Context: an optimization exercise on an open-source flow, tuned for small area, a short achievable clock period and few clock cycles per item. The choices shown serve that exercise and are no tape-out recipe.
RTL that was checked went through simulation tests only; none was proved equivalent to the original.
Some runs may be left out. An edit can pass the tests and still lose a function that they never use.
No functional check of the RTL was part of runs 2, 3, 6 and 7.
Power and IR drop assume default switching activity.

**Run 1: routing congestion**

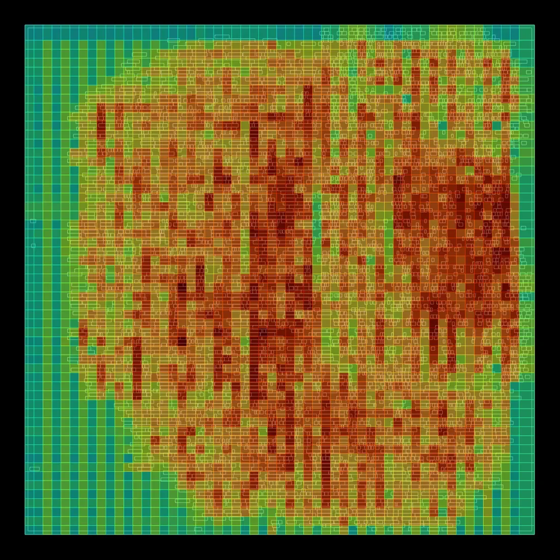
**Run 1: wiring heat map**

Bar = 100 um. The die is cut into 39 by 39 equal tiles; dark purple is low, yellow is high, scaled to the fullest tile. Values are wire area over tile area, all layers added.
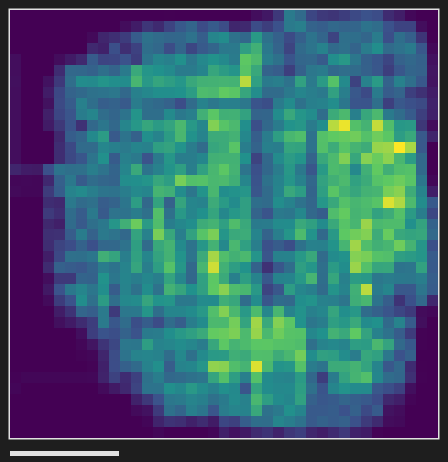
**Run 1: cell density map**

The die is cut into 39 by 39 equal tiles; dark purple is low, yellow is high, 0 to 100% covered.
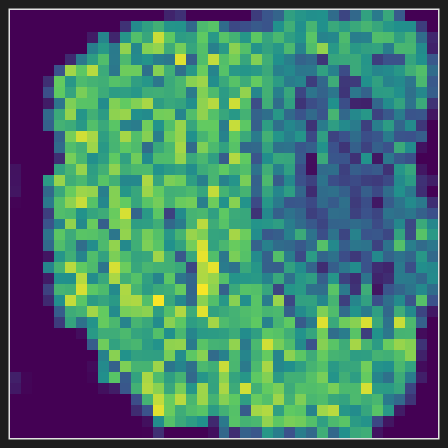
**Run 1: sizing map**

Bar = 100 um.
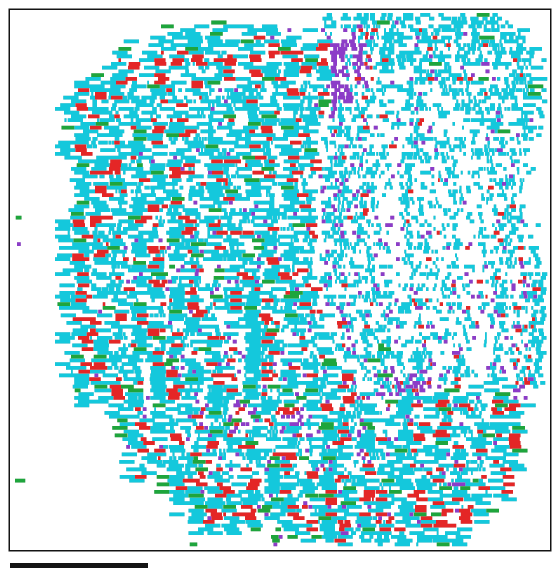
$ cat flow/run.sh
#!/bin/bash
# synth_recipe.tcl (not shown) runs the flow's synth.tcl, then flattens the netlist and writes it again
# the make line also repeats each setting of config.mk as NAME=value (left out here)
make -C /OpenROAD-flow-scripts/flow DESIGN_CONFIG=/design/flow/config.mk WORK_HOME=/design/flow/orfs CLKGATE_MAP_FILE= SYNTH_SCRIPT=/design/flow/synth_recipe.tcl finish
$ cat flow/config.mk
export PLATFORM = sky130hd
export DESIGN_NAME = top_proc
export DESIGN_NICKNAME = top_proc
export VERILOG_FILES = /design/flow/design.v
export SDC_FILE = /design/flow/constraint.sdc
export NUM_CORES = 8
export LEC_CHECK = 0
export CAP_MARGIN = 20
export CORE_MARGIN = 2
export CORE_UTILIZATION = 40
export SLEW_MARGIN = 20
$ cat flow/design.v
`timescale 1ns/1ps
module ALU( input wire [31:0] op1,
           input wire [31:0] op2,
           input wire [3:0] alu_op,
           output reg [31:0] result,
           output reg zero
          );
    parameter AND_OP     = 4'b0000;
    parameter OR_OP      = 4'b0001;
    parameter ADD_OP     = 4'b0010;
    parameter SUB_OP     = 4'b0110;
    parameter SLT_OP     = 4'b0100;
    parameter LSR_OP     = 4'b1000;
    parameter LSL_OP     = 4'b1001;
    parameter ARSR_OP    = 4'b1010;
    parameter XOR_OP     = 4'b0101;
  always @(*)
    begin : ALU_OPERATION
      case(alu_op)
            AND_OP:   result = op1 & op2;    
            OR_OP:    result = op1 | op2;    
            ADD_OP:   result = op1 + op2;    
            SUB_OP:   result = op1 - op2;
            SLT_OP:   result = ($signed(op1) < $signed(op2)) ? 32'b1 : 32'b0; 
            LSR_OP:   result = op1 >> op2[4:0]; 
            LSL_OP:   result = op1 << op2[4:0];  
        ARSR_OP:  result = $unsigned($signed(op1) >>> op2[4:0]);            
            XOR_OP:   result = op1 ^ op2;  
            default:  result = 32'b0;       
        endcase
      zero = ( result == 32'b0 );
   end  
endmodule
module regfile #(parameter DATAWIDTH = 32)(
  input clk,                       
  input [4:0] readReg1,            
  input [4:0] readReg2,            
  input [4:0] writeReg,            
  input [DATAWIDTH-1:0] writeData, 
  input write,                     
  output reg [DATAWIDTH-1:0] readData1,  
  output reg [DATAWIDTH-1:0] readData2   
);
  reg [DATAWIDTH-1:0] reg_file[31:1];
  always @(posedge clk) begin
    if (write && (writeReg != 5'd0))
      reg_file[writeReg] <= writeData; 
  end
  always @(*) begin
    readData1 = (readReg1 == 5'd0) ? {DATAWIDTH{1'b0}} : reg_file[readReg1];
    readData2 = (readReg2 == 5'd0) ? {DATAWIDTH{1'b0}} : reg_file[readReg2];
  end
endmodule 
`timescale 1ns/1ps
module datapath #(parameter  INITIAL_PC = 32'h00400000)(
  input clk,
  input rst,
  input [31:0] instr,
  input PCSrc,
  input ALUSrc,
  input RegWrite,
  input MemToReg,
  input [3:0] ALUCtrl,
  input loadPC,
  output reg [31:0] PC,
  output Zero,
  output [31:0] dAddress,
  output [31:0] dWriteData,
  input [31:0] dReadData,
  output [31:0] WriteBackData
);
  reg [31:0] branch_offset;
  reg [31:0] immediate;
  wire [31:0] readData1, readData2, aluResult;
  wire [31:0] aluOp2;
  wire [31:0] writeBackDataMux;
  reg [31:0] nextPC;
  wire [6:0] opcode = instr[6:0];
  wire [4:0] rd = instr[11:7];
  wire [4:0] rs1 = instr[19:15];
  wire [4:0] rs2 = instr[24:20];
  regfile registers (
      .clk(clk),
      .readReg1(rs1),
      .readReg2(rs2),
      .writeReg(rd),
      .writeData(writeBackDataMux),
      .write(RegWrite),
      .readData1(readData1),
      .readData2(readData2)
  );
    always @(*) begin
        immediate = 32'b0;
        branch_offset = {{19{instr[31]}}, instr[31], instr[7], instr[30:25], instr[11:8], 1'b0};
        case (opcode)
            7'b0010011, 7'b0000011:  
                immediate = {{20{instr[31]}}, instr[31:20]};
            7'b0100011:  
                immediate = {{20{instr[31]}}, instr[31:25], instr[11:7]};
            default:
                immediate = 32'b0;
        endcase
    end
  always @(posedge clk or posedge rst) begin
      if (rst)
          PC <= INITIAL_PC;
      else if (loadPC) 
          PC <= nextPC;
  end
  always @(*) begin
    if (PCSrc)
      nextPC = PC + branch_offset;
    else
      nextPC = PC + 4;
  end
  assign aluOp2 = (ALUSrc) ? immediate : readData2;
  ALU ALU_unit (
      .op1(readData1),
      .op2(aluOp2),
      .alu_op(ALUCtrl),
      .result(aluResult),
      .zero(Zero)
  );
    assign dAddress = aluResult;
    assign dWriteData = readData2;
  assign writeBackDataMux = (MemToReg) ? dReadData : aluResult;
    assign WriteBackData = writeBackDataMux;
endmodule
`timescale 1ns/1ps
module top_proc #(
    parameter INITIAL_PC = 32'h0000_0000
)(
    input clk,
    input rst,
    input [31:0] instr,
    input [31:0] dReadData,
    output [31:0] PC,
    output [31:0] dAddress,
    output [31:0] dWriteData,
    output MemRead,
    output MemWrite
);
    reg MemRead_reg, MemWrite_reg, ALUSrc, MemToReg, RegWrite, loadPC, PCSrc;
    reg [3:0] ALUCtrl;
    wire [31:0] WriteBackData;
    wire Zero;
    datapath #(.INITIAL_PC(INITIAL_PC)) dp (
        .clk(clk),
        .rst(rst),
        .instr(instr),
        .dReadData(dReadData),
        .ALUSrc(ALUSrc),
        .ALUCtrl(ALUCtrl),
        .MemToReg(MemToReg),
        .RegWrite(RegWrite),
        .loadPC(loadPC),
        .PCSrc(PCSrc),
        .PC(PC),
        .dAddress(dAddress),
        .dWriteData(dWriteData),
        .WriteBackData(WriteBackData),
        .Zero(Zero)
     );
    typedef enum logic [2:0] {
      IF = 3'b000,   
      ID = 3'b001,   
      EX = 3'b010,   
      MEM = 3'b011,  
      WB = 3'b100    
    } state_t;
    state_t state, next_state;
    always @(posedge clk or posedge rst) begin
       if (rst) 
           state <= IF;  
       else 
           state <= next_state;
    end
    always @(*) begin
        case (state)
            IF: next_state = ID;
            ID: next_state = EX;
            EX: next_state = MEM;
            MEM: next_state = WB; 
            WB: next_state = IF;  
            default: next_state = IF; 
        endcase
    end
    always @(*) begin
      {MemRead_reg, MemWrite_reg, ALUSrc, MemToReg, RegWrite, loadPC, PCSrc} = 0;
        ALUCtrl = 4'b0000;
        case (instr[6:0])
           7'b0110011: begin  
             ALUSrc = 0;
             case ({instr[30], instr[14:12]})
                4'b0000: ALUCtrl = 4'b0010;  
                4'b1000: ALUCtrl = 4'b0110;  
                4'b0001: ALUCtrl = 4'b1001;  
                4'b0010: ALUCtrl = 4'b0100;  
                4'b0100: ALUCtrl = 4'b0101;  
                4'b0101: ALUCtrl = 4'b1000;  
                4'b1101: ALUCtrl = 4'b1010;  
                4'b0110: ALUCtrl = 4'b0001;  
                4'b0111: ALUCtrl = 4'b0000;  
                default: ALUCtrl = 4'b0000; 
              endcase
           end
           7'b0010011: begin  
              ALUSrc = 1;
              case (instr[14:12])
                3'b000: ALUCtrl = 4'b0010;  
                3'b001: ALUCtrl = 4'b1001;  
                3'b010: ALUCtrl = 4'b0100;  
                3'b100: ALUCtrl = 4'b0101;  
                3'b101: ALUCtrl = instr[30] ? 4'b1010 : 4'b1000;  
                3'b110: ALUCtrl = 4'b0001;  
                3'b111: ALUCtrl = 4'b0000;  
                default: ALUCtrl = 4'b0000;
              endcase
           end
           7'b0000011, 7'b0100011: begin  
              ALUSrc = 1; 
              ALUCtrl = 4'b0010;  
           end
           7'b1100011: begin  
              ALUSrc = 0;
              ALUCtrl = 4'b0110;  
           end
           default: ;
        endcase
       case (state)
         MEM: begin  
           MemRead_reg = (instr[6:0] == 7'b0000011);  
           MemWrite_reg = (instr[6:0] == 7'b0100011);  
         end
         WB: begin
            RegWrite = (instr[6:0] == 7'b0110011) || (instr[6:0] == 7'b0010011) ||
                       (instr[6:0] == 7'b0000011);
            MemToReg = (instr[6:0] == 7'b0000011);  
            loadPC = 1;
            PCSrc = (instr[6:0] == 7'b1100011) && Zero;
         end
         default: ;
     endcase
    end
    assign MemRead = MemRead_reg;
    assign MemWrite = MemWrite_reg;
endmodule
$ cat flow/constraint.sdc
create_clock -name core_clock -period 11.0 [get_ports {clk}]
set_input_delay 2.2000 -clock core_clock [delete_from_list [all_inputs] [get_ports {clk}]]
set_output_delay 2.2000 -clock core_clock [all_outputs]
set_load 0.01 [all_outputs]
==> metrics.cfg, run 1 <==
[run_status]
status=complete, no violations

[timing]
achievable-frequency_ghz=0.0925
final_max_slew_viol_count=0
finalSetupViolCount=0
period_share=0.983

[global_route]
antenna_found_initial=7
grt_overflow_total=0
maximum_number_of_pins_on_one_net_before_global_route_repair=60
gr-usage-met2=0.487
grt_util_met3=0.0614

[logic_synthesis]
dominant_combinational_cell_family_by_area_after_synthesis=multiplexers
mappedNetlistArea_sq_um=60000
synth.yosys.warnings=4
syn_avg_cell_area_sq_um=12.7
synth_most_common_cell=sky130_fd_sc_hd__edfxtp_1
yosysUniqueCellTypes=102
synthTopCellsByArea=sky130_fd_sc_hd__edfxtp_1 50%, sky130_fd_sc_hd__mux4_2 12%, sky130_fd_sc_hd__mux2i_1 5.3%
synth-xor-area-share=0.00540
synth.largest_area_cell=sky130_fd_sc_hd__edfxtp_1
synthMuxAreaShare=0.191
post_synthesis_compound_gate_area_fraction=0.151
synthesis.instances=4715

[layout]
largest_class=flip-flops and latches
bufs_w_o_clock=605
n_all_inverters=149
layout_common_cells=992 x sky130_fd_sc_hd__edfxtp_1, 421 x sky130_fd_sc_hd__buf_4, 317 x sky130_fd_sc_hd__mux2i_1
bufAreaShareNonClock=0.0746
share_of_cell_area_taken_by_multi_input_logic_gates=0.393
layout.clock_buffers=126
clk_share=0.0514
nFlopsAndLatches=1026
design_area_sq_um=70200
final_layout_size_suffix_gt1_frac=0.230
layout.comb_gates.multi_input=3174

[power_and_ir_drop]
power_density_nw_per_um2=154
power_top_consumer=sequential cells
power.share.sequential=0.416
p_int_w=0.00754
share_clk_of_total_power=0.349
total_power_w=0.0108
power_switching_share=0.303
p_leak_nw=24.7
power.net_switching_w=0.00327

[placement]
io_buffer_count=162
gpl.final_weighted_congestion=1.03
dp_cells=6969
post-place-ws_ns=-0.462

[clock_network]
cts_max_level=3
worst_setup_hold_path_clk_slew_ns=0.05
clock_latency_ns=0.79
tritoncts.num_buffers=107
numClockSinks=1026
clock-root-buffer=sky130_fd_sc_hd__clkbuf_16
cts_setup_buffers=0

[run]
cap_viol_max_count=0

[worst_setup_path]
sequence_of_cells_on_the_critical_path=clkdlybuf4s50_1 > nor4bb_2 > and3_1 > buf_4 > or3_4 > a221o_1 > and2_2 > ha_1 > nand2b_1 > a221oi_1 > buf_4 > o21ai_0 > o31ai_1 > buf_4 > o21ai_0 > buf_4 > a221o_1 > o21ai_0 > o211ai_1 > a2111oi_1 > a21oi_1 > clkdlybuf4s50_1
r2r_slack_ns=2.68
crit_cells=22
setup.worst_path.end=dAddress[11]
cell_family_with_most_cp_delay=compound AO/OA/AOI/OAI gates
cp-startpoint=instr[1]
critical_path.startpoint_type=input pin
cp.arrival_ns=8.61
worst-path-buf-inv=6
reg2reg_depth=26
cp.required_ns=8.80
worstPathMaxFanout=4
cp-end-kind=primary output

[floorplan]
die_h_um=391
i_o_pins=164
die_area_sq_um=153000
core_area_sq_um=149000
floorplan.initialDensity=0.401

[route]
top_layer=met5
met2_wirelength_um=110000
via_count_normalized_by_instance_count=6.62
drt-met1-wl_um=94700
met3_length_um=25300

[hold_path]
timing.hold.worst.start=state[2]$_DFF_PP0_

Testbench counts for the RTL of run 1, summed over its fixed seeds: cycles 185,576, instrs 37,128.
Notes on 'routing congestion' above:
post-layout utilization of the core: 0.470
wire per inst: 33.8 um
total global-route track usage: 0.312
met1 Use GR: 0.420
busiest layer in global routing: met2

Notes on 'wiring heat map' above:
The densest ninth of the die: east. 16% of the tiles are nearly empty. 28% of the tiles are over half the peak. The emptiest ninth of the die: south-west.
number of vias after detailed routing: 47,400
WL final: 242,000 um

Notes on 'cell density map' above:
17% of the tiles are nearly empty. The emptiest ninth of the die: south-west. The mean over all tiles is 44%. The fullest tile reaches 99%. 13% of the tiles are over 75% full.

Notes on 'sizing map' above:
Key: x6 and larger = green [cells 162, most used clkbuf_16]; x3 and x4 = purple [cells 475, most used buf_4]; x1 and smaller = cyan [cells 3,968, most used edfxtp_1]; x2 = red [cells 545, most used mux4_2]
fin worst setup slack: 0.189 ns
Layout area overhead: 17.0%

**Run 1: wiring by layer**

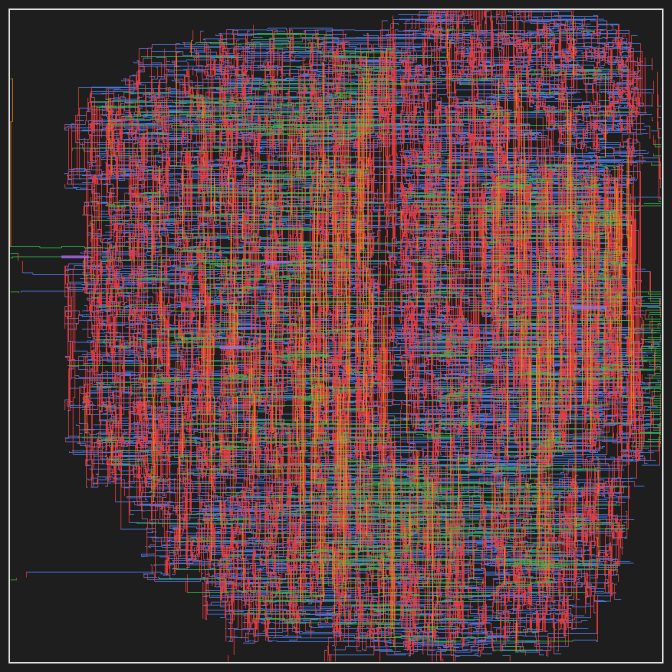

## Run 2: files that changed since run 1, shown whole
==> flow/design.v <==
`timescale 1ns/1ps
module ALU (
    input  wire [31:0] op1,
    input  wire [31:0] op2,
    input  wire        sub,       
    input  wire        arith,     
    input  wire        sel_add,   
    input  wire        sel_slt,
    input  wire        sel_sll,
    input  wire        sel_srl,   
    input  wire        sel_xor,
    input  wire        sel_or,
    input  wire        sel_and,
    output wire [31:0] result
);
    wire [31:0] op2x = op2 ^ {32{sub}};
    wire [31:0] sum  = op1 + op2x + {31'b0, sub};
    wire        lt   = (op1[31] ^ op2[31]) ? op1[31] : sum[31];
    wire [31:0] sll = op1 << op2[4:0];
    wire [31:0] srl = $unsigned($signed({arith & op1[31], op1}) >>> op2[4:0]);
    assign result = ({32{sel_add}} & sum)
                  | ({32{sel_slt}} & {31'b0, lt})
                  | ({32{sel_sll}} & sll)
                  | ({32{sel_srl}} & srl)
                  | ({32{sel_xor}} & (op1 ^ op2))
                  | ({32{sel_or}}  & (op1 | op2))
                  | ({32{sel_and}} & (op1 & op2));
endmodule
`timescale 1ns/1ps
module regfile #(parameter DATAWIDTH = 32)(
  input clk,
  input [4:0] readReg1,
  input [4:0] readReg2,
  input [4:0] writeReg,
  input [DATAWIDTH-1:0] writeData,
  input write,
  output [DATAWIDTH-1:0] readData1,
  output [DATAWIDTH-1:0] readData2
);
  reg [DATAWIDTH-1:0] reg_file[31:1];
  always @(posedge clk) begin
    if (write && (writeReg != 5'd0))
      reg_file[writeReg] <= writeData;
  end
  assign readData1 = (readReg1 == 5'd0) ? {DATAWIDTH{1'b0}} : reg_file[readReg1];
  assign readData2 = (readReg2 == 5'd0) ? {DATAWIDTH{1'b0}} : reg_file[readReg2];
endmodule
`timescale 1ns/1ps
module br_target (
    input  wire [31:0] pc,
    input  wire [12:1] off,      
    output wire [31:0] target
);
    wire [13:0] lo = {1'b0, pc[12:0]} + {1'b0, off[12:1], 1'b0};
    wire [18:0] hi   = pc[31:13];
    wire [18:0] hi_p = pc[31:13] + 19'd1;
    wire [18:0] hi_m = pc[31:13] - 19'd1;
    wire [18:0] hi_t = (lo[13] == off[12]) ? hi : (lo[13] ? hi_p : hi_m);
    assign target = {hi_t, lo[12:0]};
endmodule
`timescale 1ns/1ps
module top_proc #(
    parameter INITIAL_PC = 32'h0000_0000
)(
    input clk,
    input rst,
    input [31:0] instr,
    input [31:0] dReadData,
    output [31:0] PC,
    output [31:0] dAddress,
    output [31:0] dWriteData,
    output MemRead,
    output MemWrite
);
    localparam [6:0] OP_R  = 7'b0110011;
    localparam [6:0] OP_I  = 7'b0010011;
    localparam [6:0] OP_LW = 7'b0000011;
    localparam [6:0] OP_SW = 7'b0100011;
    localparam [6:0] OP_B  = 7'b1100011;
    reg  [31:0] pc_f;           
    reg  [31:0] pc_i;           
    reg         v_i;            
    reg  [31:0] ir;             
    reg         v_r;
    reg         r_pred;         
    reg  [31:0] r_alt;          
    reg  [31:0] e_a, e_b, e_sd;  
    reg  [31:0] e_alt;
    reg  [4:0]  e_rd;
    reg         e_we, e_load, e_store, e_beq, e_pred;
    reg         e_sub, e_arith;
    reg         e_add, e_slt, e_sll, e_srl, e_xor, e_or, e_and;
    reg  [31:0] m_res, m_sd;    
    reg  [4:0]  m_rd;
    reg         m_we, m_load, m_rdreq, m_wrreq;
    reg  [31:0] w_res;          
    reg  [4:0]  w_rd;
    reg         w_we, w_load;
    assign PC         = pc_f;
    assign dAddress   = m_res;
    assign dWriteData = m_sd;
    assign MemRead    = m_rdreq;
    assign MemWrite   = m_wrreq;
    wire        i_beq  = (instr[6:0] == OP_B);
    wire        i_pred = i_beq && (instr[19:15] == instr[24:20]);
    wire [31:0] i_target;
    br_target bt (
        .pc(pc_i),
        .off({instr[31], instr[7], instr[30:25], instr[11:8]}),
        .target(i_target)
    );
    wire [6:0] r_op  = ir[6:0];
    wire [2:0] r_f3  = ir[14:12];
    wire [4:0] r_rd  = ir[11:7];
    wire [4:0] r_rs1 = ir[19:15];
    wire [4:0] r_rs2 = ir[24:20];
    wire r_isR  = (r_op == OP_R);
    wire r_isI  = (r_op == OP_I);
    wire r_isLW = (r_op == OP_LW);
    wire r_isSW = (r_op == OP_SW);
    wire r_isB  = (r_op == OP_B);
    wire r_use2 = r_isR | r_isSW | r_isB;
    wire r_we   = (r_isR | r_isI | r_isLW) & (r_rd != 5'd0);
    wire [31:0] r_immI = {{20{ir[31]}}, ir[31:20]};
    wire [31:0] r_immS = {{20{ir[31]}}, ir[31:25], ir[11:7]};
    wire [31:0] r_imm  = r_isSW ? r_immS : r_immI;
    wire        r_useimm = r_isI | r_isLW | r_isSW;
    wire r_alu = r_isR | r_isI;
    wire r_sub = r_isR & ir[30] & (r_f3 == 3'b000) | (r_alu & (r_f3 == 3'b010));
    wire [31:0] rf_a, rf_b;
    wire [31:0] e_y;            
    wire [31:0] w_data = w_load ? dReadData : w_res;
    regfile registers (
        .clk(clk),
        .readReg1(r_rs1),
        .readReg2(r_rs2),
        .writeReg(w_rd),
        .writeData(w_data),
        .write(w_we),
        .readData1(rf_a),
        .readData2(rf_b)
    );
    wire fa_e = e_we & (e_rd == r_rs1);
    wire fa_m = m_we & (m_rd == r_rs1);
    wire fa_w = w_we & (w_rd == r_rs1);
    wire fb_e = e_we & (e_rd == r_rs2);
    wire fb_m = m_we & (m_rd == r_rs2);
    wire fb_w = w_we & (w_rd == r_rs2);
    wire [31:0] r_a = fa_e ? e_y : fa_m ? m_res : fa_w ? w_data : rf_a;
    wire [31:0] r_b = fb_e ? e_y : fb_m ? m_res : fb_w ? w_data : rf_b;
    wire stall = v_r & ((fa_e & e_load) | (~fa_e & fa_m & m_load) |
                        (r_use2 & ((fb_e & e_load) | (~fb_e & fb_m & m_load))));
    ALU alu (
        .op1(e_a), .op2(e_b), .sub(e_sub), .arith(e_arith),
        .sel_add(e_add), .sel_slt(e_slt), .sel_sll(e_sll), .sel_srl(e_srl),
        .sel_xor(e_xor), .sel_or(e_or), .sel_and(e_and),
        .result(e_y)
    );
    wire e_eq  = (e_a == e_b);
    wire mis   = e_beq & (e_eq != e_pred);
    always @(posedge clk or posedge rst) begin
        if (rst) begin
            pc_f <= INITIAL_PC;
            v_i  <= 1'b0;
        end else if (mis) begin
            pc_f <= e_alt;
            v_i  <= 1'b0;
        end else if (v_i & stall) begin
            pc_f <= pc_i;               
            v_i  <= 1'b0;
        end else if (v_i & i_pred) begin
            pc_f <= i_target;
            v_i  <= 1'b0;
        end else begin
            pc_f <= pc_f + 32'd4;
            v_i  <= 1'b1;
        end
    end
    always @(posedge clk) begin
        pc_i <= pc_f;
    end
    always @(posedge clk or posedge rst) begin
        if (rst)
            v_r <= 1'b0;
        else if (mis)
            v_r <= 1'b0;
        else if (!stall)
            v_r <= v_i;
    end
    always @(posedge clk) begin
        if (!stall) begin
            ir     <= instr;
            r_pred <= i_pred;
            r_alt  <= i_pred ? pc_f : i_target;
        end
    end
    wire go = v_r & ~stall & ~mis;
    always @(posedge clk or posedge rst) begin
        if (rst) begin
            e_we <= 1'b0; e_load <= 1'b0; e_store <= 1'b0; e_beq <= 1'b0;
        end else begin
            e_we    <= go & r_we;
            e_load  <= go & r_isLW;
            e_store <= go & r_isSW;
            e_beq   <= go & r_isB;
        end
    end
    always @(posedge clk) begin
        e_a    <= r_a;
        e_b    <= r_useimm ? r_imm : r_b;
        e_sd   <= r_b;
        e_alt  <= r_alt;
        e_pred <= r_pred;
        e_rd   <= r_rd;
        e_sub  <= r_sub;
        e_arith <= ir[30];
        e_add  <= ~r_alu | (r_f3 == 3'b000);
        e_slt  <= r_alu & (r_f3 == 3'b010);
        e_sll  <= r_alu & (r_f3 == 3'b001);
        e_srl  <= r_alu & (r_f3 == 3'b101);
        e_xor  <= r_alu & (r_f3 == 3'b100);
        e_or   <= r_alu & (r_f3 == 3'b110);
        e_and  <= r_alu & (r_f3 == 3'b111);
    end
    always @(posedge clk or posedge rst) begin
        if (rst) begin
            m_we <= 1'b0; m_load <= 1'b0; m_rdreq <= 1'b0; m_wrreq <= 1'b0;
        end else begin
            m_we    <= e_we;
            m_load  <= e_load;
            m_rdreq <= e_load;
            m_wrreq <= e_store;
        end
    end
    always @(posedge clk) begin
        m_res <= e_y;
        m_sd  <= e_sd;
        m_rd  <= e_rd;
    end
    always @(posedge clk or posedge rst) begin
        if (rst) begin
            w_we <= 1'b0; w_load <= 1'b0;
        end else begin
            w_we   <= m_we;
            w_load <= m_load;
        end
    end
    always @(posedge clk) begin
        w_res <= m_res;
        w_rd  <= m_rd;
    end
endmodule
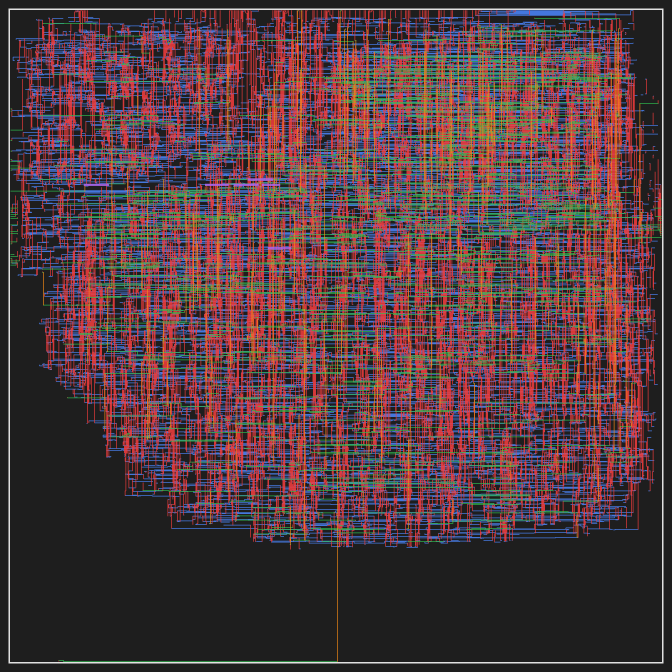
**Above:** run 2 (wiring by layer).
Key: M5 = purple [wire length 81.9 um]; M1 = blue [wire length 93.8 mm]; M3 = green [wire length 23.8 mm]; M4 = orange [wire length 9,200 um]; M2 = red [wire length 104 mm]
wire per inst: 32.1 um
number of vias after detailed routing: 45,900
WL final: 231,000 um
total global-route track usage: 0.259

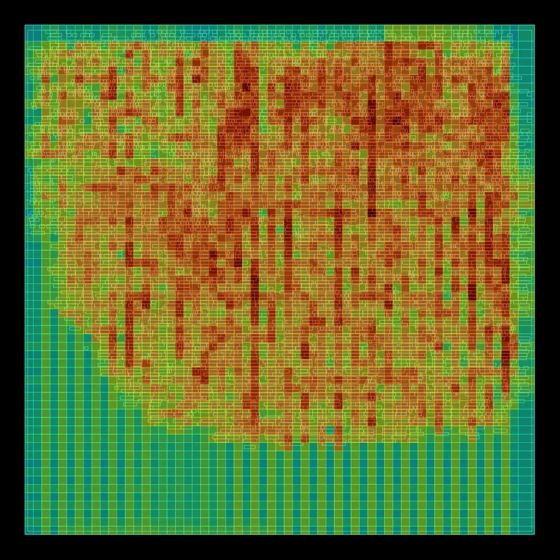
**Above:** run 2 (routing congestion).
met1 Use GR: 0.368
GR Layer Usage met3: 0.0564
met2 routing resource usage after global routing: 0.387

==> run 2 against run 1 <==
  * Worst hold slack worse by 0.16 ns
  * Highest routed layer unchanged
  * Core utilization is 1.4 points lower
  * Cell count is 0.27% higher
==> metrics.cfg, run 2 <==
[timing]
achievable-frequency_ghz=0.148  ; +60%
period_share=0.615  ; -0.368

[power_and_ir_drop]
p_leak_nw=26.6  ; +7.5%
p_int_w=0.0102  ; +36%
clk-power_w=0.00492
power_top_consumer=sequential cells
power_density_nw_per_um2=185  ; +20%
power_switching_share=0.295  ; -0.00754
power.share.sequential=0.469  ; +0.053
power.net_switching_w=0.00429  ; +31%

[layout]
layout.comb_gates.multi_input=2812  ; -11%
share_of_cell_area_taken_by_multi_input_logic_gates=0.370  ; -0.0232
final_layout_size_suffix_gt1_frac=0.221  ; -0.00871
largest_register_ff_count=992
layout_common_cells=1,057 x sky130_fd_sc_hd__edfxtp_1, 595 x sky130_fd_sc_hd__mux4_2, 275 x sky130_fd_sc_hd__dfxtp_1
layout.clock_buffers=193  ; +53%
bufs_w_o_clock=281  ; -54%
postLayoutCoreUtil=0.456  ; -0.0140
nFlopsAndLatches=1391  ; +36%
largest_class=flip-flops and latches
n_all_inverters=124  ; -17%

[clock_network]
cts_setup_buffers=0  ; unchanged
clock_latency_ns=0.79  ; about the same
worst_setup_hold_path_clk_slew_ns=0.06  ; about the same
tritoncts.num_buffers=146  ; +36%
cts_max_level=4  ; +1
numClockSinks=1391  ; +36%
clock-root-buffer=sky130_fd_sc_hd__clkbuf_16

[logic_synthesis]
syn_avg_cell_area_sq_um=14.9  ; +17%
synth.yosys.warnings=2  ; -2
synth-xor-area-share=0.0177  ; +0.0123
synth_most_common_cell=sky130_fd_sc_hd__edfxtp_1
synthTopCellsByArea=sky130_fd_sc_hd__edfxtp_1 46%, sky130_fd_sc_hd__mux4_2 19%, sky130_fd_sc_hd__dfxtp_1 8.4%
synthesis.instances=4672  ; -0.91%
synthMuxAreaShare=0.237  ; +0.0459
dominant_combinational_cell_family_by_area_after_synthesis=multiplexers
yosysUniqueCellTypes=90  ; -12%

[global_route]
busiest_layer_in_global_routing=met2
antenna_found_initial=11  ; +4
grt_overflow_total=0  ; unchanged
maximum_number_of_pins_on_one_net_before_global_route_repair=130  ; +120%

[run_status]
status=complete, no violations

[worst_setup_path]
cp.required_ns=11.71  ; +2.91 ns
cp-end-kind=flip-flop
reg2reg_depth=10  ; -62%
cp-startpoint=instr[8]
setup.worst_path.end=pc_f[30]$_DFF_PP0_
critical_path.startpoint_type=input pin
sequence_of_cells_on_the_critical_path=clkdlybuf4s50_1 > ha_1 > fa_1 > a211oi_1 > o21ai_1 > a41o_1 > a31oi_4 > ha_1 > a21oi_1 > nand2_1 > or3_1 > o221ai_1 > o21ai_0 > a31oi_1 > mux2_2 > a41oi_1
worst-path-buf-inv=1  ; -5
crit_cells=16  ; -27%
worstPathMaxFanout=24  ; +20
cell_family_with_most_cp_delay=compound AO/OA/AOI/OAI gates
r2r_slack_ns=5.77  ; +3.09 ns

[route]
via_count_normalized_by_instance_count=6.39  ; -3.5%
drt-met1-wl_um=93800  ; -1.0%
top_layer=met5
met2_wirelength_um=104000  ; -5.0%

[placement]
gpl.final_weighted_congestion=0.989  ; -3.5%
dp_cells=6915  ; -0.77%
io_buffer_count=163  ; +0.62%
post-place-ws_ns=3.49  ; +3.95 ns

[floorplan]
die_area_sq_um=177000  ; +16%
floorplan.initialDensity=0.404  ; +0.00220
i_o_pins=164  ; unchanged
core_area_sq_um=172000  ; +15%
die_h_um=420  ; +7.5%

[run]
cap_viol_max_count=0  ; unchanged

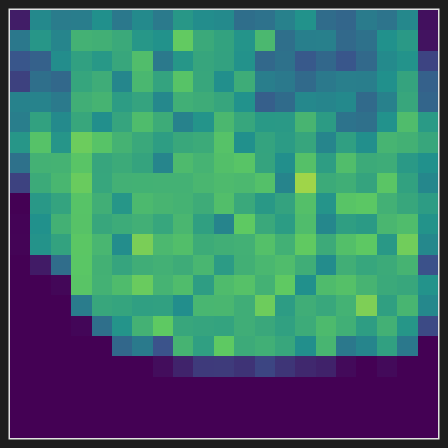
**Above:** run 2 (cell density map).
The die is cut into 21 by 21 equal tiles; dark purple is low, yellow is high, 0 to 100% covered.
The mean over all tiles is 43%. 21% of the tiles are nearly empty. 2.5% of the tiles are over 75% full. The fullest tile reaches 85%.

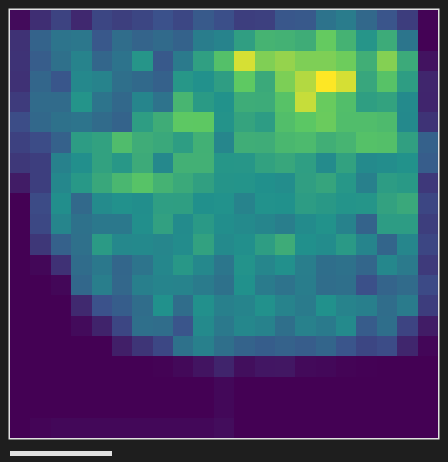
**Above:** run 2 (wiring heat map).
Bar = 100 um. The die is cut into 21 by 21 equal tiles; dark purple is low, yellow is high, scaled to the fullest tile. Values are wire area over tile area, all layers added.
The emptiest ninth of the die: south-west. 20% of the tiles are nearly empty. The mean over all tiles is 0.22. 29% of the tiles are over half the peak. The fullest tile reaches 0.65.

==> run 2 -> run 3 <==
--- a/flow/design.v
+++ b/flow/design.v
@@ -13,8 +13,8 @@
     input  wire        sel_and,
     output wire [31:0] result
 );
-    wire [31:0] op2x = op2 ^ {32{sub}};
-    wire [31:0] sum  = op1 + op2x + {31'b0, sub};
+    wire [31:0] sum;
+    add32 adder (.a(op1), .b(op2 ^ {32{sub}}), .cin(sub), .s(sum));
     wire        lt   = (op1[31] ^ op2[31]) ? op1[31] : sum[31];
     wire [31:0] sll = op1 << op2[4:0];
     wire [31:0] srl = $unsigned($signed({arith & op1[31], op1}) >>> op2[4:0]);
@@ -46,17 +46,76 @@
   assign readData2 = (readReg2 == 5'd0) ? {DATAWIDTH{1'b0}} : reg_file[readReg2];
 endmodule
 `timescale 1ns/1ps
+module add32 (
+    input  wire [31:0] a,
+    input  wire [31:0] b,
+    input  wire        cin,
+    output wire [31:0] s
+);
+    wire [31:0] p = a ^ b;
+    wire [31:0] g0 = (a & b) | {31'b0, p[0] & cin};
+    wire [31:0] G [0:5];
+    wire [31:0] P [0:5];
+    assign G[0] = g0;
+    assign P[0] = p;
+    genvar l, i;
+    generate
+        for (l = 0; l < 5; l = l + 1) begin : lvl
+            for (i = 0; i < 32; i = i + 1) begin : bit_
+                if (i >= (1 << l)) begin : comb
+                    assign G[l+1][i] = G[l][i] | (P[l][i] & G[l][i-(1<<l)]);
+                    assign P[l+1][i] = P[l][i] & P[l][i-(1<<l)];
+                end else begin : pass
+                    assign G[l+1][i] = G[l][i];
+                    assign P[l+1][i] = P[l][i];
+                end
+            end
+        end
+    endgenerate
+    assign s = p ^ {G[5][30:0], cin};
+endmodule
 module br_target (
     input  wire [31:0] pc,
     input  wire [12:1] off,      
     output wire [31:0] target
 );
-    wire [13:0] lo = {1'b0, pc[12:0]} + {1'b0, off[12:1], 1'b0};
-    wire [18:0] hi   = pc[31:13];
-    wire [18:0] hi_p = pc[31:13] + 19'd1;
-    wire [18:0] hi_m = pc[31:13] - 19'd1;
-    wire [18:0] hi_t = (lo[13] == off[12]) ? hi : (lo[13] ? hi_p : hi_m);
-    assign target = {hi_t, lo[12:0]};
+    wire [11:0] a = pc[12:1];
+    wire [11:0] b = off[12:1];
+    wire [11:0] p = a ^ b;
+    wire [11:0] G [0:4];
+    wire [11:0] P [0:4];
+    assign G[0] = a & b;
+    assign P[0] = p;
+    genvar l, i;
+    generate
+        for (l = 0; l < 4; l = l + 1) begin : lvl
+            for (i = 0; i < 12; i = i + 1) begin : bit_
+                if (i >= (1 << l)) begin : comb
+                    assign G[l+1][i] = G[l][i] | (P[l][i] & G[l][i-(1<<l)]);
+                    assign P[l+1][i] = P[l][i] & P[l][i-(1<<l)];
+                end else begin : pass
+                    assign G[l+1][i] = G[l][i];
+                    assign P[l+1][i] = P[l][i];
+                end
+            end
+        end
+    endgenerate
+    wire [11:0] lo = p ^ {G[4][10:0], 1'b0};
+    wire        c13 = G[4][11];
+    wire [18:0] hi = pc[31:13];
+    wire [18:0] all1, all0;      
+    assign all1[0] = 1'b1;
+    assign all0[0] = 1'b1;
+    generate
+        for (i = 1; i < 19; i = i + 1) begin : pre
+            assign all1[i] = &hi[i-1:0];
+            assign all0[i] = ~|hi[i-1:0];
+        end
+    endgenerate
+    wire [18:0] hi_p = hi ^ all1;
+    wire [18:0] hi_m = hi ^ all0;
+    wire [18:0] hi_t = (c13 == off[12]) ? hi : (c13 ? hi_p : hi_m);
+    assign target = {hi_t, lo, pc[0]};
 endmodule
 `timescale 1ns/1ps
 module top_proc #(
@@ -83,7 +142,7 @@
     reg  [31:0] ir;             
     reg         v_r;
     reg         r_pred;         
-    reg  [31:0] r_alt;          
+    reg  [31:0] pc_r;           
     reg  [31:0] e_a, e_b, e_sd;  
     reg  [31:0] e_alt;
     reg  [4:0]  e_rd;
@@ -127,6 +186,13 @@
     wire        r_useimm = r_isI | r_isLW | r_isSW;
     wire r_alu = r_isR | r_isI;
     wire r_sub = r_isR & ir[30] & (r_f3 == 3'b000) | (r_alu & (r_f3 == 3'b010));
+    wire [31:0] r_target;
+    br_target btr (
+        .pc(pc_r),
+        .off({ir[31], ir[7], ir[30:25], ir[11:8]}),
+        .target(r_target)
+    );
+    wire [31:0] r_alt = r_pred ? {pc_r[31:2] + 30'd1, pc_r[1:0]} : r_target;
     wire [31:0] rf_a, rf_b;
     wire [31:0] e_y;            
     wire [31:0] w_data = w_load ? dReadData : w_res;
@@ -146,8 +212,11 @@
     wire fb_e = e_we & (e_rd == r_rs2);
     wire fb_m = m_we & (m_rd == r_rs2);
     wire fb_w = w_we & (w_rd == r_rs2);
-    wire [31:0] r_a = fa_e ? e_y : fa_m ? m_res : fa_w ? w_data : rf_a;
-    wire [31:0] r_b = fb_e ? e_y : fb_m ? m_res : fb_w ? w_data : rf_b;
+    wire [31:0] r_a_old = fa_m ? m_res : fa_w ? w_data : rf_a;
+    wire [31:0] r_b_old = fb_m ? m_res : fb_w ? w_data : rf_b;
+    wire [31:0] r_a  = fa_e ? e_y : r_a_old;
+    wire [31:0] r_b  = fb_e ? e_y : r_b_old;
+    wire [31:0] r_op2 = (fb_e & ~r_useimm) ? e_y : (r_useimm ? r_imm : r_b_old);
     wire stall = v_r & ((fa_e & e_load) | (~fa_e & fa_m & m_load) |
                         (r_use2 & ((fb_e & e_load) | (~fb_e & fb_m & m_load))));
     ALU alu (
@@ -158,6 +227,14 @@
     );
     wire e_eq  = (e_a == e_b);
     wire mis   = e_beq & (e_eq != e_pred);
+    wire [29:0] pc_ones;         
+    genvar k;
+    generate
+        for (k = 0; k < 30; k = k + 1) begin : inc
+            assign pc_ones[k] = &pc_f[k+2:2];
+        end
+    endgenerate
+    wire [31:0] pc_inc = {pc_f[31:2] ^ {pc_ones[28:0], 1'b1}, pc_f[1:0]};
     always @(posedge clk or posedge rst) begin
         if (rst) begin
             pc_f <= INITIAL_PC;
@@ -172,7 +249,7 @@
             pc_f <= i_target;
             v_i  <= 1'b0;
         end else begin
-            pc_f <= pc_f + 32'd4;
+            pc_f <= pc_inc;
             v_i  <= 1'b1;
         end
     end
@@ -191,7 +268,7 @@
         if (!stall) begin
             ir     <= instr;
             r_pred <= i_pred;
-            r_alt  <= i_pred ? pc_f : i_target;
+            pc_r   <= pc_i;
         end
     end
     wire go = v_r & ~stall & ~mis;
@@ -207,9 +284,9 @@
     end
     always @(posedge clk) begin
         e_a    <= r_a;
-        e_b    <= r_useimm ? r_imm : r_b;
+        e_b    <= r_op2;
         e_sd   <= r_b;
-        e_alt  <= r_alt;
+        e_alt  <= r_alt;         
         e_pred <= r_pred;
         e_rd   <= r_rd;
         e_sub  <= r_sub;
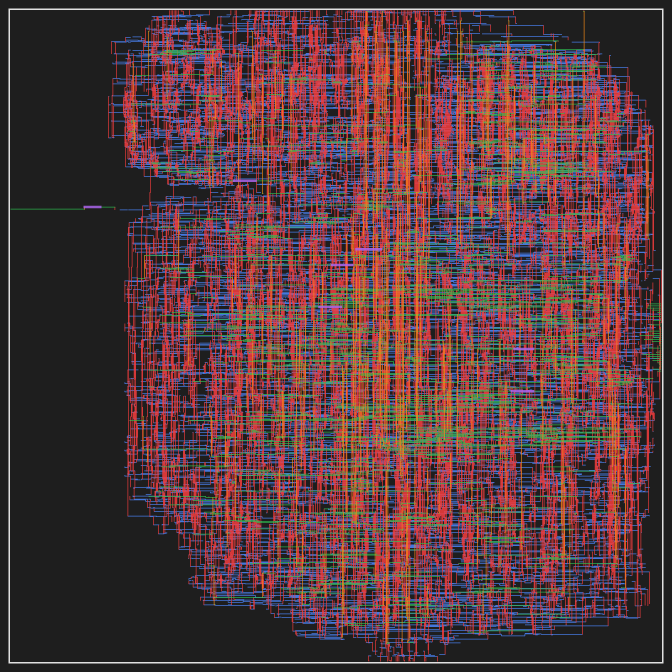
**Above:** run 3 (wiring by layer).
Key: M2 = red [wire length 112 mm]; M1 = blue [wire length 90.1 mm]; M4 = orange [wire length 13,100 um]; M3 = green [wire length 19,000 um]; M5 = purple [wire length 92.0 um]

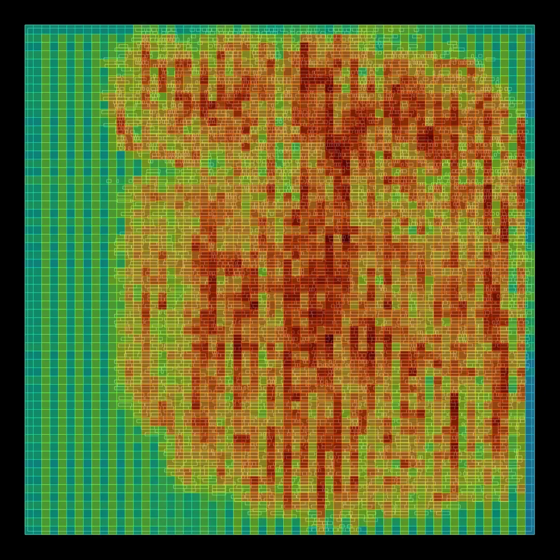
**Above:** run 3 (routing congestion).
post-layout utilization of the core: 0.455
wire per inst: 31.9 um
met2 routing resource usage after global routing: 0.420
total global-route track usage: 0.259

==> run 3 against run 2 <==
  * Clock skew rose by 0.0048 ns
  * Register-to-register slack improved by 0.28 ns
  * Via count rose by 1.4%
  * Die area rose by 0.49%
  * Still clean
  * Global-route usage barely moved
  * Critical endpoint is now e_b[2]$_DFF_P_
  * Core utilization fell by 0.055 points
  * Non-clock buffer count fell by 7
  * Clock power rose by 0.8%
  * Count of clock-buffer cells in the layout rose by 3
  * Design area rose by 0.76%
  * Worst hold slack got worse by 0.00060 ns
==> metrics.cfg, run 3 <==
[run_status]
status=complete, no violations

[clock_network]
worst_setup_hold_path_clk_slew_ns=0.06  ; about the same
cts_max_level=4  ; unchanged
tritoncts.num_buffers=146  ; unchanged
clock_latency_ns=0.81  ; +0.02 ns
numClockSinks=1391  ; unchanged
cts_setup_buffers=0  ; unchanged

[power_and_ir_drop]
power_switching_share=0.297  ; +0.00221
power_density_nw_per_um2=184  ; -0.54%
p_leak_nw=26.6  ; +0.12%
clk-power_w=0.00496  ; +0.8%
p_int_w=0.0102  ; about the same
power_top_consumer=sequential cells
power.net_switching_w=0.00433  ; +0.97%
power.share.sequential=0.468  ; about the same

[logic_synthesis]
synth_most_common_cell=sky130_fd_sc_hd__edfxtp_1
syn_avg_cell_area_sq_um=14.5  ; -2.1%
synth-xor-area-share=0.0195  ; +0.00174
synthesis.instances=4797  ; +2.7%
synthTopCellsByArea=sky130_fd_sc_hd__edfxtp_1 46%, sky130_fd_sc_hd__mux4_2 19%, sky130_fd_sc_hd__dfxtp_1 8.4%

[route]
via_count_normalized_by_instance_count=6.34  ; -0.65%
met2_wirelength_um=112000  ; +7.3%

[worst_setup_path]
worst-path-buf-inv=3  ; +2
cp.required_ns=11.66  ; -0.05 ns
sequence_of_cells_on_the_critical_path=buf_12 > buf_12 > buf_4 > mux4_2 > mux4_2 > a221o_1 > a21oi_1 > o22ai_1 > nor2_1 > a21oi_1
crit_cells=10  ; -6
critical_path.startpoint_type=flip-flop
reg2reg_depth=10  ; unchanged
cp-end-kind=flip-flop
r2r_slack_ns=6.05  ; +0.28 ns

[placement]
post-place-ws_ns=5.48  ; +2.00 ns
io_buffer_count=163  ; unchanged
dp_cells=7058  ; +2.1%

[global_route]
antenna_found_initial=15  ; +4
grt_util_met3=0.0439  ; -0.0125
busiest_layer_in_global_routing=met2
met1_use_gr=0.336  ; -0.0318
grt_overflow_total=0  ; unchanged
maximum_number_of_pins_on_one_net_before_global_route_repair=121  ; -6.9%

[run]
cap_viol_max_count=0  ; unchanged

[layout]
bufs_w_o_clock=274  ; -2.5%
n_all_inverters=129  ; +4.0%
largest_register_ff_count=992  ; unchanged
final_layout_size_suffix_gt1_frac=0.219  ; -0.00203
layout_common_cells=1,057 x sky130_fd_sc_hd__edfxtp_1, 597 x sky130_fd_sc_hd__mux4_2, 279 x sky130_fd_sc_hd__dfxtp_1
nFlopsAndLatches=1391  ; unchanged
share_of_cell_area_taken_by_multi_input_logic_gates=0.374  ; +0.00330
largest_class=flip-flops and latches

[floorplan]
die_area_sq_um=178000  ; +0.49%
die_h_um=422  ; +0.24%

[timing]
period_share=0.450  ; -0.164
achievable-frequency_ghz=0.202  ; +37%

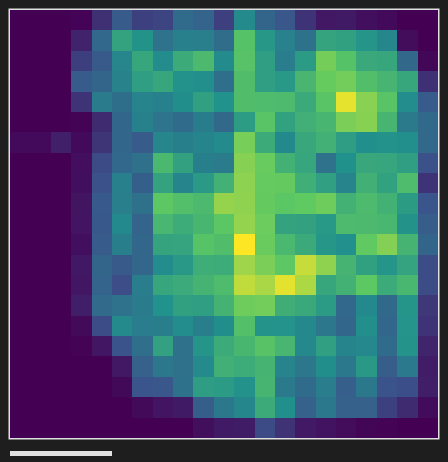
**Above:** run 3 (wiring heat map).
Bar = 100 um. The die is cut into 21 by 21 equal tiles; dark purple is low, yellow is high, scaled to the fullest tile. Values are wire area over tile area, all layers added.
38% of the tiles are over half the peak. The densest ninth of the die: center. The mean over all tiles is 0.22. 19% of the tiles are nearly empty. The fullest tile reaches 0.58.
number of vias after detailed routing: 46,500
WL final: 234,000 um

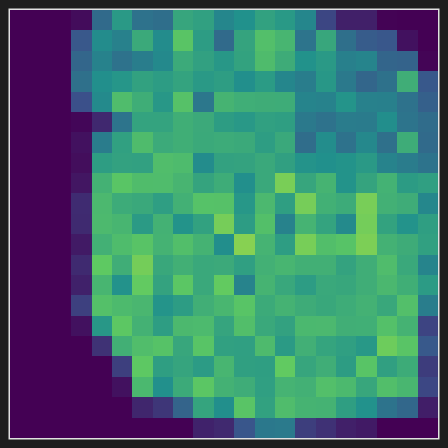
**Above:** run 3 (cell density map).
The die is cut into 21 by 21 equal tiles; dark purple is low, yellow is high, 0 to 100% covered.
The fullest tile reaches 81%. 20% of the tiles are nearly empty. The emptiest ninth of the die: south-west. The mean over all tiles is 43%. 3.2% of the tiles are over 75% full.
Std-Cell Core Area: 173,000 sq um
initial standard-cell utilization of the core: 0.402

--- run 4 (changed files replaced; the others as in run 3) ---
removed: flow/run.sh
==> flow/design.v <==
`timescale 1ns/1ps
module fetch_next (
    input  wire [31:0] instr,
    input  wire [31:0] pc_i,      
    input  wire [31:0] pc_f,      
    input  wire        v_i,       
    input  wire [31:0] e_alt,
    input  wire        e_beq,
    input  wire [31:0] e_a,
    input  wire [31:0] e_b,
    input  wire        v_r,
    input  wire [31:0] ir,
    input  wire        e_we,
    input  wire        e_load,
    input  wire [4:0]  e_rd,
    input  wire        m_we,
    input  wire        m_load,
    input  wire [4:0]  m_rd,
    output wire        mis,
    output wire        stall,
    output wire [31:0] pc_nx,
    output wire        v_nx,
    output wire        pred,      
    output wire [31:0] target     
);
    assign mis = e_beq & (e_a == e_b);
    wire [4:0] rs1 = ir[19:15];
    wire [4:0] rs2 = ir[24:20];
    wire use2 = (ir[6:0] == 7'b0110011) | (ir[6:0] == 7'b0100011) | (ir[6:0] == 7'b1100011);
    wire a_e = e_we & (e_rd == rs1);
    wire a_m = m_we & (m_rd == rs1);
    wire b_e = e_we & (e_rd == rs2);
    wire b_m = m_we & (m_rd == rs2);
    assign stall = v_r & ((a_e & e_load) | (~a_e & a_m & m_load) |
                          (use2 & ((b_e & e_load) | (~b_e & b_m & m_load))));
    assign pred = (instr[6:0] == 7'b1100011) && (instr[19:15] == instr[24:20]);
    wire [11:0] a = pc_i[12:1];
    wire [11:0] b = {instr[31], instr[7], instr[30:25], instr[11:8]};
    wire [11:0] p = a ^ b;
    wire [11:0] G [0:4];
    wire [11:0] P [0:4];
    assign G[0] = a & b;
    assign P[0] = p;
    genvar l, i;
    generate
        for (l = 0; l < 4; l = l + 1) begin : lvl
            for (i = 0; i < 12; i = i + 1) begin : bit_
                if (i >= (1 << l)) begin : comb
                    assign G[l+1][i] = G[l][i] | (P[l][i] & G[l][i-(1<<l)]);
                    assign P[l+1][i] = P[l][i] & P[l][i-(1<<l)];
                end else begin : pass
                    assign G[l+1][i] = G[l][i];
                    assign P[l+1][i] = P[l][i];
                end
            end
        end
    endgenerate
    wire [11:0] lo = p ^ {G[4][10:0], 1'b0};
    wire        c13 = G[4][11];
    wire [18:0] hi = pc_i[31:13];
    wire [18:0] all1, all0;      
    assign all1[0] = 1'b1;
    assign all0[0] = 1'b1;
    generate
        for (i = 1; i < 19; i = i + 1) begin : pre
            assign all1[i] = &hi[i-1:0];
            assign all0[i] = ~|hi[i-1:0];
        end
    endgenerate
    wire [18:0] hi_t = (c13 == b[11]) ? hi : (c13 ? hi ^ all1 : hi ^ all0);
    assign target = {hi_t, lo, pc_i[0]};
    wire [29:0] ones;            
    genvar k;
    generate
        for (k = 0; k < 30; k = k + 1) begin : inc
            assign ones[k] = &pc_f[k+2:2];
        end
    endgenerate
    wire [31:0] pc_inc = {pc_f[31:2] ^ {ones[28:0], 1'b1}, pc_f[1:0]};
    wire take = v_i & pred & ~mis & ~stall;
    assign pc_nx  = mis ? e_alt : (v_i & stall) ? pc_i : take ? target : pc_inc;
    assign v_nx   = ~mis & ~(v_i & stall) & ~take;
endmodule
`timescale 1ns/1ps
module top_proc #(
    parameter INITIAL_PC = 32'h0000_0000
)(
    input clk,
    input rst,
    input [31:0] instr,
    input [31:0] dReadData,
    output [31:0] PC,
    output [31:0] dAddress,
    output [31:0] dWriteData,
    output MemRead,
    output MemWrite
);
    localparam [6:0] OP_R  = 7'b0110011;
    localparam [6:0] OP_I  = 7'b0010011;
    localparam [6:0] OP_LW = 7'b0000011;
    localparam [6:0] OP_SW = 7'b0100011;
    localparam [6:0] OP_B  = 7'b1100011;
    reg  [31:0] pc_f;           
    reg  [31:0] pc_i;           
    reg         v_i;            
    reg  [31:0] ir;             
    reg         v_r;
    reg         r_pred;         
    reg  [31:0] r_alt;          
    reg  [31:0] e_a, e_b;       
    reg  [31:0] e_alt;          
    reg  [4:0]  e_rd;
    reg         e_we, e_load, e_store, e_beq;    
    reg         e_sub, e_arith;
    reg         e_add, e_slt, e_sll, e_srl, e_xor, e_or, e_and;
    reg  [31:0] m_res, m_sd;    
    reg  [4:0]  m_rd;
    reg         m_we, m_load, m_rdreq, m_wrreq;
    reg  [31:0] w_res;          
    reg  [4:0]  w_rd;
    reg         w_we, w_load;
    assign PC         = pc_f;
    assign dAddress   = m_res;
    assign dWriteData = m_sd;
    assign MemRead    = m_rdreq;
    assign MemWrite   = m_wrreq;
    wire [31:0] pc_nx, i_target;
    wire        v_nx, i_pred;
    wire        stall, mis;
    fetch_next fn (
        .instr(instr), .pc_i(pc_i), .pc_f(pc_f), .v_i(v_i),
        .e_alt(e_alt), .e_beq(e_beq), .e_a(e_a), .e_b(e_b),
        .v_r(v_r), .ir(ir), .e_we(e_we), .e_load(e_load), .e_rd(e_rd),
        .m_we(m_we), .m_load(m_load), .m_rd(m_rd),
        .mis(mis), .stall(stall),
        .pc_nx(pc_nx), .v_nx(v_nx), .pred(i_pred), .target(i_target)
    );
    wire [6:0] r_op  = ir[6:0];
    wire [2:0] r_f3  = ir[14:12];
    wire [4:0] r_rd  = ir[11:7];
    wire [4:0] r_rs1 = ir[19:15];
    wire [4:0] r_rs2 = ir[24:20];
    wire r_isR  = (r_op == OP_R);
    wire r_isI  = (r_op == OP_I);
    wire r_isLW = (r_op == OP_LW);
    wire r_isSW = (r_op == OP_SW);
    wire r_isB  = (r_op == OP_B);
    wire r_we   = (r_isR | r_isI | r_isLW) & (r_rd != 5'd0);
    wire [31:0] r_immI = {{20{ir[31]}}, ir[31:20]};
    wire [31:0] r_immS = {{20{ir[31]}}, ir[31:25], ir[11:7]};
    wire [31:0] r_imm  = r_isSW ? r_immS : r_immI;
    wire        r_useimm = r_isI | r_isLW | r_isSW;
    wire r_alu = r_isR | r_isI;
    wire r_sub = r_isR & ir[30] & (r_f3 == 3'b000) | (r_alu & (r_f3 == 3'b010));
    wire [31:0] rf_a, rf_b;
    wire [31:1] r_sel1, r_sel2;
    genvar q;
    generate
        for (q = 1; q < 32; q = q + 1) begin : dec
            assign r_sel1[q] = (r_rs1 == q);
            assign r_sel2[q] = (r_rs2 == q);
        end
    endgenerate
    wire [31:0] e_y;            
    wire [31:0] w_data = w_load ? dReadData : w_res;
    reg  [31:0] rf [31:1];
    always @(posedge clk) begin
        if (w_we)
            rf[w_rd] <= w_data;             
    end
    integer ri;
    reg [31:0] rf_a_r, rf_b_r;
    always @(*) begin
        rf_a_r = 32'b0;
        rf_b_r = 32'b0;
        for (ri = 1; ri < 32; ri = ri + 1) begin
            rf_a_r = rf_a_r | ({32{r_sel1[ri]}} & rf[ri]);
            rf_b_r = rf_b_r | ({32{r_sel2[ri]}} & rf[ri]);
        end
    end
    assign rf_a = rf_a_r;
    assign rf_b = rf_b_r;
    wire fa_e = e_we & (e_rd == r_rs1);
    wire fa_m = m_we & (m_rd == r_rs1);
    wire fa_w = w_we & (w_rd == r_rs1);
    wire fb_e = e_we & (e_rd == r_rs2);
    wire fb_m = m_we & (m_rd == r_rs2);
    wire fb_w = w_we & (w_rd == r_rs2);
    wire [31:0] r_a_old = fa_m ? m_res : fa_w ? w_data : rf_a;
    wire [31:0] r_b_old = fb_m ? m_res : fb_w ? w_data : rf_b;
    wire [31:0] r_a  = fa_e ? e_y : r_a_old;
    wire [31:0] r_b  = fb_e ? e_y : r_b_old;
    wire [31:0] r_op2 = (fb_e & ~r_useimm) ? e_y : (r_useimm ? r_imm : r_b_old);
    wire [31:0] ad_b = e_b ^ {32{e_sub}};
    wire [31:0] ad_p = e_a ^ ad_b;
    wire [31:0] ad_G [0:5];
    wire [31:0] ad_P [0:5];
    assign ad_G[0] = (e_a & ad_b) | {31'b0, ad_p[0] & e_sub};
    assign ad_P[0] = ad_p;
    genvar al, ai;
    generate
        for (al = 0; al < 5; al = al + 1) begin : ks
            for (ai = 0; ai < 32; ai = ai + 1) begin : b_
                if (ai >= (1 << al)) begin : comb
                    assign ad_G[al+1][ai] = ad_G[al][ai] | (ad_P[al][ai] & ad_G[al][ai-(1<<al)]);
                    assign ad_P[al+1][ai] = ad_P[al][ai] & ad_P[al][ai-(1<<al)];
                end else begin : pass
                    assign ad_G[al+1][ai] = ad_G[al][ai];
                    assign ad_P[al+1][ai] = ad_P[al][ai];
                end
            end
        end
    endgenerate
    wire [31:0] e_sum = ad_p ^ {ad_G[5][30:0], e_sub};
    wire        e_lt  = (e_a[31] ^ e_b[31]) ? e_a[31] : e_sum[31];
    wire [31:0] e_ar, e_shl, e_shr;
    generate
        for (ai = 0; ai < 32; ai = ai + 1) begin : rev
            assign e_ar[ai]  = e_a[31-ai];
            assign e_shl[ai] = e_shr[31-ai];
        end
    endgenerate
    wire [31:0] e_shin = e_sll ? e_ar : e_a;
    assign e_shr = $unsigned($signed({e_arith & e_a[31], e_shin}) >>> e_b[4:0]);
    assign e_y = ({32{e_add}} & e_sum)
               | ({32{e_slt}} & {31'b0, e_lt})
               | ({32{e_sll}} & e_shl)
               | ({32{e_srl}} & e_shr)
               | ({32{e_xor}} & (e_a ^ e_b))
               | ({32{e_or}}  & (e_a | e_b))
               | ({32{e_and}} & (e_a & e_b));
    always @(posedge clk or posedge rst) begin
        if (rst) begin
            pc_f <= INITIAL_PC;
            v_i  <= 1'b0;
        end else begin
            pc_f <= pc_nx;
            v_i  <= v_nx;
        end
    end
    always @(posedge clk) begin
        pc_i <= pc_f;
    end
    always @(posedge clk or posedge rst) begin
        if (rst)
            v_r <= 1'b0;
        else if (mis)
            v_r <= 1'b0;
        else if (!stall)
            v_r <= v_i;
    end
    always @(posedge clk) begin
        if (!stall) begin
            ir     <= instr;
            r_pred <= i_pred;
            r_alt  <= i_target;
        end
    end
    wire go = v_r & ~stall & ~mis;
    always @(posedge clk or posedge rst) begin
        if (rst) begin
            e_we <= 1'b0; e_load <= 1'b0; e_store <= 1'b0; e_beq <= 1'b0;
        end else begin
            e_we    <= go & r_we;
            e_load  <= go & r_isLW;
            e_store <= go & r_isSW;
            e_beq   <= go & r_isB & ~r_pred;    
        end
    end
    always @(posedge clk) begin
        e_a    <= r_a;
        e_b    <= r_op2;
        e_alt  <= r_isSW ? r_b : r_alt;
        e_rd   <= r_rd;
        e_sub  <= r_sub;
        e_arith <= ir[30];
        e_add  <= ~r_alu | (r_f3 == 3'b000);
        e_slt  <= r_alu & (r_f3 == 3'b010);
        e_sll  <= r_alu & (r_f3 == 3'b001);
        e_srl  <= r_alu & (r_f3 == 3'b101);
        e_xor  <= r_alu & (r_f3 == 3'b100);
        e_or   <= r_alu & (r_f3 == 3'b110);
        e_and  <= r_alu & (r_f3 == 3'b111);
    end
    always @(posedge clk or posedge rst) begin
        if (rst) begin
            m_we <= 1'b0; m_load <= 1'b0; m_rdreq <= 1'b0; m_wrreq <= 1'b0;
        end else begin
            m_we    <= e_we;
            m_load  <= e_load;
            m_rdreq <= e_load;
            m_wrreq <= e_store;
        end
    end
    always @(posedge clk) begin
        m_res <= e_y;
        m_sd  <= e_alt;
        m_rd  <= e_rd;
    end
    always @(posedge clk or posedge rst) begin
        if (rst) begin
            w_we <= 1'b0; w_load <= 1'b0;
        end else begin
            w_we   <= m_we;
            w_load <= m_load;
        end
    end
    always @(posedge clk) begin
        w_res <= m_res;
        w_rd  <= m_rd;
    end
endmodule
==> flow/flow/run.sh <==
#!/bin/bash
set -euo pipefail
bash standard.sh synth > synth.log 2>&1
bash standard.sh SETUP_SLACK_MARGIN=7.5 floorplan > floorplan.log 2>&1
bash standard.sh SETUP_SLACK_MARGIN=7.5 place > place.log 2>&1
bash standard.sh SETUP_SLACK_MARGIN=7.5 cts > cts.log 2>&1
bash standard.sh SETUP_SLACK_MARGIN=7.5 route > route.log 2>&1
bash standard.sh SETUP_SLACK_MARGIN=7.5 finish > finish.log 2>&1
==> flow/standard.sh <==
#!/bin/bash
# synth_recipe.tcl (not shown) runs the flow's synth.tcl, then flattens the netlist and writes it again
# the make line also repeats each setting of config.mk as NAME=value (left out here)
make -C /OpenROAD-flow-scripts/flow DESIGN_CONFIG=/design/flow/config.mk WORK_HOME=/design/flow/orfs CLKGATE_MAP_FILE= SYNTH_SCRIPT=/design/flow/synth_recipe.tcl "${@:-finish}"
==> flow/config.mk <==
export PLATFORM = sky130hd
export DESIGN_NAME = top_proc
export DESIGN_NICKNAME = top_proc
export VERILOG_FILES = /design/flow/design.v
export SDC_FILE = /design/flow/constraint.sdc
export NUM_CORES = 8
export LEC_CHECK = 0
export CAP_MARGIN = 20
export CORE_MARGIN = 2
export CORE_UTILIZATION = 45
export CTS_BUF_LIST = sky130_fd_sc_hd__clkbuf_16
export CTS_CLUSTER_DIAMETER = 80
export CTS_CLUSTER_SIZE = 20
export SETUP_SLACK_MARGIN = 5
export SLEW_MARGIN = 20
export SYNTH_HIERARCHICAL = 1
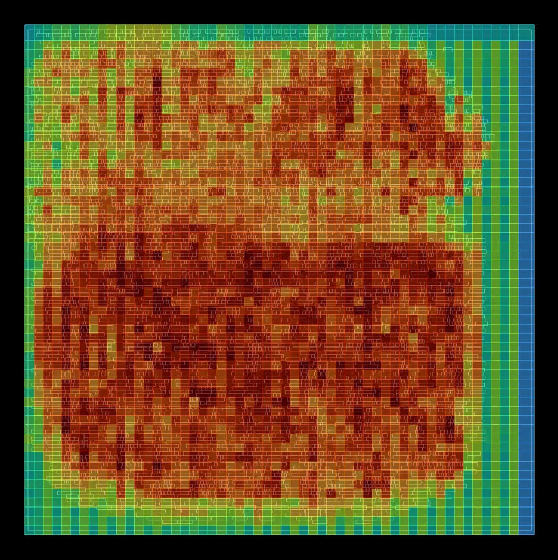
**Above:** run 4 (routing congestion).
GR Layer Usage met3: 0.188
total global-route track usage: 0.434
wire per inst: 43.5 um
met1 Use GR: 0.564
met2 routing resource usage after global routing: 0.578

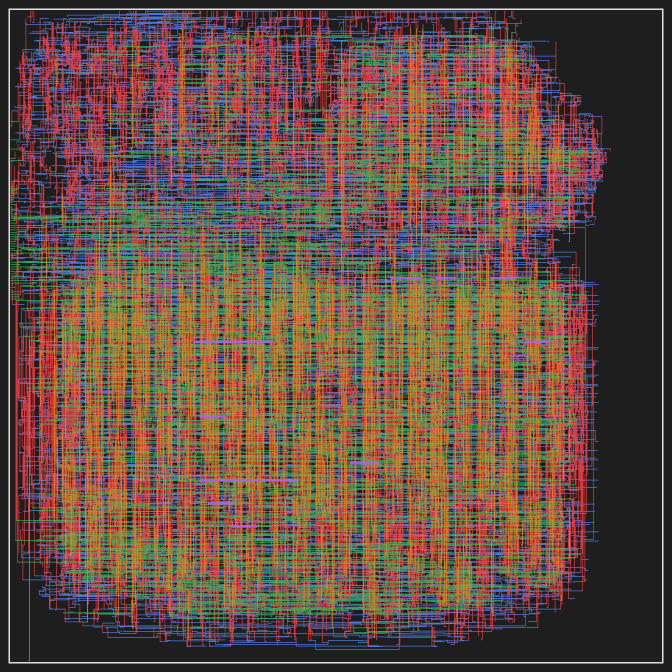
**Above:** run 4 (wiring by layer).
Key: M5 = purple [wire length 214 um]; M1 = blue [wire length 114 mm]; M4 = orange [wire length 31.9 mm]; M2 = red [wire length 129 mm]; M3 = green [wire length 59.9 mm]
number of vias after detailed routing: 59,600
WL final: 336,000 um

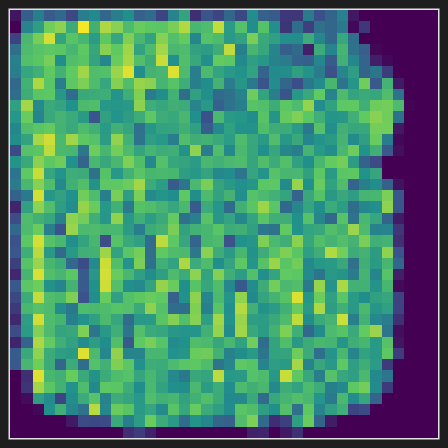
**Above:** run 4 (cell density map).
The die is cut into 38 by 38 equal tiles; dark purple is low, yellow is high, 0 to 100% covered.
The mean over all tiles is 50%. The fullest tile reaches 99%. 13% of the tiles are nearly empty. 13% of the tiles are over 75% full.
post-layout utilization of the core: 0.531
initial standard-cell utilization of the core: 0.453
Std-Cell Core Area: 144,000 sq um

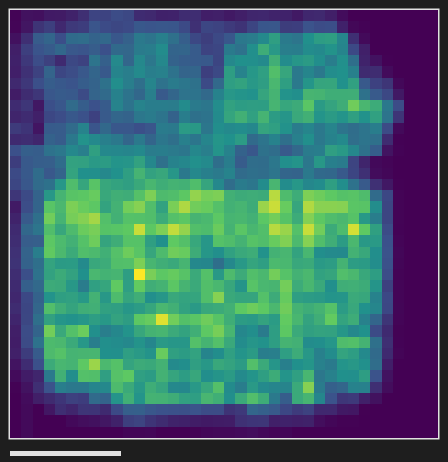
**Above:** run 4 (wiring heat map).
Bar = 100 um. The die is cut into 38 by 38 equal tiles; dark purple is low, yellow is high, scaled to the fullest tile. Values are wire area over tile area, all layers added.
The fullest tile reaches 1.1. 14% of the tiles are nearly empty. The densest ninth of the die: center. The mean over all tiles is 0.43. 40% of the tiles are over half the peak.

==> run 4 against run 3 <==
  * The layout now fails its checks (slew limit)
  * Global-route usage grew 17 points
  * Worst hold slack gained 0.031 ns
  * Die area shrank 17%
  * Via count grew 28%
  * Cell count grew 5.2%
  * Combinational power grew 28%
  * Non-clock buffer count grew 267
  * Critical path type is now input pin to flip-flop
  * Largest power group unchanged
==> metrics.cfg, run 4 <==
[route]
met3_length_um=59900
via_count_normalized_by_instance_count=7.72  ; +22%
drt_first_pass_iters=12
met2_wirelength_um=129000  ; +16%

[run_status]
status=finished with violations
so.violations=slew limit

[worst_setup_path]
r2r_slack_ns=7.32  ; +1.27 ns
crit_cells=11  ; +1
cp.required_ns=11.68  ; +0.02 ns
critical_path.startpoint_type=input pin
critical-path-slowest-cell=sky130_fd_sc_hd__a2111o_1
cp-startpoint=instr[8]
cell_family_with_most_cp_delay=compound AO/OA/AOI/OAI gates
sequence_of_cells_on_the_critical_path=buf_8 > ha_4 > fa_2 > a211oi_4 > o211a_4 > o311ai_4 > and2_4 > o32a_1 > xor2_1 > a2111o_1 > nand3_1
cp-end-kind=flip-flop
reg2reg_depth=11  ; +1
worst-path-buf-inv=1  ; -2
cp_slowest_stage_delay_ns=0.38

[placement]
post-place-ws_ns=5.68  ; +0.192 ns
io_buffer_count=163  ; unchanged
dp_cells=7329  ; +3.8%

[power_and_ir_drop]
power_density_nw_per_um2=178  ; -3.5%
power_switching_share=0.342  ; +0.0450
p_leak_nw=27.7  ; +4.0%
power.share.sequential=0.500  ; +0.032
clk-power_w=0.00323  ; -35%
power.net_switching_w=0.00465  ; +7.3%
p_int_w=0.00892  ; -13%

[layout]
nFlopsAndLatches=1348  ; -3.1%
layout.clock_buffers=82
bufs_w_o_clock=541  ; +97%
seq-cell-share=0.498
multi_input_comb_area_sq_um=27900
n_all_inverters=130  ; +0.78%
final_layout_size_suffix_gt1_frac=0.210  ; -0.00878
share_of_cell_area_taken_by_multi_input_logic_gates=0.365  ; -0.00802
layout.comb_gates.multi_input=3643
largest_class=flip-flops and latches
final-instance-count-excl-fill=7713
largest_register_ff_count=992  ; unchanged

[global_route]
busiest_layer_in_global_routing=met2
antenna_found_initial=29  ; +14
maximum_number_of_pins_on_one_net_before_global_route_repair=55  ; -55%
grt_overflow_total=0  ; unchanged

[logic_synthesis]
synth_most_common_cell=sky130_fd_sc_hd__edfxtp_1
synth_simple_gate_area_frac=0.134
synth-xor-area-share=0.0245  ; +0.00502
synthesis.instances=5506  ; +15%
yosys_register_bits=1348
synthTopCellsByArea=sky130_fd_sc_hd__edfxtp_1 49%, sky130_fd_sc_hd__a22oi_1 7.9%, sky130_fd_sc_hd__dfxtp_1 7.6%
ys_async_sr_fraction=0.0319
syn_avg_cell_area_sq_um=11.8  ; -19%
synth_enable_flop_cells=1057

[clock_network]
clock_latency_ns=0.79  ; -0.02 ns
cts_max_level=3  ; -1
numClockSinks=1348  ; -3.1%
tritoncts.num_buffers=81  ; -45%
cts_setup_buffers=133  ; +133
worst_setup_hold_path_clk_slew_ns=0.08  ; +0.02 ns

[run]
cap_viol_max_count=0  ; unchanged

[hold_path]
min_delay_path_depth=0

[floorplan]
die_area_sq_um=148000  ; -17%
die_h_um=384  ; -8.8%

[timing]
clock_skew_ns=0.0645
period_share=0.351  ; -0.0987
achievable-frequency_ghz=0.259  ; +28%
final_max_slew_viol_count=26

Testbench counts for the RTL of run 4, summed over its fixed seeds: cycles 44,945, instrs 37,128.
**Run 4: sizing map**

Bar = 100 um.
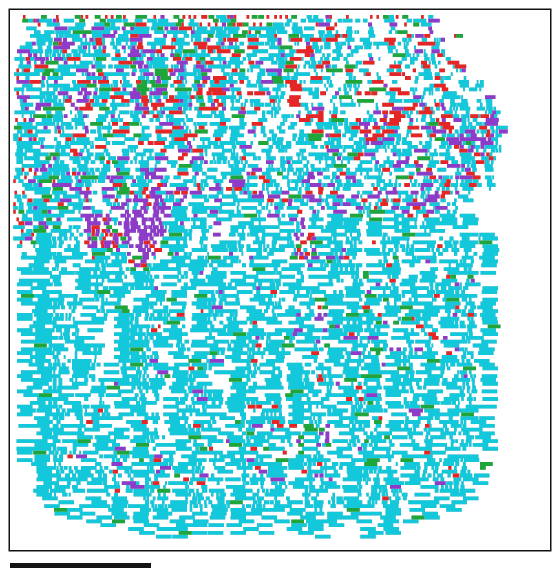

==> run 4 -> run 5 <==
--- a/flow/design.v
+++ b/flow/design.v
@@ -4,36 +4,44 @@
     input  wire [31:0] pc_i,      
     input  wire [31:0] pc_f,      
     input  wire        v_i,       
+    input  wire        stall,
+    input  wire        rfix,
+    input  wire [31:0] r_tgt,
     input  wire [31:0] e_alt,
-    input  wire        e_beq,
+    input  wire        e_beq,     
     input  wire [31:0] e_a,
     input  wire [31:0] e_b,
-    input  wire        v_r,
+    input  wire        v_r,       
     input  wire [31:0] ir,
-    input  wire        e_we,
+    input  wire        e_we,      
     input  wire        e_load,
     input  wire [4:0]  e_rd,
-    input  wire        m_we,
-    input  wire        m_load,
-    input  wire [4:0]  m_rd,
     output wire        mis,
-    output wire        stall,
     output wire [31:0] pc_nx,
     output wire        v_nx,
     output wire        pred,      
-    output wire [31:0] target     
+    output wire [31:0] target,    
+    output wire        inc,       
+    output wire        dec,       
+    output wire        hz_e,      
+    output wire        hz_m       
 );
     assign mis = e_beq & (e_a == e_b);
-    wire [4:0] rs1 = ir[19:15];
-    wire [4:0] rs2 = ir[24:20];
-    wire use2 = (ir[6:0] == 7'b0110011) | (ir[6:0] == 7'b0100011) | (ir[6:0] == 7'b1100011);
-    wire a_e = e_we & (e_rd == rs1);
-    wire a_m = m_we & (m_rd == rs1);
-    wire b_e = e_we & (e_rd == rs2);
-    wire b_m = m_we & (m_rd == rs2);
-    assign stall = v_r & ((a_e & e_load) | (~a_e & a_m & m_load) |
-                          (use2 & ((b_e & e_load) | (~b_e & b_m & m_load))));
-    assign pred = (instr[6:0] == 7'b1100011) && (instr[19:15] == instr[24:20]);
+    wire [6:0] op = instr[6:0];
+    wire [4:0] rs1 = instr[19:15];
+    wire [4:0] rs2 = instr[24:20];
+    assign pred = (op == 7'b1100011) && (rs1 == rs2);
+    wire       use2 = (op == 7'b0110011) | (op == 7'b0100011) | (op == 7'b1100011);
+    wire [4:0] y_rd = ir[11:7];
+    wire       y_wr = (ir[6:0] == 7'b0110011) | (ir[6:0] == 7'b0010011) | (ir[6:0] == 7'b0000011);
+    wire       y_we = v_r & y_wr & (y_rd != 5'd0);
+    wire       y_ld = v_r & (ir[6:0] == 7'b0000011) & (y_rd != 5'd0);
+    wire       y1 = (y_rd == rs1);
+    wire       y2 = (y_rd == rs2) & use2;
+    wire       z1 = (e_rd == rs1) & ~(y_we & y1);
+    wire       z2 = (e_rd == rs2) & use2 & ~(y_we & y2);
+    assign hz_e = y_ld & (y1 | y2);
+    assign hz_m = e_load & e_we & (z1 | z2);
     wire [11:0] a = pc_i[12:1];
     wire [11:0] b = {instr[31], instr[7], instr[30:25], instr[11:8]};
     wire [11:0] p = a ^ b;
@@ -56,30 +64,39 @@
         end
     endgenerate
     wire [11:0] lo = p ^ {G[4][10:0], 1'b0};
-    wire        c13 = G[4][11];
-    wire [18:0] hi = pc_i[31:13];
+    assign target = {pc_i[31:13], lo, pc_i[0]};
+    assign inc = G[4][11] & ~b[11];
+    assign dec = ~G[4][11] & b[11];
+    wire [29:0] ones;            
+    genvar k;
+    generate
+        for (k = 0; k < 30; k = k + 1) begin : incr
+            assign ones[k] = &pc_f[k+2:2];
+        end
+    endgenerate
+    wire [31:0] pc_inc = {pc_f[31:2] ^ {ones[28:0], 1'b1}, pc_f[1:0]};
+    wire again = v_i & stall;
+    wire take  = v_i & pred & ~stall & ~mis & ~rfix;
+    assign pc_nx = mis ? e_alt : rfix ? r_tgt : again ? pc_i : take ? target : pc_inc;
+    assign v_nx  = ~mis & ~rfix & ~again & ~take;
+endmodule
+module hi_adjust (
+    input  wire [18:0] hi,
+    input  wire        inc,
+    input  wire        dec,
+    output wire [18:0] y
+);
     wire [18:0] all1, all0;      
     assign all1[0] = 1'b1;
     assign all0[0] = 1'b1;
+    genvar i;
     generate
         for (i = 1; i < 19; i = i + 1) begin : pre
             assign all1[i] = &hi[i-1:0];
             assign all0[i] = ~|hi[i-1:0];
         end
     endgenerate
-    wire [18:0] hi_t = (c13 == b[11]) ? hi : (c13 ? hi ^ all1 : hi ^ all0);
-    assign target = {hi_t, lo, pc_i[0]};
-    wire [29:0] ones;            
-    genvar k;
-    generate
-        for (k = 0; k < 30; k = k + 1) begin : inc
-            assign ones[k] = &pc_f[k+2:2];
-        end
-    endgenerate
-    wire [31:0] pc_inc = {pc_f[31:2] ^ {ones[28:0], 1'b1}, pc_f[1:0]};
-    wire take = v_i & pred & ~mis & ~stall;
-    assign pc_nx  = mis ? e_alt : (v_i & stall) ? pc_i : take ? target : pc_inc;
-    assign v_nx   = ~mis & ~(v_i & stall) & ~take;
+    assign y = hi ^ (({19{inc}} & all1) | ({19{dec}} & all0));
 endmodule
 `timescale 1ns/1ps
 module top_proc #(
@@ -107,6 +124,8 @@
     reg         v_r;
     reg         r_pred;         
     reg  [31:0] r_alt;          
+    reg         r_inc, r_dec;   
+    reg         r_hze, r_hzm;   
     reg  [31:0] e_a, e_b;       
     reg  [31:0] e_alt;          
     reg  [4:0]  e_rd;
@@ -124,16 +143,18 @@
     assign dWriteData = m_sd;
     assign MemRead    = m_rdreq;
     assign MemWrite   = m_wrreq;
-    wire [31:0] pc_nx, i_target;
-    wire        v_nx, i_pred;
-    wire        stall, mis;
+    wire [31:0] pc_nx, i_target, r_tgt;
+    wire        v_nx, i_pred, i_inc, i_dec, hz_e, hz_m;
+    wire        mis;
+    wire        stall = v_r & (r_hze | r_hzm);
+    wire        rfix = v_r & r_pred & (r_inc | r_dec);
     fetch_next fn (
         .instr(instr), .pc_i(pc_i), .pc_f(pc_f), .v_i(v_i),
+        .stall(stall), .rfix(rfix), .r_tgt(r_tgt),
         .e_alt(e_alt), .e_beq(e_beq), .e_a(e_a), .e_b(e_b),
         .v_r(v_r), .ir(ir), .e_we(e_we), .e_load(e_load), .e_rd(e_rd),
-        .m_we(m_we), .m_load(m_load), .m_rd(m_rd),
-        .mis(mis), .stall(stall),
-        .pc_nx(pc_nx), .v_nx(v_nx), .pred(i_pred), .target(i_target)
+        .mis(mis), .pc_nx(pc_nx), .v_nx(v_nx), .pred(i_pred),
+        .target(i_target), .inc(i_inc), .dec(i_dec), .hz_e(hz_e), .hz_m(hz_m)
     );
     wire [6:0] r_op  = ir[6:0];
     wire [2:0] r_f3  = ir[14:12];
@@ -152,6 +173,9 @@
     wire        r_useimm = r_isI | r_isLW | r_isSW;
     wire r_alu = r_isR | r_isI;
     wire r_sub = r_isR & ir[30] & (r_f3 == 3'b000) | (r_alu & (r_f3 == 3'b010));
+    wire [18:0] r_tgthi;
+    hi_adjust hadj (.hi(r_alt[31:13]), .inc(r_inc), .dec(r_dec), .y(r_tgthi));
+    assign r_tgt = {r_tgthi, r_alt[12:0]};
     wire [31:0] rf_a, rf_b;
     wire [31:1] r_sel1, r_sel2;
     genvar q;
@@ -191,6 +215,15 @@
     wire [31:0] r_a  = fa_e ? e_y : r_a_old;
     wire [31:0] r_b  = fb_e ? e_y : r_b_old;
     wire [31:0] r_op2 = (fb_e & ~r_useimm) ? e_y : (r_useimm ? r_imm : r_b_old);
+    always @(posedge clk) begin
+        if (stall) begin
+            r_hzm <= r_hze;
+            r_hze <= 1'b0;
+        end else begin
+            r_hze <= hz_e;
+            r_hzm <= hz_m;
+        end
+    end
     wire [31:0] ad_b = e_b ^ {32{e_sub}};
     wire [31:0] ad_p = e_a ^ ad_b;
     wire [31:0] ad_G [0:5];
@@ -254,6 +287,8 @@
             ir     <= instr;
             r_pred <= i_pred;
             r_alt  <= i_target;
+            r_inc  <= i_inc;
+            r_dec  <= i_dec;
         end
     end
     wire go = v_r & ~stall & ~mis;
@@ -270,7 +305,7 @@
     always @(posedge clk) begin
         e_a    <= r_a;
         e_b    <= r_op2;
-        e_alt  <= r_isSW ? r_b : r_alt;
+        e_alt  <= r_isSW ? r_b : r_tgt;
         e_rd   <= r_rd;
         e_sub  <= r_sub;
         e_arith <= ir[30];
==> flow/flow/run.sh (replaced) <==
#!/bin/bash
set -euo pipefail
bash standard.sh synth > synth.log 2>&1
bash standard.sh SETUP_SLACK_MARGIN=7.5 SKIP_GATE_CLONING=1 floorplan > floorplan.log 2>&1
bash standard.sh SETUP_SLACK_MARGIN=7.5 SKIP_GATE_CLONING=1 place > place.log 2>&1
bash standard.sh SETUP_SLACK_MARGIN=7.5 SKIP_GATE_CLONING=1 cts > cts.log 2>&1
bash standard.sh SETUP_SLACK_MARGIN=7.5 SKIP_GATE_CLONING=1 route > route.log 2>&1
bash standard.sh SETUP_SLACK_MARGIN=7.5 SKIP_GATE_CLONING=1 finish > finish.log 2>&1
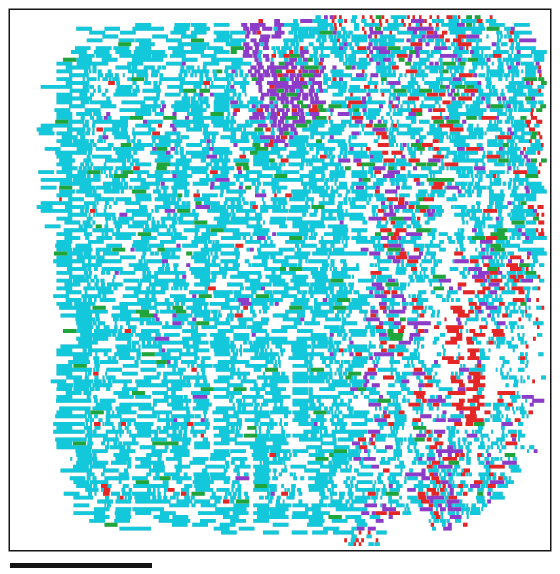
**Above:** run 5 (sizing map).
Bar = 100 um.
Key: x2 = red [cells 404, most used buf_2]; x3 and x4 = purple [cells 568, most used buf_4]; x6 and larger = green [cells 203, most used clkbuf_16]; x1 and smaller = cyan [cells 4,389, most used edfxtp_1]
final instance area: 74,200 sq um
bufs w/o clock: 576
Layout area overhead: 17.2%
fin worst setup slack: 7.38 ns

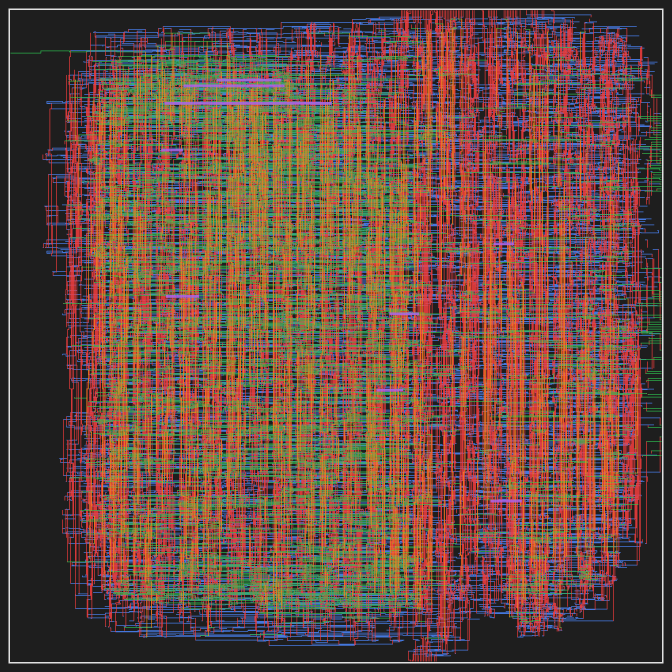
**Above:** run 5 (wiring by layer).
Key: M1 = blue [wire length 104 mm]; M2 = red [wire length 133 mm]; M4 = orange [wire length 32.4 mm]; M3 = green [wire length 49.8 mm]; M5 = purple [wire length 273 um]

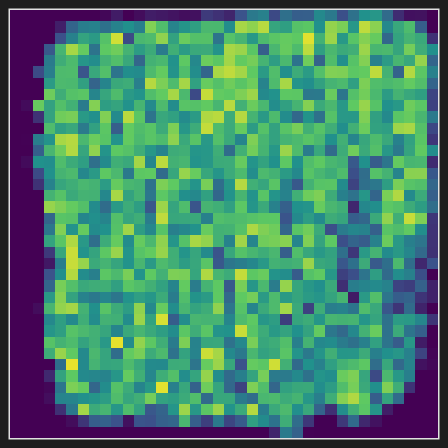
**Above:** run 5 (cell density map).
The die is cut into 38 by 38 equal tiles; dark purple is low, yellow is high, 0 to 100% covered.
The fullest tile reaches 97%. The mean over all tiles is 50%. 15% of the tiles are over 75% full. 12% of the tiles are nearly empty.
initial standard-cell utilization of the core: 0.454
Std-Cell Core Area: 140,000 sq um
post-layout utilization of the core: 0.531

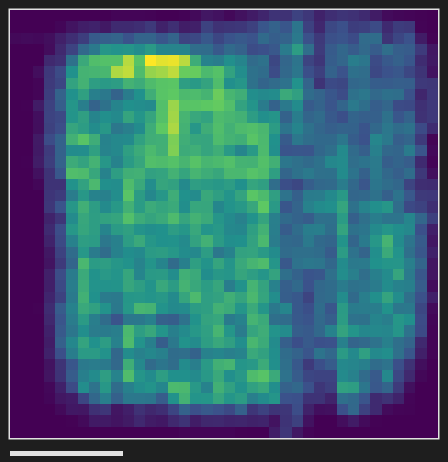
**Above:** run 5 (wiring heat map).
Bar = 100 um. The die is cut into 38 by 38 equal tiles; dark purple is low, yellow is high, scaled to the fullest tile. Values are wire area over tile area, all layers added.
The mean over all tiles is 0.42. 13% of the tiles are nearly empty. The densest ninth of the die: center. 29% of the tiles are over half the peak. The fullest tile reaches 1.2.

==> run 5 against run 4 <==
  * The run now finishes clean
  * Sequential power about the same
  * Core utilization is essentially flat
  * Total power about the same
  * Synthesized cell count down 4.9%
  * Design area down 2.8%
  * Worst setup slack gained 0.25 ns
  * Largest cell class unchanged
  * Highest routed layer unchanged
==> metrics.cfg, run 5 <==
[worst_setup_path]
cp.required_ns=11.65  ; -0.03 ns
cp-startpoint=ir[19]$_DFFE_PN_
crit_cells=12  ; +1
critical_path.startpoint_type=flip-flop
cell_family_with_most_cp_delay=simple AND/OR/NAND/NOR gates
reg2reg_depth=12  ; +1
worst-path-buf-inv=3  ; +2
r2r_slack_ns=7.38  ; +0.06 ns
cp-end-kind=flip-flop

[logic_synthesis]
synthTopCellsByArea=sky130_fd_sc_hd__edfxtp_1 50%, sky130_fd_sc_hd__a22oi_1 10%, sky130_fd_sc_hd__dfxtp_1 7.9%
synth_most_common_cell=sky130_fd_sc_hd__edfxtp_1
synth_enable_flop_cells=1059  ; +0.19%
ys_async_sr_fraction=0.0318  ; -0.0000944
syn_avg_cell_area_sq_um=12.1  ; +2.2%
yosys_register_bits=1352  ; +0.30%

[layout]
final-instance-count-excl-fill=7449  ; -3.4%
seq-cell-share=0.513  ; +0.0153
largest_register_ff_count=992  ; unchanged
nFlopsAndLatches=1352  ; +0.30%
largest_class=flip-flops and latches
n_all_inverters=116  ; -11%
multi_input_comb_area_sq_um=25800  ; -7.3%
final_layout_size_suffix_gt1_frac=0.211  ; +0.00118

[run]
cap_viol_max_count=0  ; unchanged

[global_route]
grt_util_met3=0.162  ; -0.0261
maximum_number_of_pins_on_one_net_before_global_route_repair=71  ; +29%
grt_overflow_total=0  ; unchanged
antenna_found_initial=15  ; -48%
gr-usage-met2=0.624  ; +0.0459

[route]
met2_wirelength_um=133000  ; +2.9%
met3_length_um=49800  ; -17%
wl_per_cell_um=42.9  ; -1.3%

[timing]
clock_skew_ns=0.0324  ; -0.0321 ns
achievable-frequency_ghz=0.276  ; +6.9%
period_share=0.329  ; -0.0226
final_max_slew_viol_count=0  ; -100%

[clock_network]
clock_latency_ns=0.74  ; -0.05 ns
cts_max_level=3  ; unchanged

[power_and_ir_drop]
clk-power_w=0.00322  ; about the same
power.net_switching_w=0.00452  ; -2.8%
power_density_nw_per_um2=183  ; +2.8%
power_switching_share=0.333  ; -0.00945

[floorplan]
die_h_um=379  ; -1.4%

[placement]
io_buffer_count=163  ; unchanged
dp_cells=7051  ; -3.8%

[run_status]
status=complete, no violations

[hold_path]
min_delay_path_depth=0  ; unchanged

Testbench counts for the RTL of run 5, summed over its fixed seeds: cycles 44,945, instrs 37,128.
**Run 5: routing congestion**

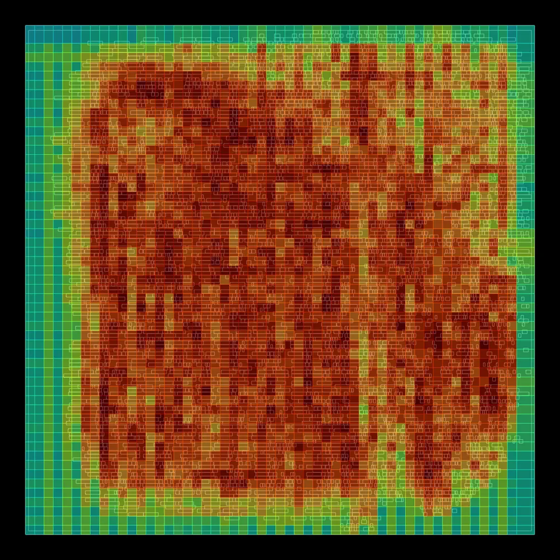

==> run 5 -> run 6 <==
--- a/flow/design.v
+++ b/flow/design.v
@@ -5,10 +5,9 @@
     input  wire [31:0] pc_f,      
     input  wire        v_i,       
     input  wire        stall,
-    input  wire        rfix,
-    input  wire [31:0] r_tgt,
     input  wire [31:0] e_alt,
     input  wire        e_beq,     
+    input  wire        e_fix,     
     input  wire [31:0] e_a,
     input  wire [31:0] e_b,
     input  wire        v_r,       
@@ -26,7 +25,7 @@
     output wire        hz_e,      
     output wire        hz_m       
 );
-    assign mis = e_beq & (e_a == e_b);
+    assign mis = e_fix | (e_beq & (e_a == e_b));
     wire [6:0] op = instr[6:0];
     wire [4:0] rs1 = instr[19:15];
     wire [4:0] rs2 = instr[24:20];
@@ -76,9 +75,9 @@
     endgenerate
     wire [31:0] pc_inc = {pc_f[31:2] ^ {ones[28:0], 1'b1}, pc_f[1:0]};
     wire again = v_i & stall;
-    wire take  = v_i & pred & ~stall & ~mis & ~rfix;
-    assign pc_nx = mis ? e_alt : rfix ? r_tgt : again ? pc_i : take ? target : pc_inc;
-    assign v_nx  = ~mis & ~rfix & ~again & ~take;
+    wire take  = v_i & pred & ~stall & ~mis;
+    assign pc_nx = mis ? e_alt : again ? pc_i : take ? target : pc_inc;
+    assign v_nx  = ~mis & ~again & ~take;
 endmodule
 module hi_adjust (
     input  wire [18:0] hi,
@@ -126,6 +125,8 @@
     reg  [31:0] r_alt;          
     reg         r_inc, r_dec;   
     reg         r_hze, r_hzm;   
+    reg  [3:0]  r_p1lo, r_p2lo;  
+    reg  [7:0]  r_p1hi, r_p2hi;  
     reg  [31:0] e_a, e_b;       
     reg  [31:0] e_alt;          
     reg  [4:0]  e_rd;
@@ -144,14 +145,14 @@
     assign MemRead    = m_rdreq;
     assign MemWrite   = m_wrreq;
     wire [31:0] pc_nx, i_target, r_tgt;
+    reg         e_fix;          
     wire        v_nx, i_pred, i_inc, i_dec, hz_e, hz_m;
     wire        mis;
     wire        stall = v_r & (r_hze | r_hzm);
-    wire        rfix = v_r & r_pred & (r_inc | r_dec);
     fetch_next fn (
         .instr(instr), .pc_i(pc_i), .pc_f(pc_f), .v_i(v_i),
-        .stall(stall), .rfix(rfix), .r_tgt(r_tgt),
-        .e_alt(e_alt), .e_beq(e_beq), .e_a(e_a), .e_b(e_b),
+        .stall(stall),
+        .e_alt(e_alt), .e_beq(e_beq), .e_fix(e_fix), .e_a(e_a), .e_b(e_b),
         .v_r(v_r), .ir(ir), .e_we(e_we), .e_load(e_load), .e_rd(e_rd),
         .mis(mis), .pc_nx(pc_nx), .v_nx(v_nx), .pred(i_pred),
         .target(i_target), .inc(i_inc), .dec(i_dec), .hz_e(hz_e), .hz_m(hz_m)
@@ -181,8 +182,8 @@
     genvar q;
     generate
         for (q = 1; q < 32; q = q + 1) begin : dec
-            assign r_sel1[q] = (r_rs1 == q);
-            assign r_sel2[q] = (r_rs2 == q);
+            assign r_sel1[q] = r_p1lo[q % 4] & r_p1hi[q / 4];
+            assign r_sel2[q] = r_p2lo[q % 4] & r_p2hi[q / 4];
         end
     endgenerate
     wire [31:0] e_y;            
@@ -287,19 +288,26 @@
             ir     <= instr;
             r_pred <= i_pred;
             r_alt  <= i_target;
+            r_p1lo <= 4'b1 << instr[16:15];
+            r_p1hi <= 8'b1 << instr[19:17];
+            r_p2lo <= 4'b1 << instr[21:20];
+            r_p2hi <= 8'b1 << instr[24:22];
             r_inc  <= i_inc;
             r_dec  <= i_dec;
         end
     end
     wire go = v_r & ~stall & ~mis;
+    wire r_bnext = ({ir[31], ir[7], ir[30:25], ir[11:8]} == 12'd2);
     always @(posedge clk or posedge rst) begin
         if (rst) begin
             e_we <= 1'b0; e_load <= 1'b0; e_store <= 1'b0; e_beq <= 1'b0;
+            e_fix <= 1'b0;
         end else begin
             e_we    <= go & r_we;
             e_load  <= go & r_isLW;
             e_store <= go & r_isSW;
-            e_beq   <= go & r_isB & ~r_pred;    
+            e_beq   <= go & r_isB & ~r_pred & ~r_bnext;    
+            e_fix   <= go & r_pred & (r_inc | r_dec);
         end
     end
     always @(posedge clk) begin
--- a/flow/config.mk
+++ b/flow/config.mk
@@ -8,7 +8,7 @@
 export CAP_MARGIN = 20
 export CORE_MARGIN = 2
 export CORE_UTILIZATION = 45
-export CTS_BUF_LIST = sky130_fd_sc_hd__clkbuf_16
+export CTS_BUF_LIST = sky130_fd_sc_hd__clkbuf_8 sky130_fd_sc_hd__clkbuf_16
 export CTS_CLUSTER_DIAMETER = 80
 export CTS_CLUSTER_SIZE = 20
 export SETUP_SLACK_MARGIN = 5
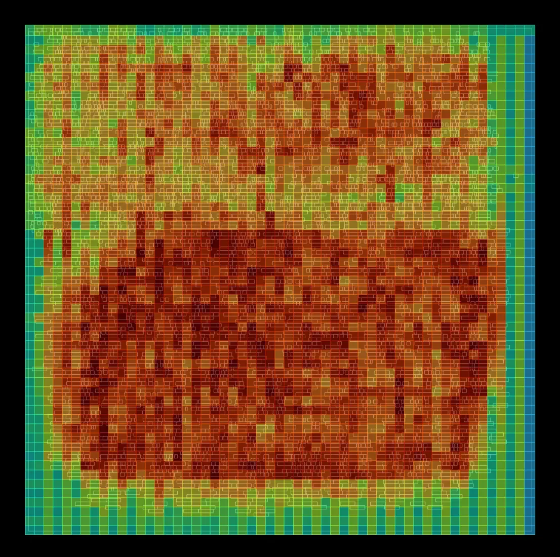
**Above:** run 6 (routing congestion).
total global-route track usage: 0.426
met1 Use GR: 0.561
met2 routing resource usage after global routing: 0.571
GR Layer Usage met3: 0.181

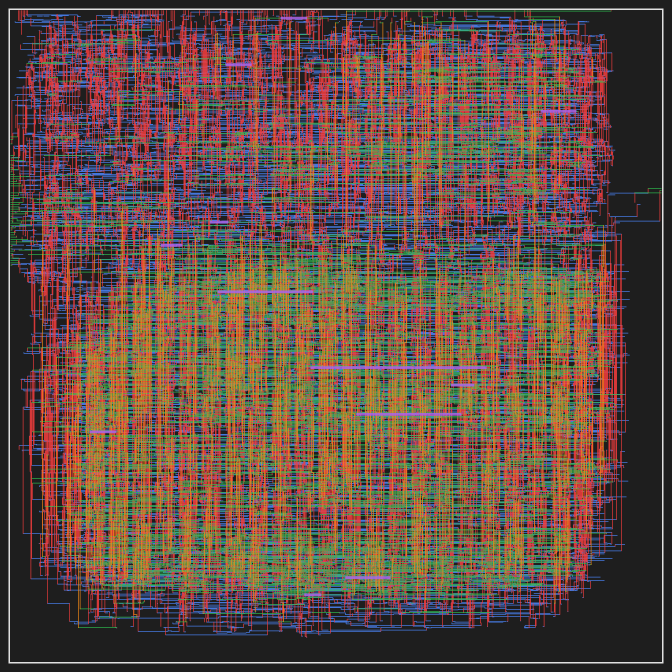
**Above:** run 6 (wiring by layer).
Key: M1 = blue [wire length 111 mm]; M3 = green [wire length 56.8 mm]; M2 = red [wire length 124 mm]; M4 = orange [wire length 28.0 mm]; M5 = purple [wire length 341 um]
WL final: 321,000 um
wire per inst: 44.6 um

==> run 6 against run 5 <==
  * Global-route usage shrank 0.20 points
  * Flip-flop and latch count grew 25
  * Area after synthesis grew 0.77%
  * Die area grew 0.76%
  * Non-clock buffer count shrank 68
  * Wire length grew 0.30%
  * Core utilization shrank 1.0 points
  * Total power grew 2.1%
  * Cell count shrank 3.4%
  * Sequential share of layout area grew 1.5 points
  * Via count grew 0.98%
  * Sequential power grew 1%
  * Largest power group unchanged
==> metrics.cfg, run 6 <==
[global_route]
antenna_found_initial=19  ; +4
first_global_vias=50900
grt_first_pass_wirelength_um=426000
grt_overflow_total=0  ; unchanged
maximum_number_of_pins_on_one_net_before_global_route_repair=63  ; -11%

[timing]
setup_tns_ns=0
slew_headroom=0.130
period_share=0.343  ; +0.0141
clock_skew_ns=0.0566  ; +0.0242 ns
achievable-frequency_ghz=0.265  ; -4.1%
final_critical_path_setup_slack_ns=7.23  ; -0.155 ns
final_max_slew_viol_count=0  ; unchanged
layout_min_cycle_time_ns=3.77
grt_setup_unrepaired=yes

[clock_network]
cts_resized=721
worst_setup_hold_path_clk_slew_ns=0.09
clock_latency_ns=0.76  ; +0.02 ns
clock_tree.buffer_depth=3
numClockSinks=1377
cts_max_level=3  ; unchanged
holdBufCountCts=0
tritoncts.num_buffers=85
clock-root-buffer=sky130_fd_sc_hd__clkbuf_16

[layout]
largest_register_ff_count=992  ; unchanged
share_of_cell_area_taken_by_multi_input_logic_gates=0.338
multi_input_comb_area_sq_um=24800  ; -3.8%
postLayoutCoreUtil=0.521  ; -0.0103
largest_class=flip-flops and latches
layout_common_cells=1,083 x sky130_fd_sc_hd__edfxtp_1, 388 x sky130_fd_sc_hd__a22oi_1, 273 x sky130_fd_sc_hd__buf_4
design_area_sq_um=73500  ; -0.87%
area_delta_synth_final_pct=15.3
largest-register=rf
layout.clock_buffers=85
layout.comb_gates.multi_input=3152
sequential_cell_area_sq_um=38800
final_layout_size_suffix_gt1_frac=0.203  ; -0.00796
final-instance-count-excl-fill=7194  ; -3.4%
final_common_cell=sky130_fd_sc_hd__edfxtp_1
bufs_w_o_clock=508  ; -12%
nFlopsAndLatches=1377  ; +1.8%
n_all_inverters=120  ; +3.4%
clk_share=0.0334
bufAreaShareNonClock=0.0616
seq-cell-share=0.528  ; +0.0147

[power_and_ir_drop]
power.share.sequential=0.498
power.net_switching_w=0.00462  ; +2.3%
total_power_w=0.0139
clk-power_w=0.00332  ; +3%
power_density_nw_per_um2=188  ; +3.0%
power_switching_share=0.333  ; +0.000434

[hold_path]
min_delay_path_depth=0  ; unchanged
hold_path.class=flip-flop to flip-flop
timing.hold.worst.start=e_alt[6]$_DFF_P_

[worst_setup_path]
reg2reg_depth=8  ; -4
critical-path-slowest-cell=sky130_fd_sc_hd__a211oi_1
criticalPathCategory=flip-flop to flip-flop
critical_path.startpoint_type=flip-flop
cp-startpoint=e_a[26]$_DFF_P_
r2r_slack_ns=7.23  ; -0.16 ns
crit_cells=8  ; -4
cp.required_ns=11.64  ; about the same
cell_family_with_most_cp_delay=compound AO/OA/AOI/OAI gates
worst-path-buf-inv=0  ; -3
cp-end-kind=flip-flop
setup.worst_path.end=e_b[13]$_DFF_P_
cp.arrival_ns=4.41

[floorplan]
floorplan.initialDensity=0.452  ; -0.00148
core_area_sq_um=141000  ; +1.1%
i_o_pins=164
die_h_um=380  ; +0.38%
die_area_sq_um=145000

[route]
drt_first_iter_violations=14000
drt.antenna.violating_nets=0
met3_length_um=56800  ; +14%
met2_wirelength_um=124000  ; -6.4%
drc=0
via_count_normalized_by_instance_count=7.78

[logic_synthesis]
synth_most_common_cell=sky130_fd_sc_hd__edfxtp_1
yosysUniqueCellTypes=95
synth.top_cell.area_share=0.510
syn_nets=5244
synth-adder-area-share=0.0224
synth.top_cells.by_count=1,083 x sky130_fd_sc_hd__edfxtp_1, 389 x sky130_fd_sc_hd__a22oi_1, 341 x sky130_fd_sc_hd__clkbuf_1
syn_avg_cell_area_sq_um=12.6  ; +4.2%
synth_simple_gate_area_frac=0.0843
mappedNetlistArea_sq_um=63800
yosysSeqAreaShare=0.606
synthTopCellsByArea=sky130_fd_sc_hd__edfxtp_1 51%, sky130_fd_sc_hd__dfxtp_1 7.8%, sky130_fd_sc_hd__a22oi_1 4.6%
post_synthesis_compound_gate_area_fraction=0.191
synth.yosys.warnings=8
yosys_register_bits=1377  ; +1.8%
synth.largest_area_cell=sky130_fd_sc_hd__edfxtp_1
ys_async_sr_fraction=0.0320  ; +0.000149
synth_enable_flop_cells=1083  ; +2.3%

[placement]
io_buffer_count=163  ; unchanged
area_after_detailed_placement_sq_um=67800
gpl.final_weighted_congestion=1.01
dp_cells=6869  ; -2.6%

[run_status]
status=complete, no violations

[run]
cap_viol_max_count=0  ; unchanged

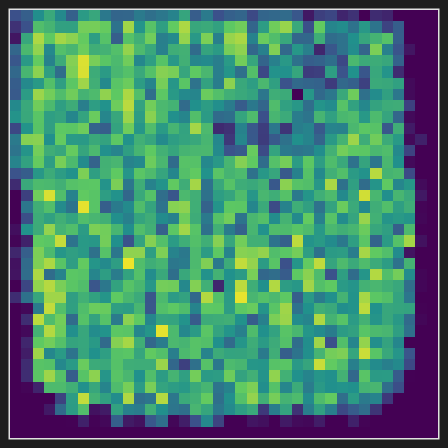
**Above:** run 6 (cell density map).
The die is cut into 38 by 38 equal tiles; dark purple is low, yellow is high, 0 to 100% covered.
The mean over all tiles is 49%. 13% of the tiles are over 75% full. 11% of the tiles are nearly empty. The fullest tile reaches 97%.

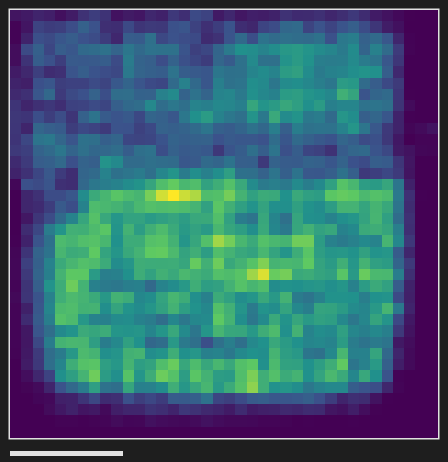
**Above:** run 6 (wiring heat map).
Bar = 100 um. The die is cut into 38 by 38 equal tiles; dark purple is low, yellow is high, scaled to the fullest tile. Values are wire area over tile area, all layers added.
The mean over all tiles is 0.42. 13% of the tiles are nearly empty. 30% of the tiles are over half the peak. The densest ninth of the die: center. The fullest tile reaches 1.2.

**Run 6: sizing map**

Bar = 100 um.
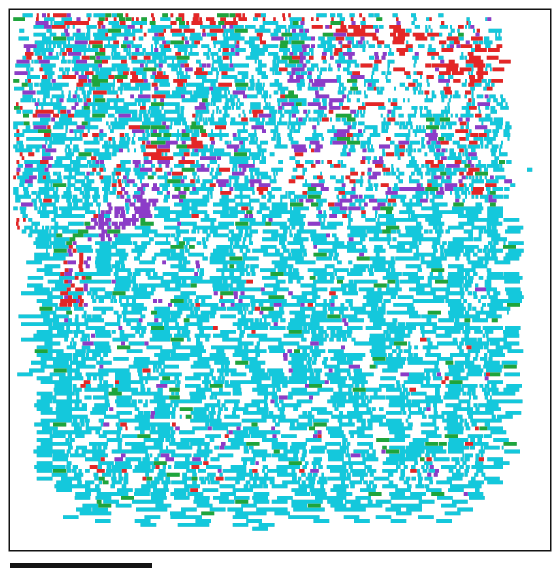

==> run 6 -> run 7 <==
--- a/flow/design.v
+++ b/flow/design.v
@@ -5,6 +5,10 @@
     input  wire [31:0] pc_f,      
     input  wire        v_i,       
     input  wire        stall,
+    input  wire        i_bp,      
+    input  wire        btb_v,
+    input  wire [12:2] btb_tag,
+    input  wire [12:1] btb_off,
     input  wire [31:0] e_alt,
     input  wire        e_beq,     
     input  wire        e_fix,     
@@ -16,6 +20,10 @@
     input  wire        e_load,
     input  wire [4:0]  e_rd,
     output wire        mis,
+    output wire        refuse,    
+    output wire        bp_nx,     
+    output wire        btb_we,    
+    output wire        btb_inv,   
     output wire [31:0] pc_nx,
     output wire        v_nx,
     output wire        pred,      
@@ -74,10 +82,30 @@
         end
     endgenerate
     wire [31:0] pc_inc = {pc_f[31:2] ^ {ones[28:0], 1'b1}, pc_f[1:0]};
-    wire again = v_i & stall;
-    wire take  = v_i & pred & ~stall & ~mis;
-    assign pc_nx = mis ? e_alt : again ? pc_i : take ? target : pc_inc;
-    assign v_nx  = ~mis & ~again & ~take;
+    wire        hit = btb_v & (pc_f[12:2] == btb_tag);
+    wire [11:0] ba = pc_f[12:1];
+    wire [11:0] bb = btb_off;
+    wire [11:0] bg = ba & bb;
+    wire [11:0] bp = ba ^ bb;
+    wire [11:0] bc;              
+    assign bc[0] = 1'b0;
+    generate
+        for (i = 1; i < 12; i = i + 1) begin : bcar
+            assign bc[i] = bg[i-1] | (bp[i-1] & bc[i-1]);
+        end
+    endgenerate
+    wire [31:0] btgt = {pc_f[31:13], bp ^ bc, pc_f[0]};
+    wire bp_ok  = pred & (b == btb_off);
+    wire wrong  = v_i & i_bp & ~bp_ok;           
+    wire again  = v_i & stall;
+    wire take   = v_i & pred & ~i_bp & ~stall & ~mis;
+    assign refuse  = wrong;
+    assign pc_nx = mis ? e_alt : (again | wrong) ? pc_i : take ? target :
+                   hit ? btgt : pc_inc;
+    assign v_nx  = ~mis & ~again & ~wrong & ~take;
+    assign bp_nx = hit & ~mis & ~again & ~wrong & ~take;
+    assign btb_we  = take & ~inc & ~dec;
+    assign btb_inv = wrong & ~mis & ~again;
 endmodule
 module hi_adjust (
     input  wire [18:0] hi,
@@ -147,14 +175,19 @@
     wire [31:0] pc_nx, i_target, r_tgt;
     reg         e_fix;          
     wire        v_nx, i_pred, i_inc, i_dec, hz_e, hz_m;
-    wire        mis;
+    wire        mis, refuse, bp_nx, btb_we, btb_inv;
+    reg         i_bp;           
+    reg         btb_v;          
+    reg  [12:2] btb_tag;
+    reg  [12:1] btb_off;
     wire        stall = v_r & (r_hze | r_hzm);
     fetch_next fn (
         .instr(instr), .pc_i(pc_i), .pc_f(pc_f), .v_i(v_i),
-        .stall(stall),
+        .stall(stall), .i_bp(i_bp), .btb_v(btb_v), .btb_tag(btb_tag), .btb_off(btb_off),
         .e_alt(e_alt), .e_beq(e_beq), .e_fix(e_fix), .e_a(e_a), .e_b(e_b),
         .v_r(v_r), .ir(ir), .e_we(e_we), .e_load(e_load), .e_rd(e_rd),
-        .mis(mis), .pc_nx(pc_nx), .v_nx(v_nx), .pred(i_pred),
+        .mis(mis), .refuse(refuse), .bp_nx(bp_nx), .btb_we(btb_we), .btb_inv(btb_inv),
+        .pc_nx(pc_nx), .v_nx(v_nx), .pred(i_pred),
         .target(i_target), .inc(i_inc), .dec(i_dec), .hz_e(hz_e), .hz_m(hz_m)
     );
     wire [6:0] r_op  = ir[6:0];
@@ -267,9 +300,22 @@
         if (rst) begin
             pc_f <= INITIAL_PC;
             v_i  <= 1'b0;
+            i_bp <= 1'b0;
+            btb_v <= 1'b0;
         end else begin
             pc_f <= pc_nx;
             v_i  <= v_nx;
+            i_bp <= bp_nx;
+            if (btb_we)
+                btb_v <= 1'b1;
+            else if (btb_inv)
+                btb_v <= 1'b0;
+        end
+    end
+    always @(posedge clk) begin
+        if (btb_we) begin
+            btb_tag <= pc_i[12:2];
+            btb_off <= {instr[31], instr[7], instr[30:25], instr[11:8]};
         end
     end
     always @(posedge clk) begin
@@ -281,7 +327,7 @@
         else if (mis)
             v_r <= 1'b0;
         else if (!stall)
-            v_r <= v_i;
+            v_r <= v_i & ~refuse;
     end
     always @(posedge clk) begin
         if (!stall) begin
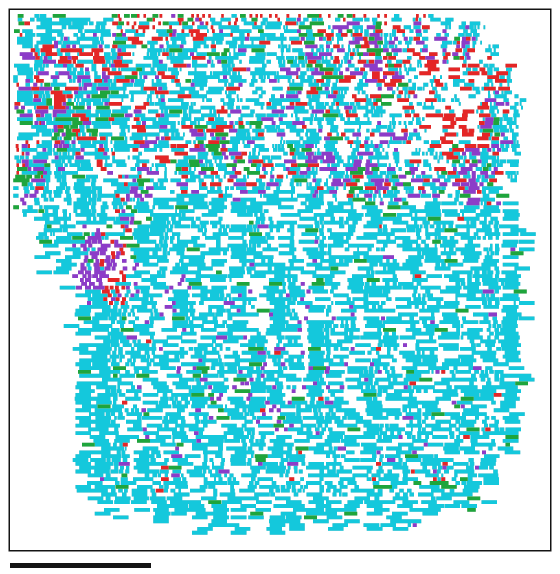
**Above:** run 7 (sizing map).
Bar = 100 um.
Key: x1 and smaller = cyan [cells 4,100, most used edfxtp_1]; x2 = red [cells 424, most used buf_2]; x6 and larger = green [cells 269, most used buf_6]; x3 and x4 = purple [cells 553, most used buf_4]

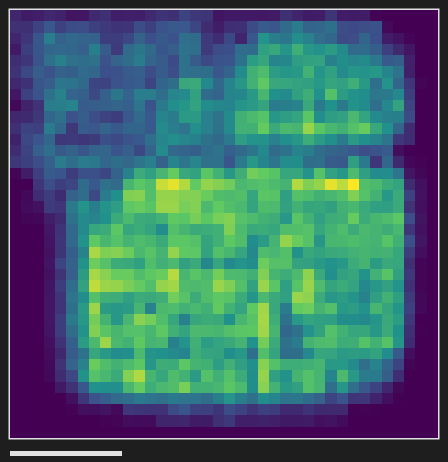
**Above:** run 7 (wiring heat map).
Bar = 100 um. The die is cut into 38 by 38 equal tiles; dark purple is low, yellow is high, scaled to the fullest tile. Values are wire area over tile area, all layers added.
The densest ninth of the die: center. The fullest tile reaches 1.1. 41% of the tiles are over half the peak. The mean over all tiles is 0.42. 14% of the tiles are nearly empty.

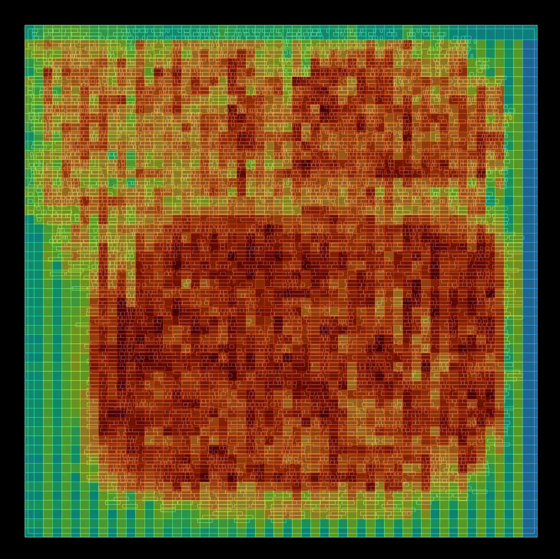
**Above:** run 7 (routing congestion).
met1 Use GR: 0.550
met2 routing resource usage after global routing: 0.573
post-layout utilization of the core: 0.531

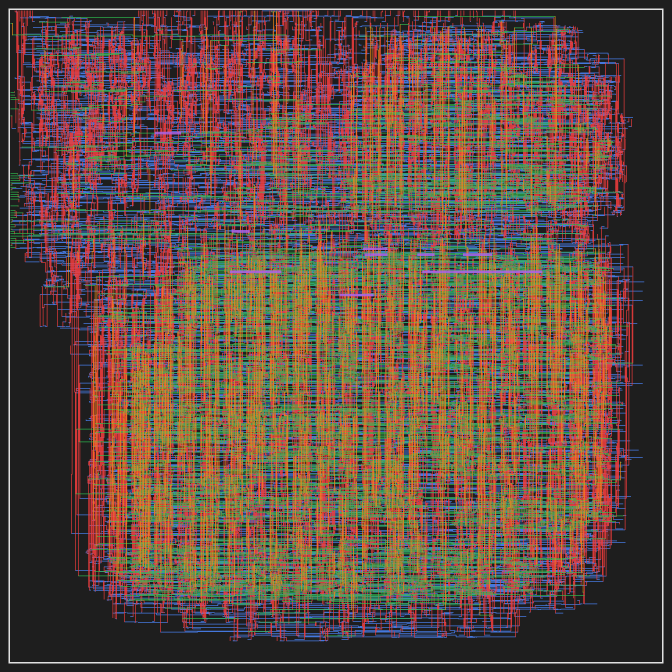
**Above:** run 7 (wiring by layer).
Key: M4 = orange [wire length 30.0 mm]; M1 = blue [wire length 111 mm]; M5 = purple [wire length 188 um]; M2 = red [wire length 126 mm]; M3 = green [wire length 58.3 mm]
wire per inst: 44.8 um
WL final: 326,000 um
total global-route track usage: 0.427
number of vias after detailed routing: 57,000

==> run 7 against run 6 <==
  * Register-to-register slack got worse by 1.5 ns
  * First-iteration DRC count increased by 1.8%
  * Core utilization increased by 1.0 points
  * Global-route usage increased by 0.14 points
  * Flip-flop and latch count increased by 25
  * Synthesized cell count decreased by 0.47%
  * Clock power increased by 5%
  * Critical path type unchanged
==> metrics.cfg, run 7 <==
[clock_network]
tritoncts.num_buffers=87  ; +2.4%
clock_latency_ns=0.76  ; about the same
numClockSinks=1402  ; +1.8%
clock_tree.buffer_depth=3  ; unchanged
clock-root-buffer=sky130_fd_sc_hd__clkbuf_16
cts_max_level=3  ; unchanged
holdBufCountCts=0  ; unchanged
cts_resized=935  ; +30%

[route]
met2_wirelength_um=126000  ; +1.4%
drt.antenna.violating_nets=0  ; unchanged
drc=0  ; unchanged
drt_first_iter_violations=14200  ; +1.8%
via_count_normalized_by_instance_count=7.83  ; +0.56%

[timing]
setup_tns_ns=0  ; unchanged
grt_setup_unrepaired=yes
achievable-frequency_ghz=0.191  ; -28%
layout_min_cycle_time_ns=5.24  ; +1.46 ns
slew_headroom=0.174  ; +0.0434
final_max_slew_viol_count=0  ; unchanged
period_share=0.476  ; +0.133

[layout]
n_all_inverters=133  ; +11%
design_area_sq_um=76200  ; +3.6%
bufs_w_o_clock=580  ; +14%
final_common_cell=sky130_fd_sc_hd__edfxtp_1
final-instance-count-excl-fill=7280  ; +1.2%
layout.clock_buffers=91  ; +7.1%
multi_input_comb_area_sq_um=25700  ; +3.4%
layout_common_cells=1,106 x sky130_fd_sc_hd__edfxtp_1, 359 x sky130_fd_sc_hd__a22oi_1, 304 x sky130_fd_sc_hd__buf_4
largest-register=rf
bufAreaShareNonClock=0.0693  ; +0.00775
area_delta_synth_final_pct=17.5
final_layout_size_suffix_gt1_frac=0.233  ; +0.0299
clk_share=0.0350  ; +0.00158

[worst_setup_path]
cp-end-kind=flip-flop
r2r_slack_ns=5.76  ; -1.46 ns
setup.worst_path.end=pc_f[12]$_DFF_PP0_
cp.arrival_ns=5.86  ; +1.45 ns
cell_family_with_most_cp_delay=adder cells
crit_cells=17  ; +9
cp-startpoint=btb_off[1]$_DFFE_PP_
criticalPathCategory=flip-flop to flip-flop

[logic_synthesis]
mappedNetlistArea_sq_um=64800  ; +1.7%
synth.top_cell.area_share=0.512  ; +0.00232
synthTopCellsByArea=sky130_fd_sc_hd__edfxtp_1 51%, sky130_fd_sc_hd__dfxtp_1 7.7%, sky130_fd_sc_hd__a22oi_1 4.2%
yosys_register_bits=1402  ; +1.8%
synth.top_cells.by_count=1,106 x sky130_fd_sc_hd__edfxtp_1, 363 x sky130_fd_sc_hd__a22oi_1, 319 x sky130_fd_sc_hd__clkbuf_1
synth_enable_flop_cells=1106  ; +2.1%
syn_nets=5231  ; -0.25%
synth_simple_gate_area_frac=0.0781  ; -0.00614
yosysUniqueCellTypes=97  ; +2.1%
post_synthesis_compound_gate_area_fraction=0.189  ; -0.00172
syn_avg_cell_area_sq_um=12.9  ; +2.1%
synth-adder-area-share=0.0253  ; +0.00291

[placement]
dp_cells=6857  ; -0.17%
area_after_detailed_placement_sq_um=68900  ; +1.5%
io_buffer_count=163  ; unchanged

[floorplan]
die_area_sq_um=147000  ; +1.6%
core_area_sq_um=143000  ; +1.6%
i_o_pins=164  ; unchanged
floorplan.initialDensity=0.452  ; about the same

[global_route]
maximum_number_of_pins_on_one_net_before_global_route_repair=65  ; +3.2%
grt_first_pass_wirelength_um=432000  ; +1.5%
first_global_vias=52200  ; +2.6%
antenna_found_initial=19  ; unchanged

[power_and_ir_drop]
clk-power_w=0.00350  ; +5%
power_switching_share=0.330  ; -0.00302
power.share.sequential=0.488  ; -0.010

[hold_path]
timing.hold.worst.start=e_store$_DFF_PP0_
hold_path.class=flip-flop to flip-flop
min_delay_path_depth=0  ; unchanged

[run_status]
status=complete, no violations

[run]
cap_viol_max_count=0  ; unchanged

**Run 7: cell density map**

The die is cut into 38 by 38 equal tiles; dark purple is low, yellow is high, 0 to 100% covered.
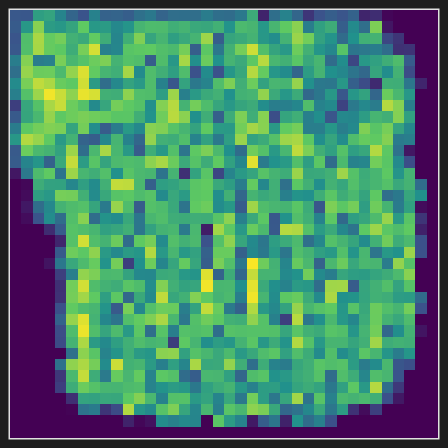

==> run 7 -> run 8 <==
--- a/flow/design.v
+++ b/flow/design.v
@@ -7,8 +7,9 @@
     input  wire        stall,
     input  wire        i_bp,      
     input  wire        btb_v,
-    input  wire [12:2] btb_tag,
+    input  wire [12:1] btb_tag,
     input  wire [12:1] btb_off,
+    input  wire [12:1] btb_tgt,
     input  wire [31:0] e_alt,
     input  wire        e_beq,     
     input  wire        e_fix,     
@@ -82,19 +83,8 @@
         end
     endgenerate
     wire [31:0] pc_inc = {pc_f[31:2] ^ {ones[28:0], 1'b1}, pc_f[1:0]};
-    wire        hit = btb_v & (pc_f[12:2] == btb_tag);
-    wire [11:0] ba = pc_f[12:1];
-    wire [11:0] bb = btb_off;
-    wire [11:0] bg = ba & bb;
-    wire [11:0] bp = ba ^ bb;
-    wire [11:0] bc;              
-    assign bc[0] = 1'b0;
-    generate
-        for (i = 1; i < 12; i = i + 1) begin : bcar
-            assign bc[i] = bg[i-1] | (bp[i-1] & bc[i-1]);
-        end
-    endgenerate
-    wire [31:0] btgt = {pc_f[31:13], bp ^ bc, pc_f[0]};
+    wire        hit = btb_v & (pc_inc[12:1] == btb_tag);
+    wire [31:0] btgt = {pc_f[31:13], btb_tgt, pc_f[0]};
     wire bp_ok  = pred & (b == btb_off);
     wire wrong  = v_i & i_bp & ~bp_ok;           
     wire again  = v_i & stall;
@@ -104,7 +94,7 @@
                    hit ? btgt : pc_inc;
     assign v_nx  = ~mis & ~again & ~wrong & ~take;
     assign bp_nx = hit & ~mis & ~again & ~wrong & ~take;
-    assign btb_we  = take & ~inc & ~dec;
+    assign btb_we  = take;
     assign btb_inv = wrong & ~mis & ~again;
 endmodule
 module hi_adjust (
@@ -177,13 +167,15 @@
     wire        v_nx, i_pred, i_inc, i_dec, hz_e, hz_m;
     wire        mis, refuse, bp_nx, btb_we, btb_inv;
     reg         i_bp;           
+    reg         btb_fill;       
     reg         btb_v;          
-    reg  [12:2] btb_tag;
+    reg  [12:1] btb_tag;
     reg  [12:1] btb_off;
+    reg  [12:1] btb_tgt;
     wire        stall = v_r & (r_hze | r_hzm);
     fetch_next fn (
         .instr(instr), .pc_i(pc_i), .pc_f(pc_f), .v_i(v_i),
-        .stall(stall), .i_bp(i_bp), .btb_v(btb_v), .btb_tag(btb_tag), .btb_off(btb_off),
+        .stall(stall), .i_bp(i_bp), .btb_v(btb_v), .btb_tag(btb_tag), .btb_off(btb_off), .btb_tgt(btb_tgt),
         .e_alt(e_alt), .e_beq(e_beq), .e_fix(e_fix), .e_a(e_a), .e_b(e_b),
         .v_r(v_r), .ir(ir), .e_we(e_we), .e_load(e_load), .e_rd(e_rd),
         .mis(mis), .refuse(refuse), .bp_nx(bp_nx), .btb_we(btb_we), .btb_inv(btb_inv),
@@ -301,21 +293,24 @@
             pc_f <= INITIAL_PC;
             v_i  <= 1'b0;
             i_bp <= 1'b0;
+            btb_fill <= 1'b0;
             btb_v <= 1'b0;
         end else begin
             pc_f <= pc_nx;
             v_i  <= v_nx;
             i_bp <= bp_nx;
-            if (btb_we)
-                btb_v <= 1'b1;
+            btb_fill <= btb_we;
+            if (btb_fill)
+                btb_v <= ~r_inc & ~r_dec;    
             else if (btb_inv)
                 btb_v <= 1'b0;
         end
     end
     always @(posedge clk) begin
-        if (btb_we) begin
-            btb_tag <= pc_i[12:2];
-            btb_off <= {instr[31], instr[7], instr[30:25], instr[11:8]};
+        if (btb_fill) begin
+            btb_tag <= pc_i[12:1];
+            btb_tgt <= r_alt[12:1];
+            btb_off <= {ir[31], ir[7], ir[30:25], ir[11:8]};
         end
     end
     always @(posedge clk) begin
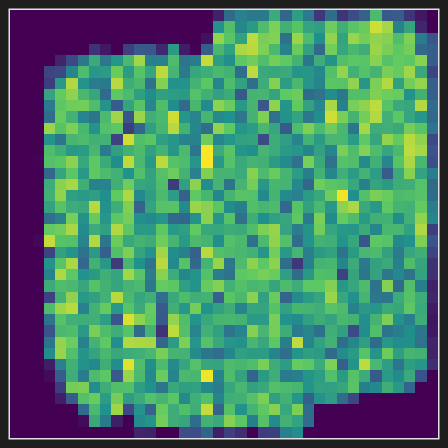
**Above:** run 8 (cell density map).
The die is cut into 38 by 38 equal tiles; dark purple is low, yellow is high, 0 to 100% covered.
The mean over all tiles is 49%. The fullest tile reaches 100%. 15% of the tiles are over 75% full. 16% of the tiles are nearly empty. The emptiest ninth of the die: north-west.

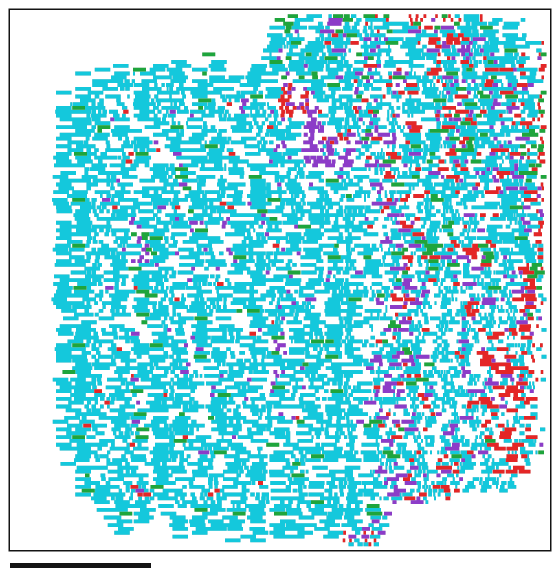
**Above:** run 8 (sizing map).
Bar = 100 um.
Key: x2 = red [cells 390, most used buf_2]; x6 and larger = green [cells 220, most used clkbuf_16]; x3 and x4 = purple [cells 481, most used buf_4]; x1 and smaller = cyan [cells 4,137, most used edfxtp_1]
final instance area: 74,800 sq um
bufs w/o clock: 511
fin worst setup slack: 7.36 ns
Layout area overhead: 15.3%

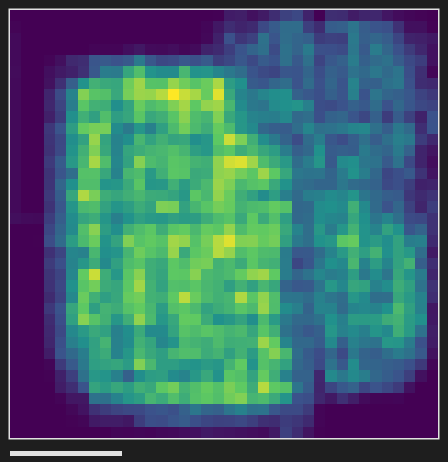
**Above:** run 8 (wiring heat map).
Bar = 100 um. The die is cut into 38 by 38 equal tiles; dark purple is low, yellow is high, scaled to the fullest tile. Values are wire area over tile area, all layers added.
The mean over all tiles is 0.40. 38% of the tiles are over half the peak. The fullest tile reaches 1.0. The densest ninth of the die: center. 15% of the tiles are nearly empty.
WL final: 312,000 um
total global-route track usage: 0.405
wire per inst: 43.6 um
number of vias after detailed routing: 54,700

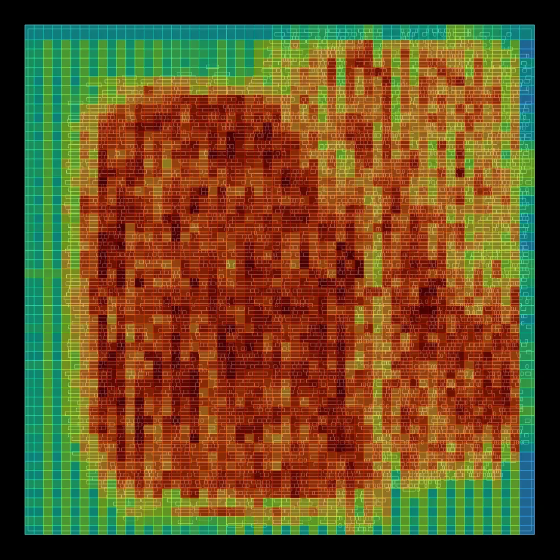
**Above:** run 8 (routing congestion).
GR Layer Usage met3: 0.174
post-layout utilization of the core: 0.522
met1 Use GR: 0.483
met2 routing resource usage after global routing: 0.587

==> run 8 against run 7 <==
  * Synthesized cell count is 1.2% lower
  * Wire length fell by 4.4%
  * Flip-flop and latch count grew 14
  * Clock power fell by 5%
  * Worst hold slack better by 0.0071 ns
  * Critical path depth fell by 5
  * Highest routed layer unchanged
==> metrics.cfg, run 8 <==
[run_status]
status=complete, no violations

[timing]
slew_headroom=0.191  ; +0.0174
final_max_slew_viol_count=0  ; unchanged

[layout]
final_layout_size_suffix_gt1_frac=0.209  ; -0.0244
largest-register=rf
bufAreaShareNonClock=0.0614  ; -0.00798
layout.clock_buffers=87  ; -4.4%
clk_share=0.0327  ; -0.00229
layout_common_cells=1,119 x sky130_fd_sc_hd__edfxtp_1, 306 x sky130_fd_sc_hd__a22o_1, 302 x sky130_fd_sc_hd__a221oi_1
multi_input_comb_area_sq_um=24900  ; -3.0%
final_common_cell=sky130_fd_sc_hd__edfxtp_1

[logic_synthesis]
mappedNetlistArea_sq_um=64900  ; +0.11%
synth-adder-area-share=0.0220  ; -0.00331
syn_avg_cell_area_sq_um=13.0  ; +1.3%
synth_simple_gate_area_frac=0.0776  ; -0.000511
synth.top_cells.by_count=1,119 x sky130_fd_sc_hd__edfxtp_1, 315 x sky130_fd_sc_hd__clkbuf_1, 311 x sky130_fd_sc_hd__a221oi_1
synth.top_cell.area_share=0.518  ; +0.00544

[worst_setup_path]
setup.worst_path.end=pc_f[31]$_DFF_PP0_
crit_cells=12  ; -5
cp-startpoint=instr[20]
criticalPathCategory=input pin to flip-flop
cp.arrival_ns=4.27  ; -1.59 ns

[clock_network]
tritoncts.num_buffers=83  ; -4.6%
numClockSinks=1416  ; +1.0%
clock_tree.buffer_depth=3  ; unchanged
clock_latency_ns=0.74  ; -0.02 ns
holdBufCountCts=0  ; unchanged

[floorplan]
die_area_sq_um=147000  ; +0.11%
i_o_pins=164  ; unchanged
floorplan.initialDensity=0.453  ; +0.000506
core_area_sq_um=143000  ; unchanged

[power_and_ir_drop]
clk-power_w=0.00331  ; -5%
power_switching_share=0.325  ; -0.00524
power.share.sequential=0.510  ; +0.022

[run]
cap_viol_max_count=0  ; unchanged

[global_route]
antenna_found_initial=17  ; -2
first_global_vias=50700  ; -2.9%
grt_first_pass_wirelength_um=413000  ; -4.4%

[route]
met2_wirelength_um=128000  ; +1.4%
drt.antenna.violating_nets=0  ; unchanged
via_count_normalized_by_instance_count=7.65  ; -2.3%
drt_first_iter_violations=12400  ; -13%

[hold_path]
hold_path.class=flip-flop to flip-flop
timing.hold.worst.start=e_alt[1]$_DFF_P_

[placement]
dp_cells=6796  ; -0.89%
area_after_detailed_placement_sq_um=68900  ; about the same

Testbench counts for the RTL of run 8, summed over its fixed seeds: cycles 43,757, instrs 37,128.

-- separate check: timing with driven ports --
The results above use ideal ports. As a check the final layouts listed here were re-extracted and re-timed, cells and wires unchanged.
Step 1, drivers: a clkbuf_16 drives clk and a buf_2 each remaining input, both assumed.
Step 2 also shifts input and output timing later by t, the mid clock arrival at the registers, as if the neighbouring blocks saw the same clock.
a / b / c = ideal ports / drivers / drivers and shift; a / b = the first two.
run | t, ns | setup WS [ns] | clock arrival spread, ns
run 1 | 0.825 | 0.189 / 0.161 / 0.161 | 0.087 / 0.087
run 2 | 0.863 | 4.240 / 4.300 / 3.437 | 0.033 / 0.033
run 3 | 0.885 | 6.048 / 6.048 / 5.427 | 0.036 / 0.036
run 4 | 0.839 | 7.134 / 7.185 / 6.346 | 0.076 / 0.076
run 5 | 0.810 | 7.382 / 7.364 / 6.646 | 0.037 / 0.037
run 6 | 0.812 | 7.227 / 7.227 / 6.698 | 0.060 / 0.061
run 7 | 0.831 | 5.763 / 5.763 / 5.763 | 0.041 / 0.041
run 8 | 0.807 | 7.359 / 7.360 / 6.583 | 0.030 / 0.030
For run 2, which loses most, drivers alone change the setup slack by +0.060 ns; drivers and shift together by -0.803 ns.
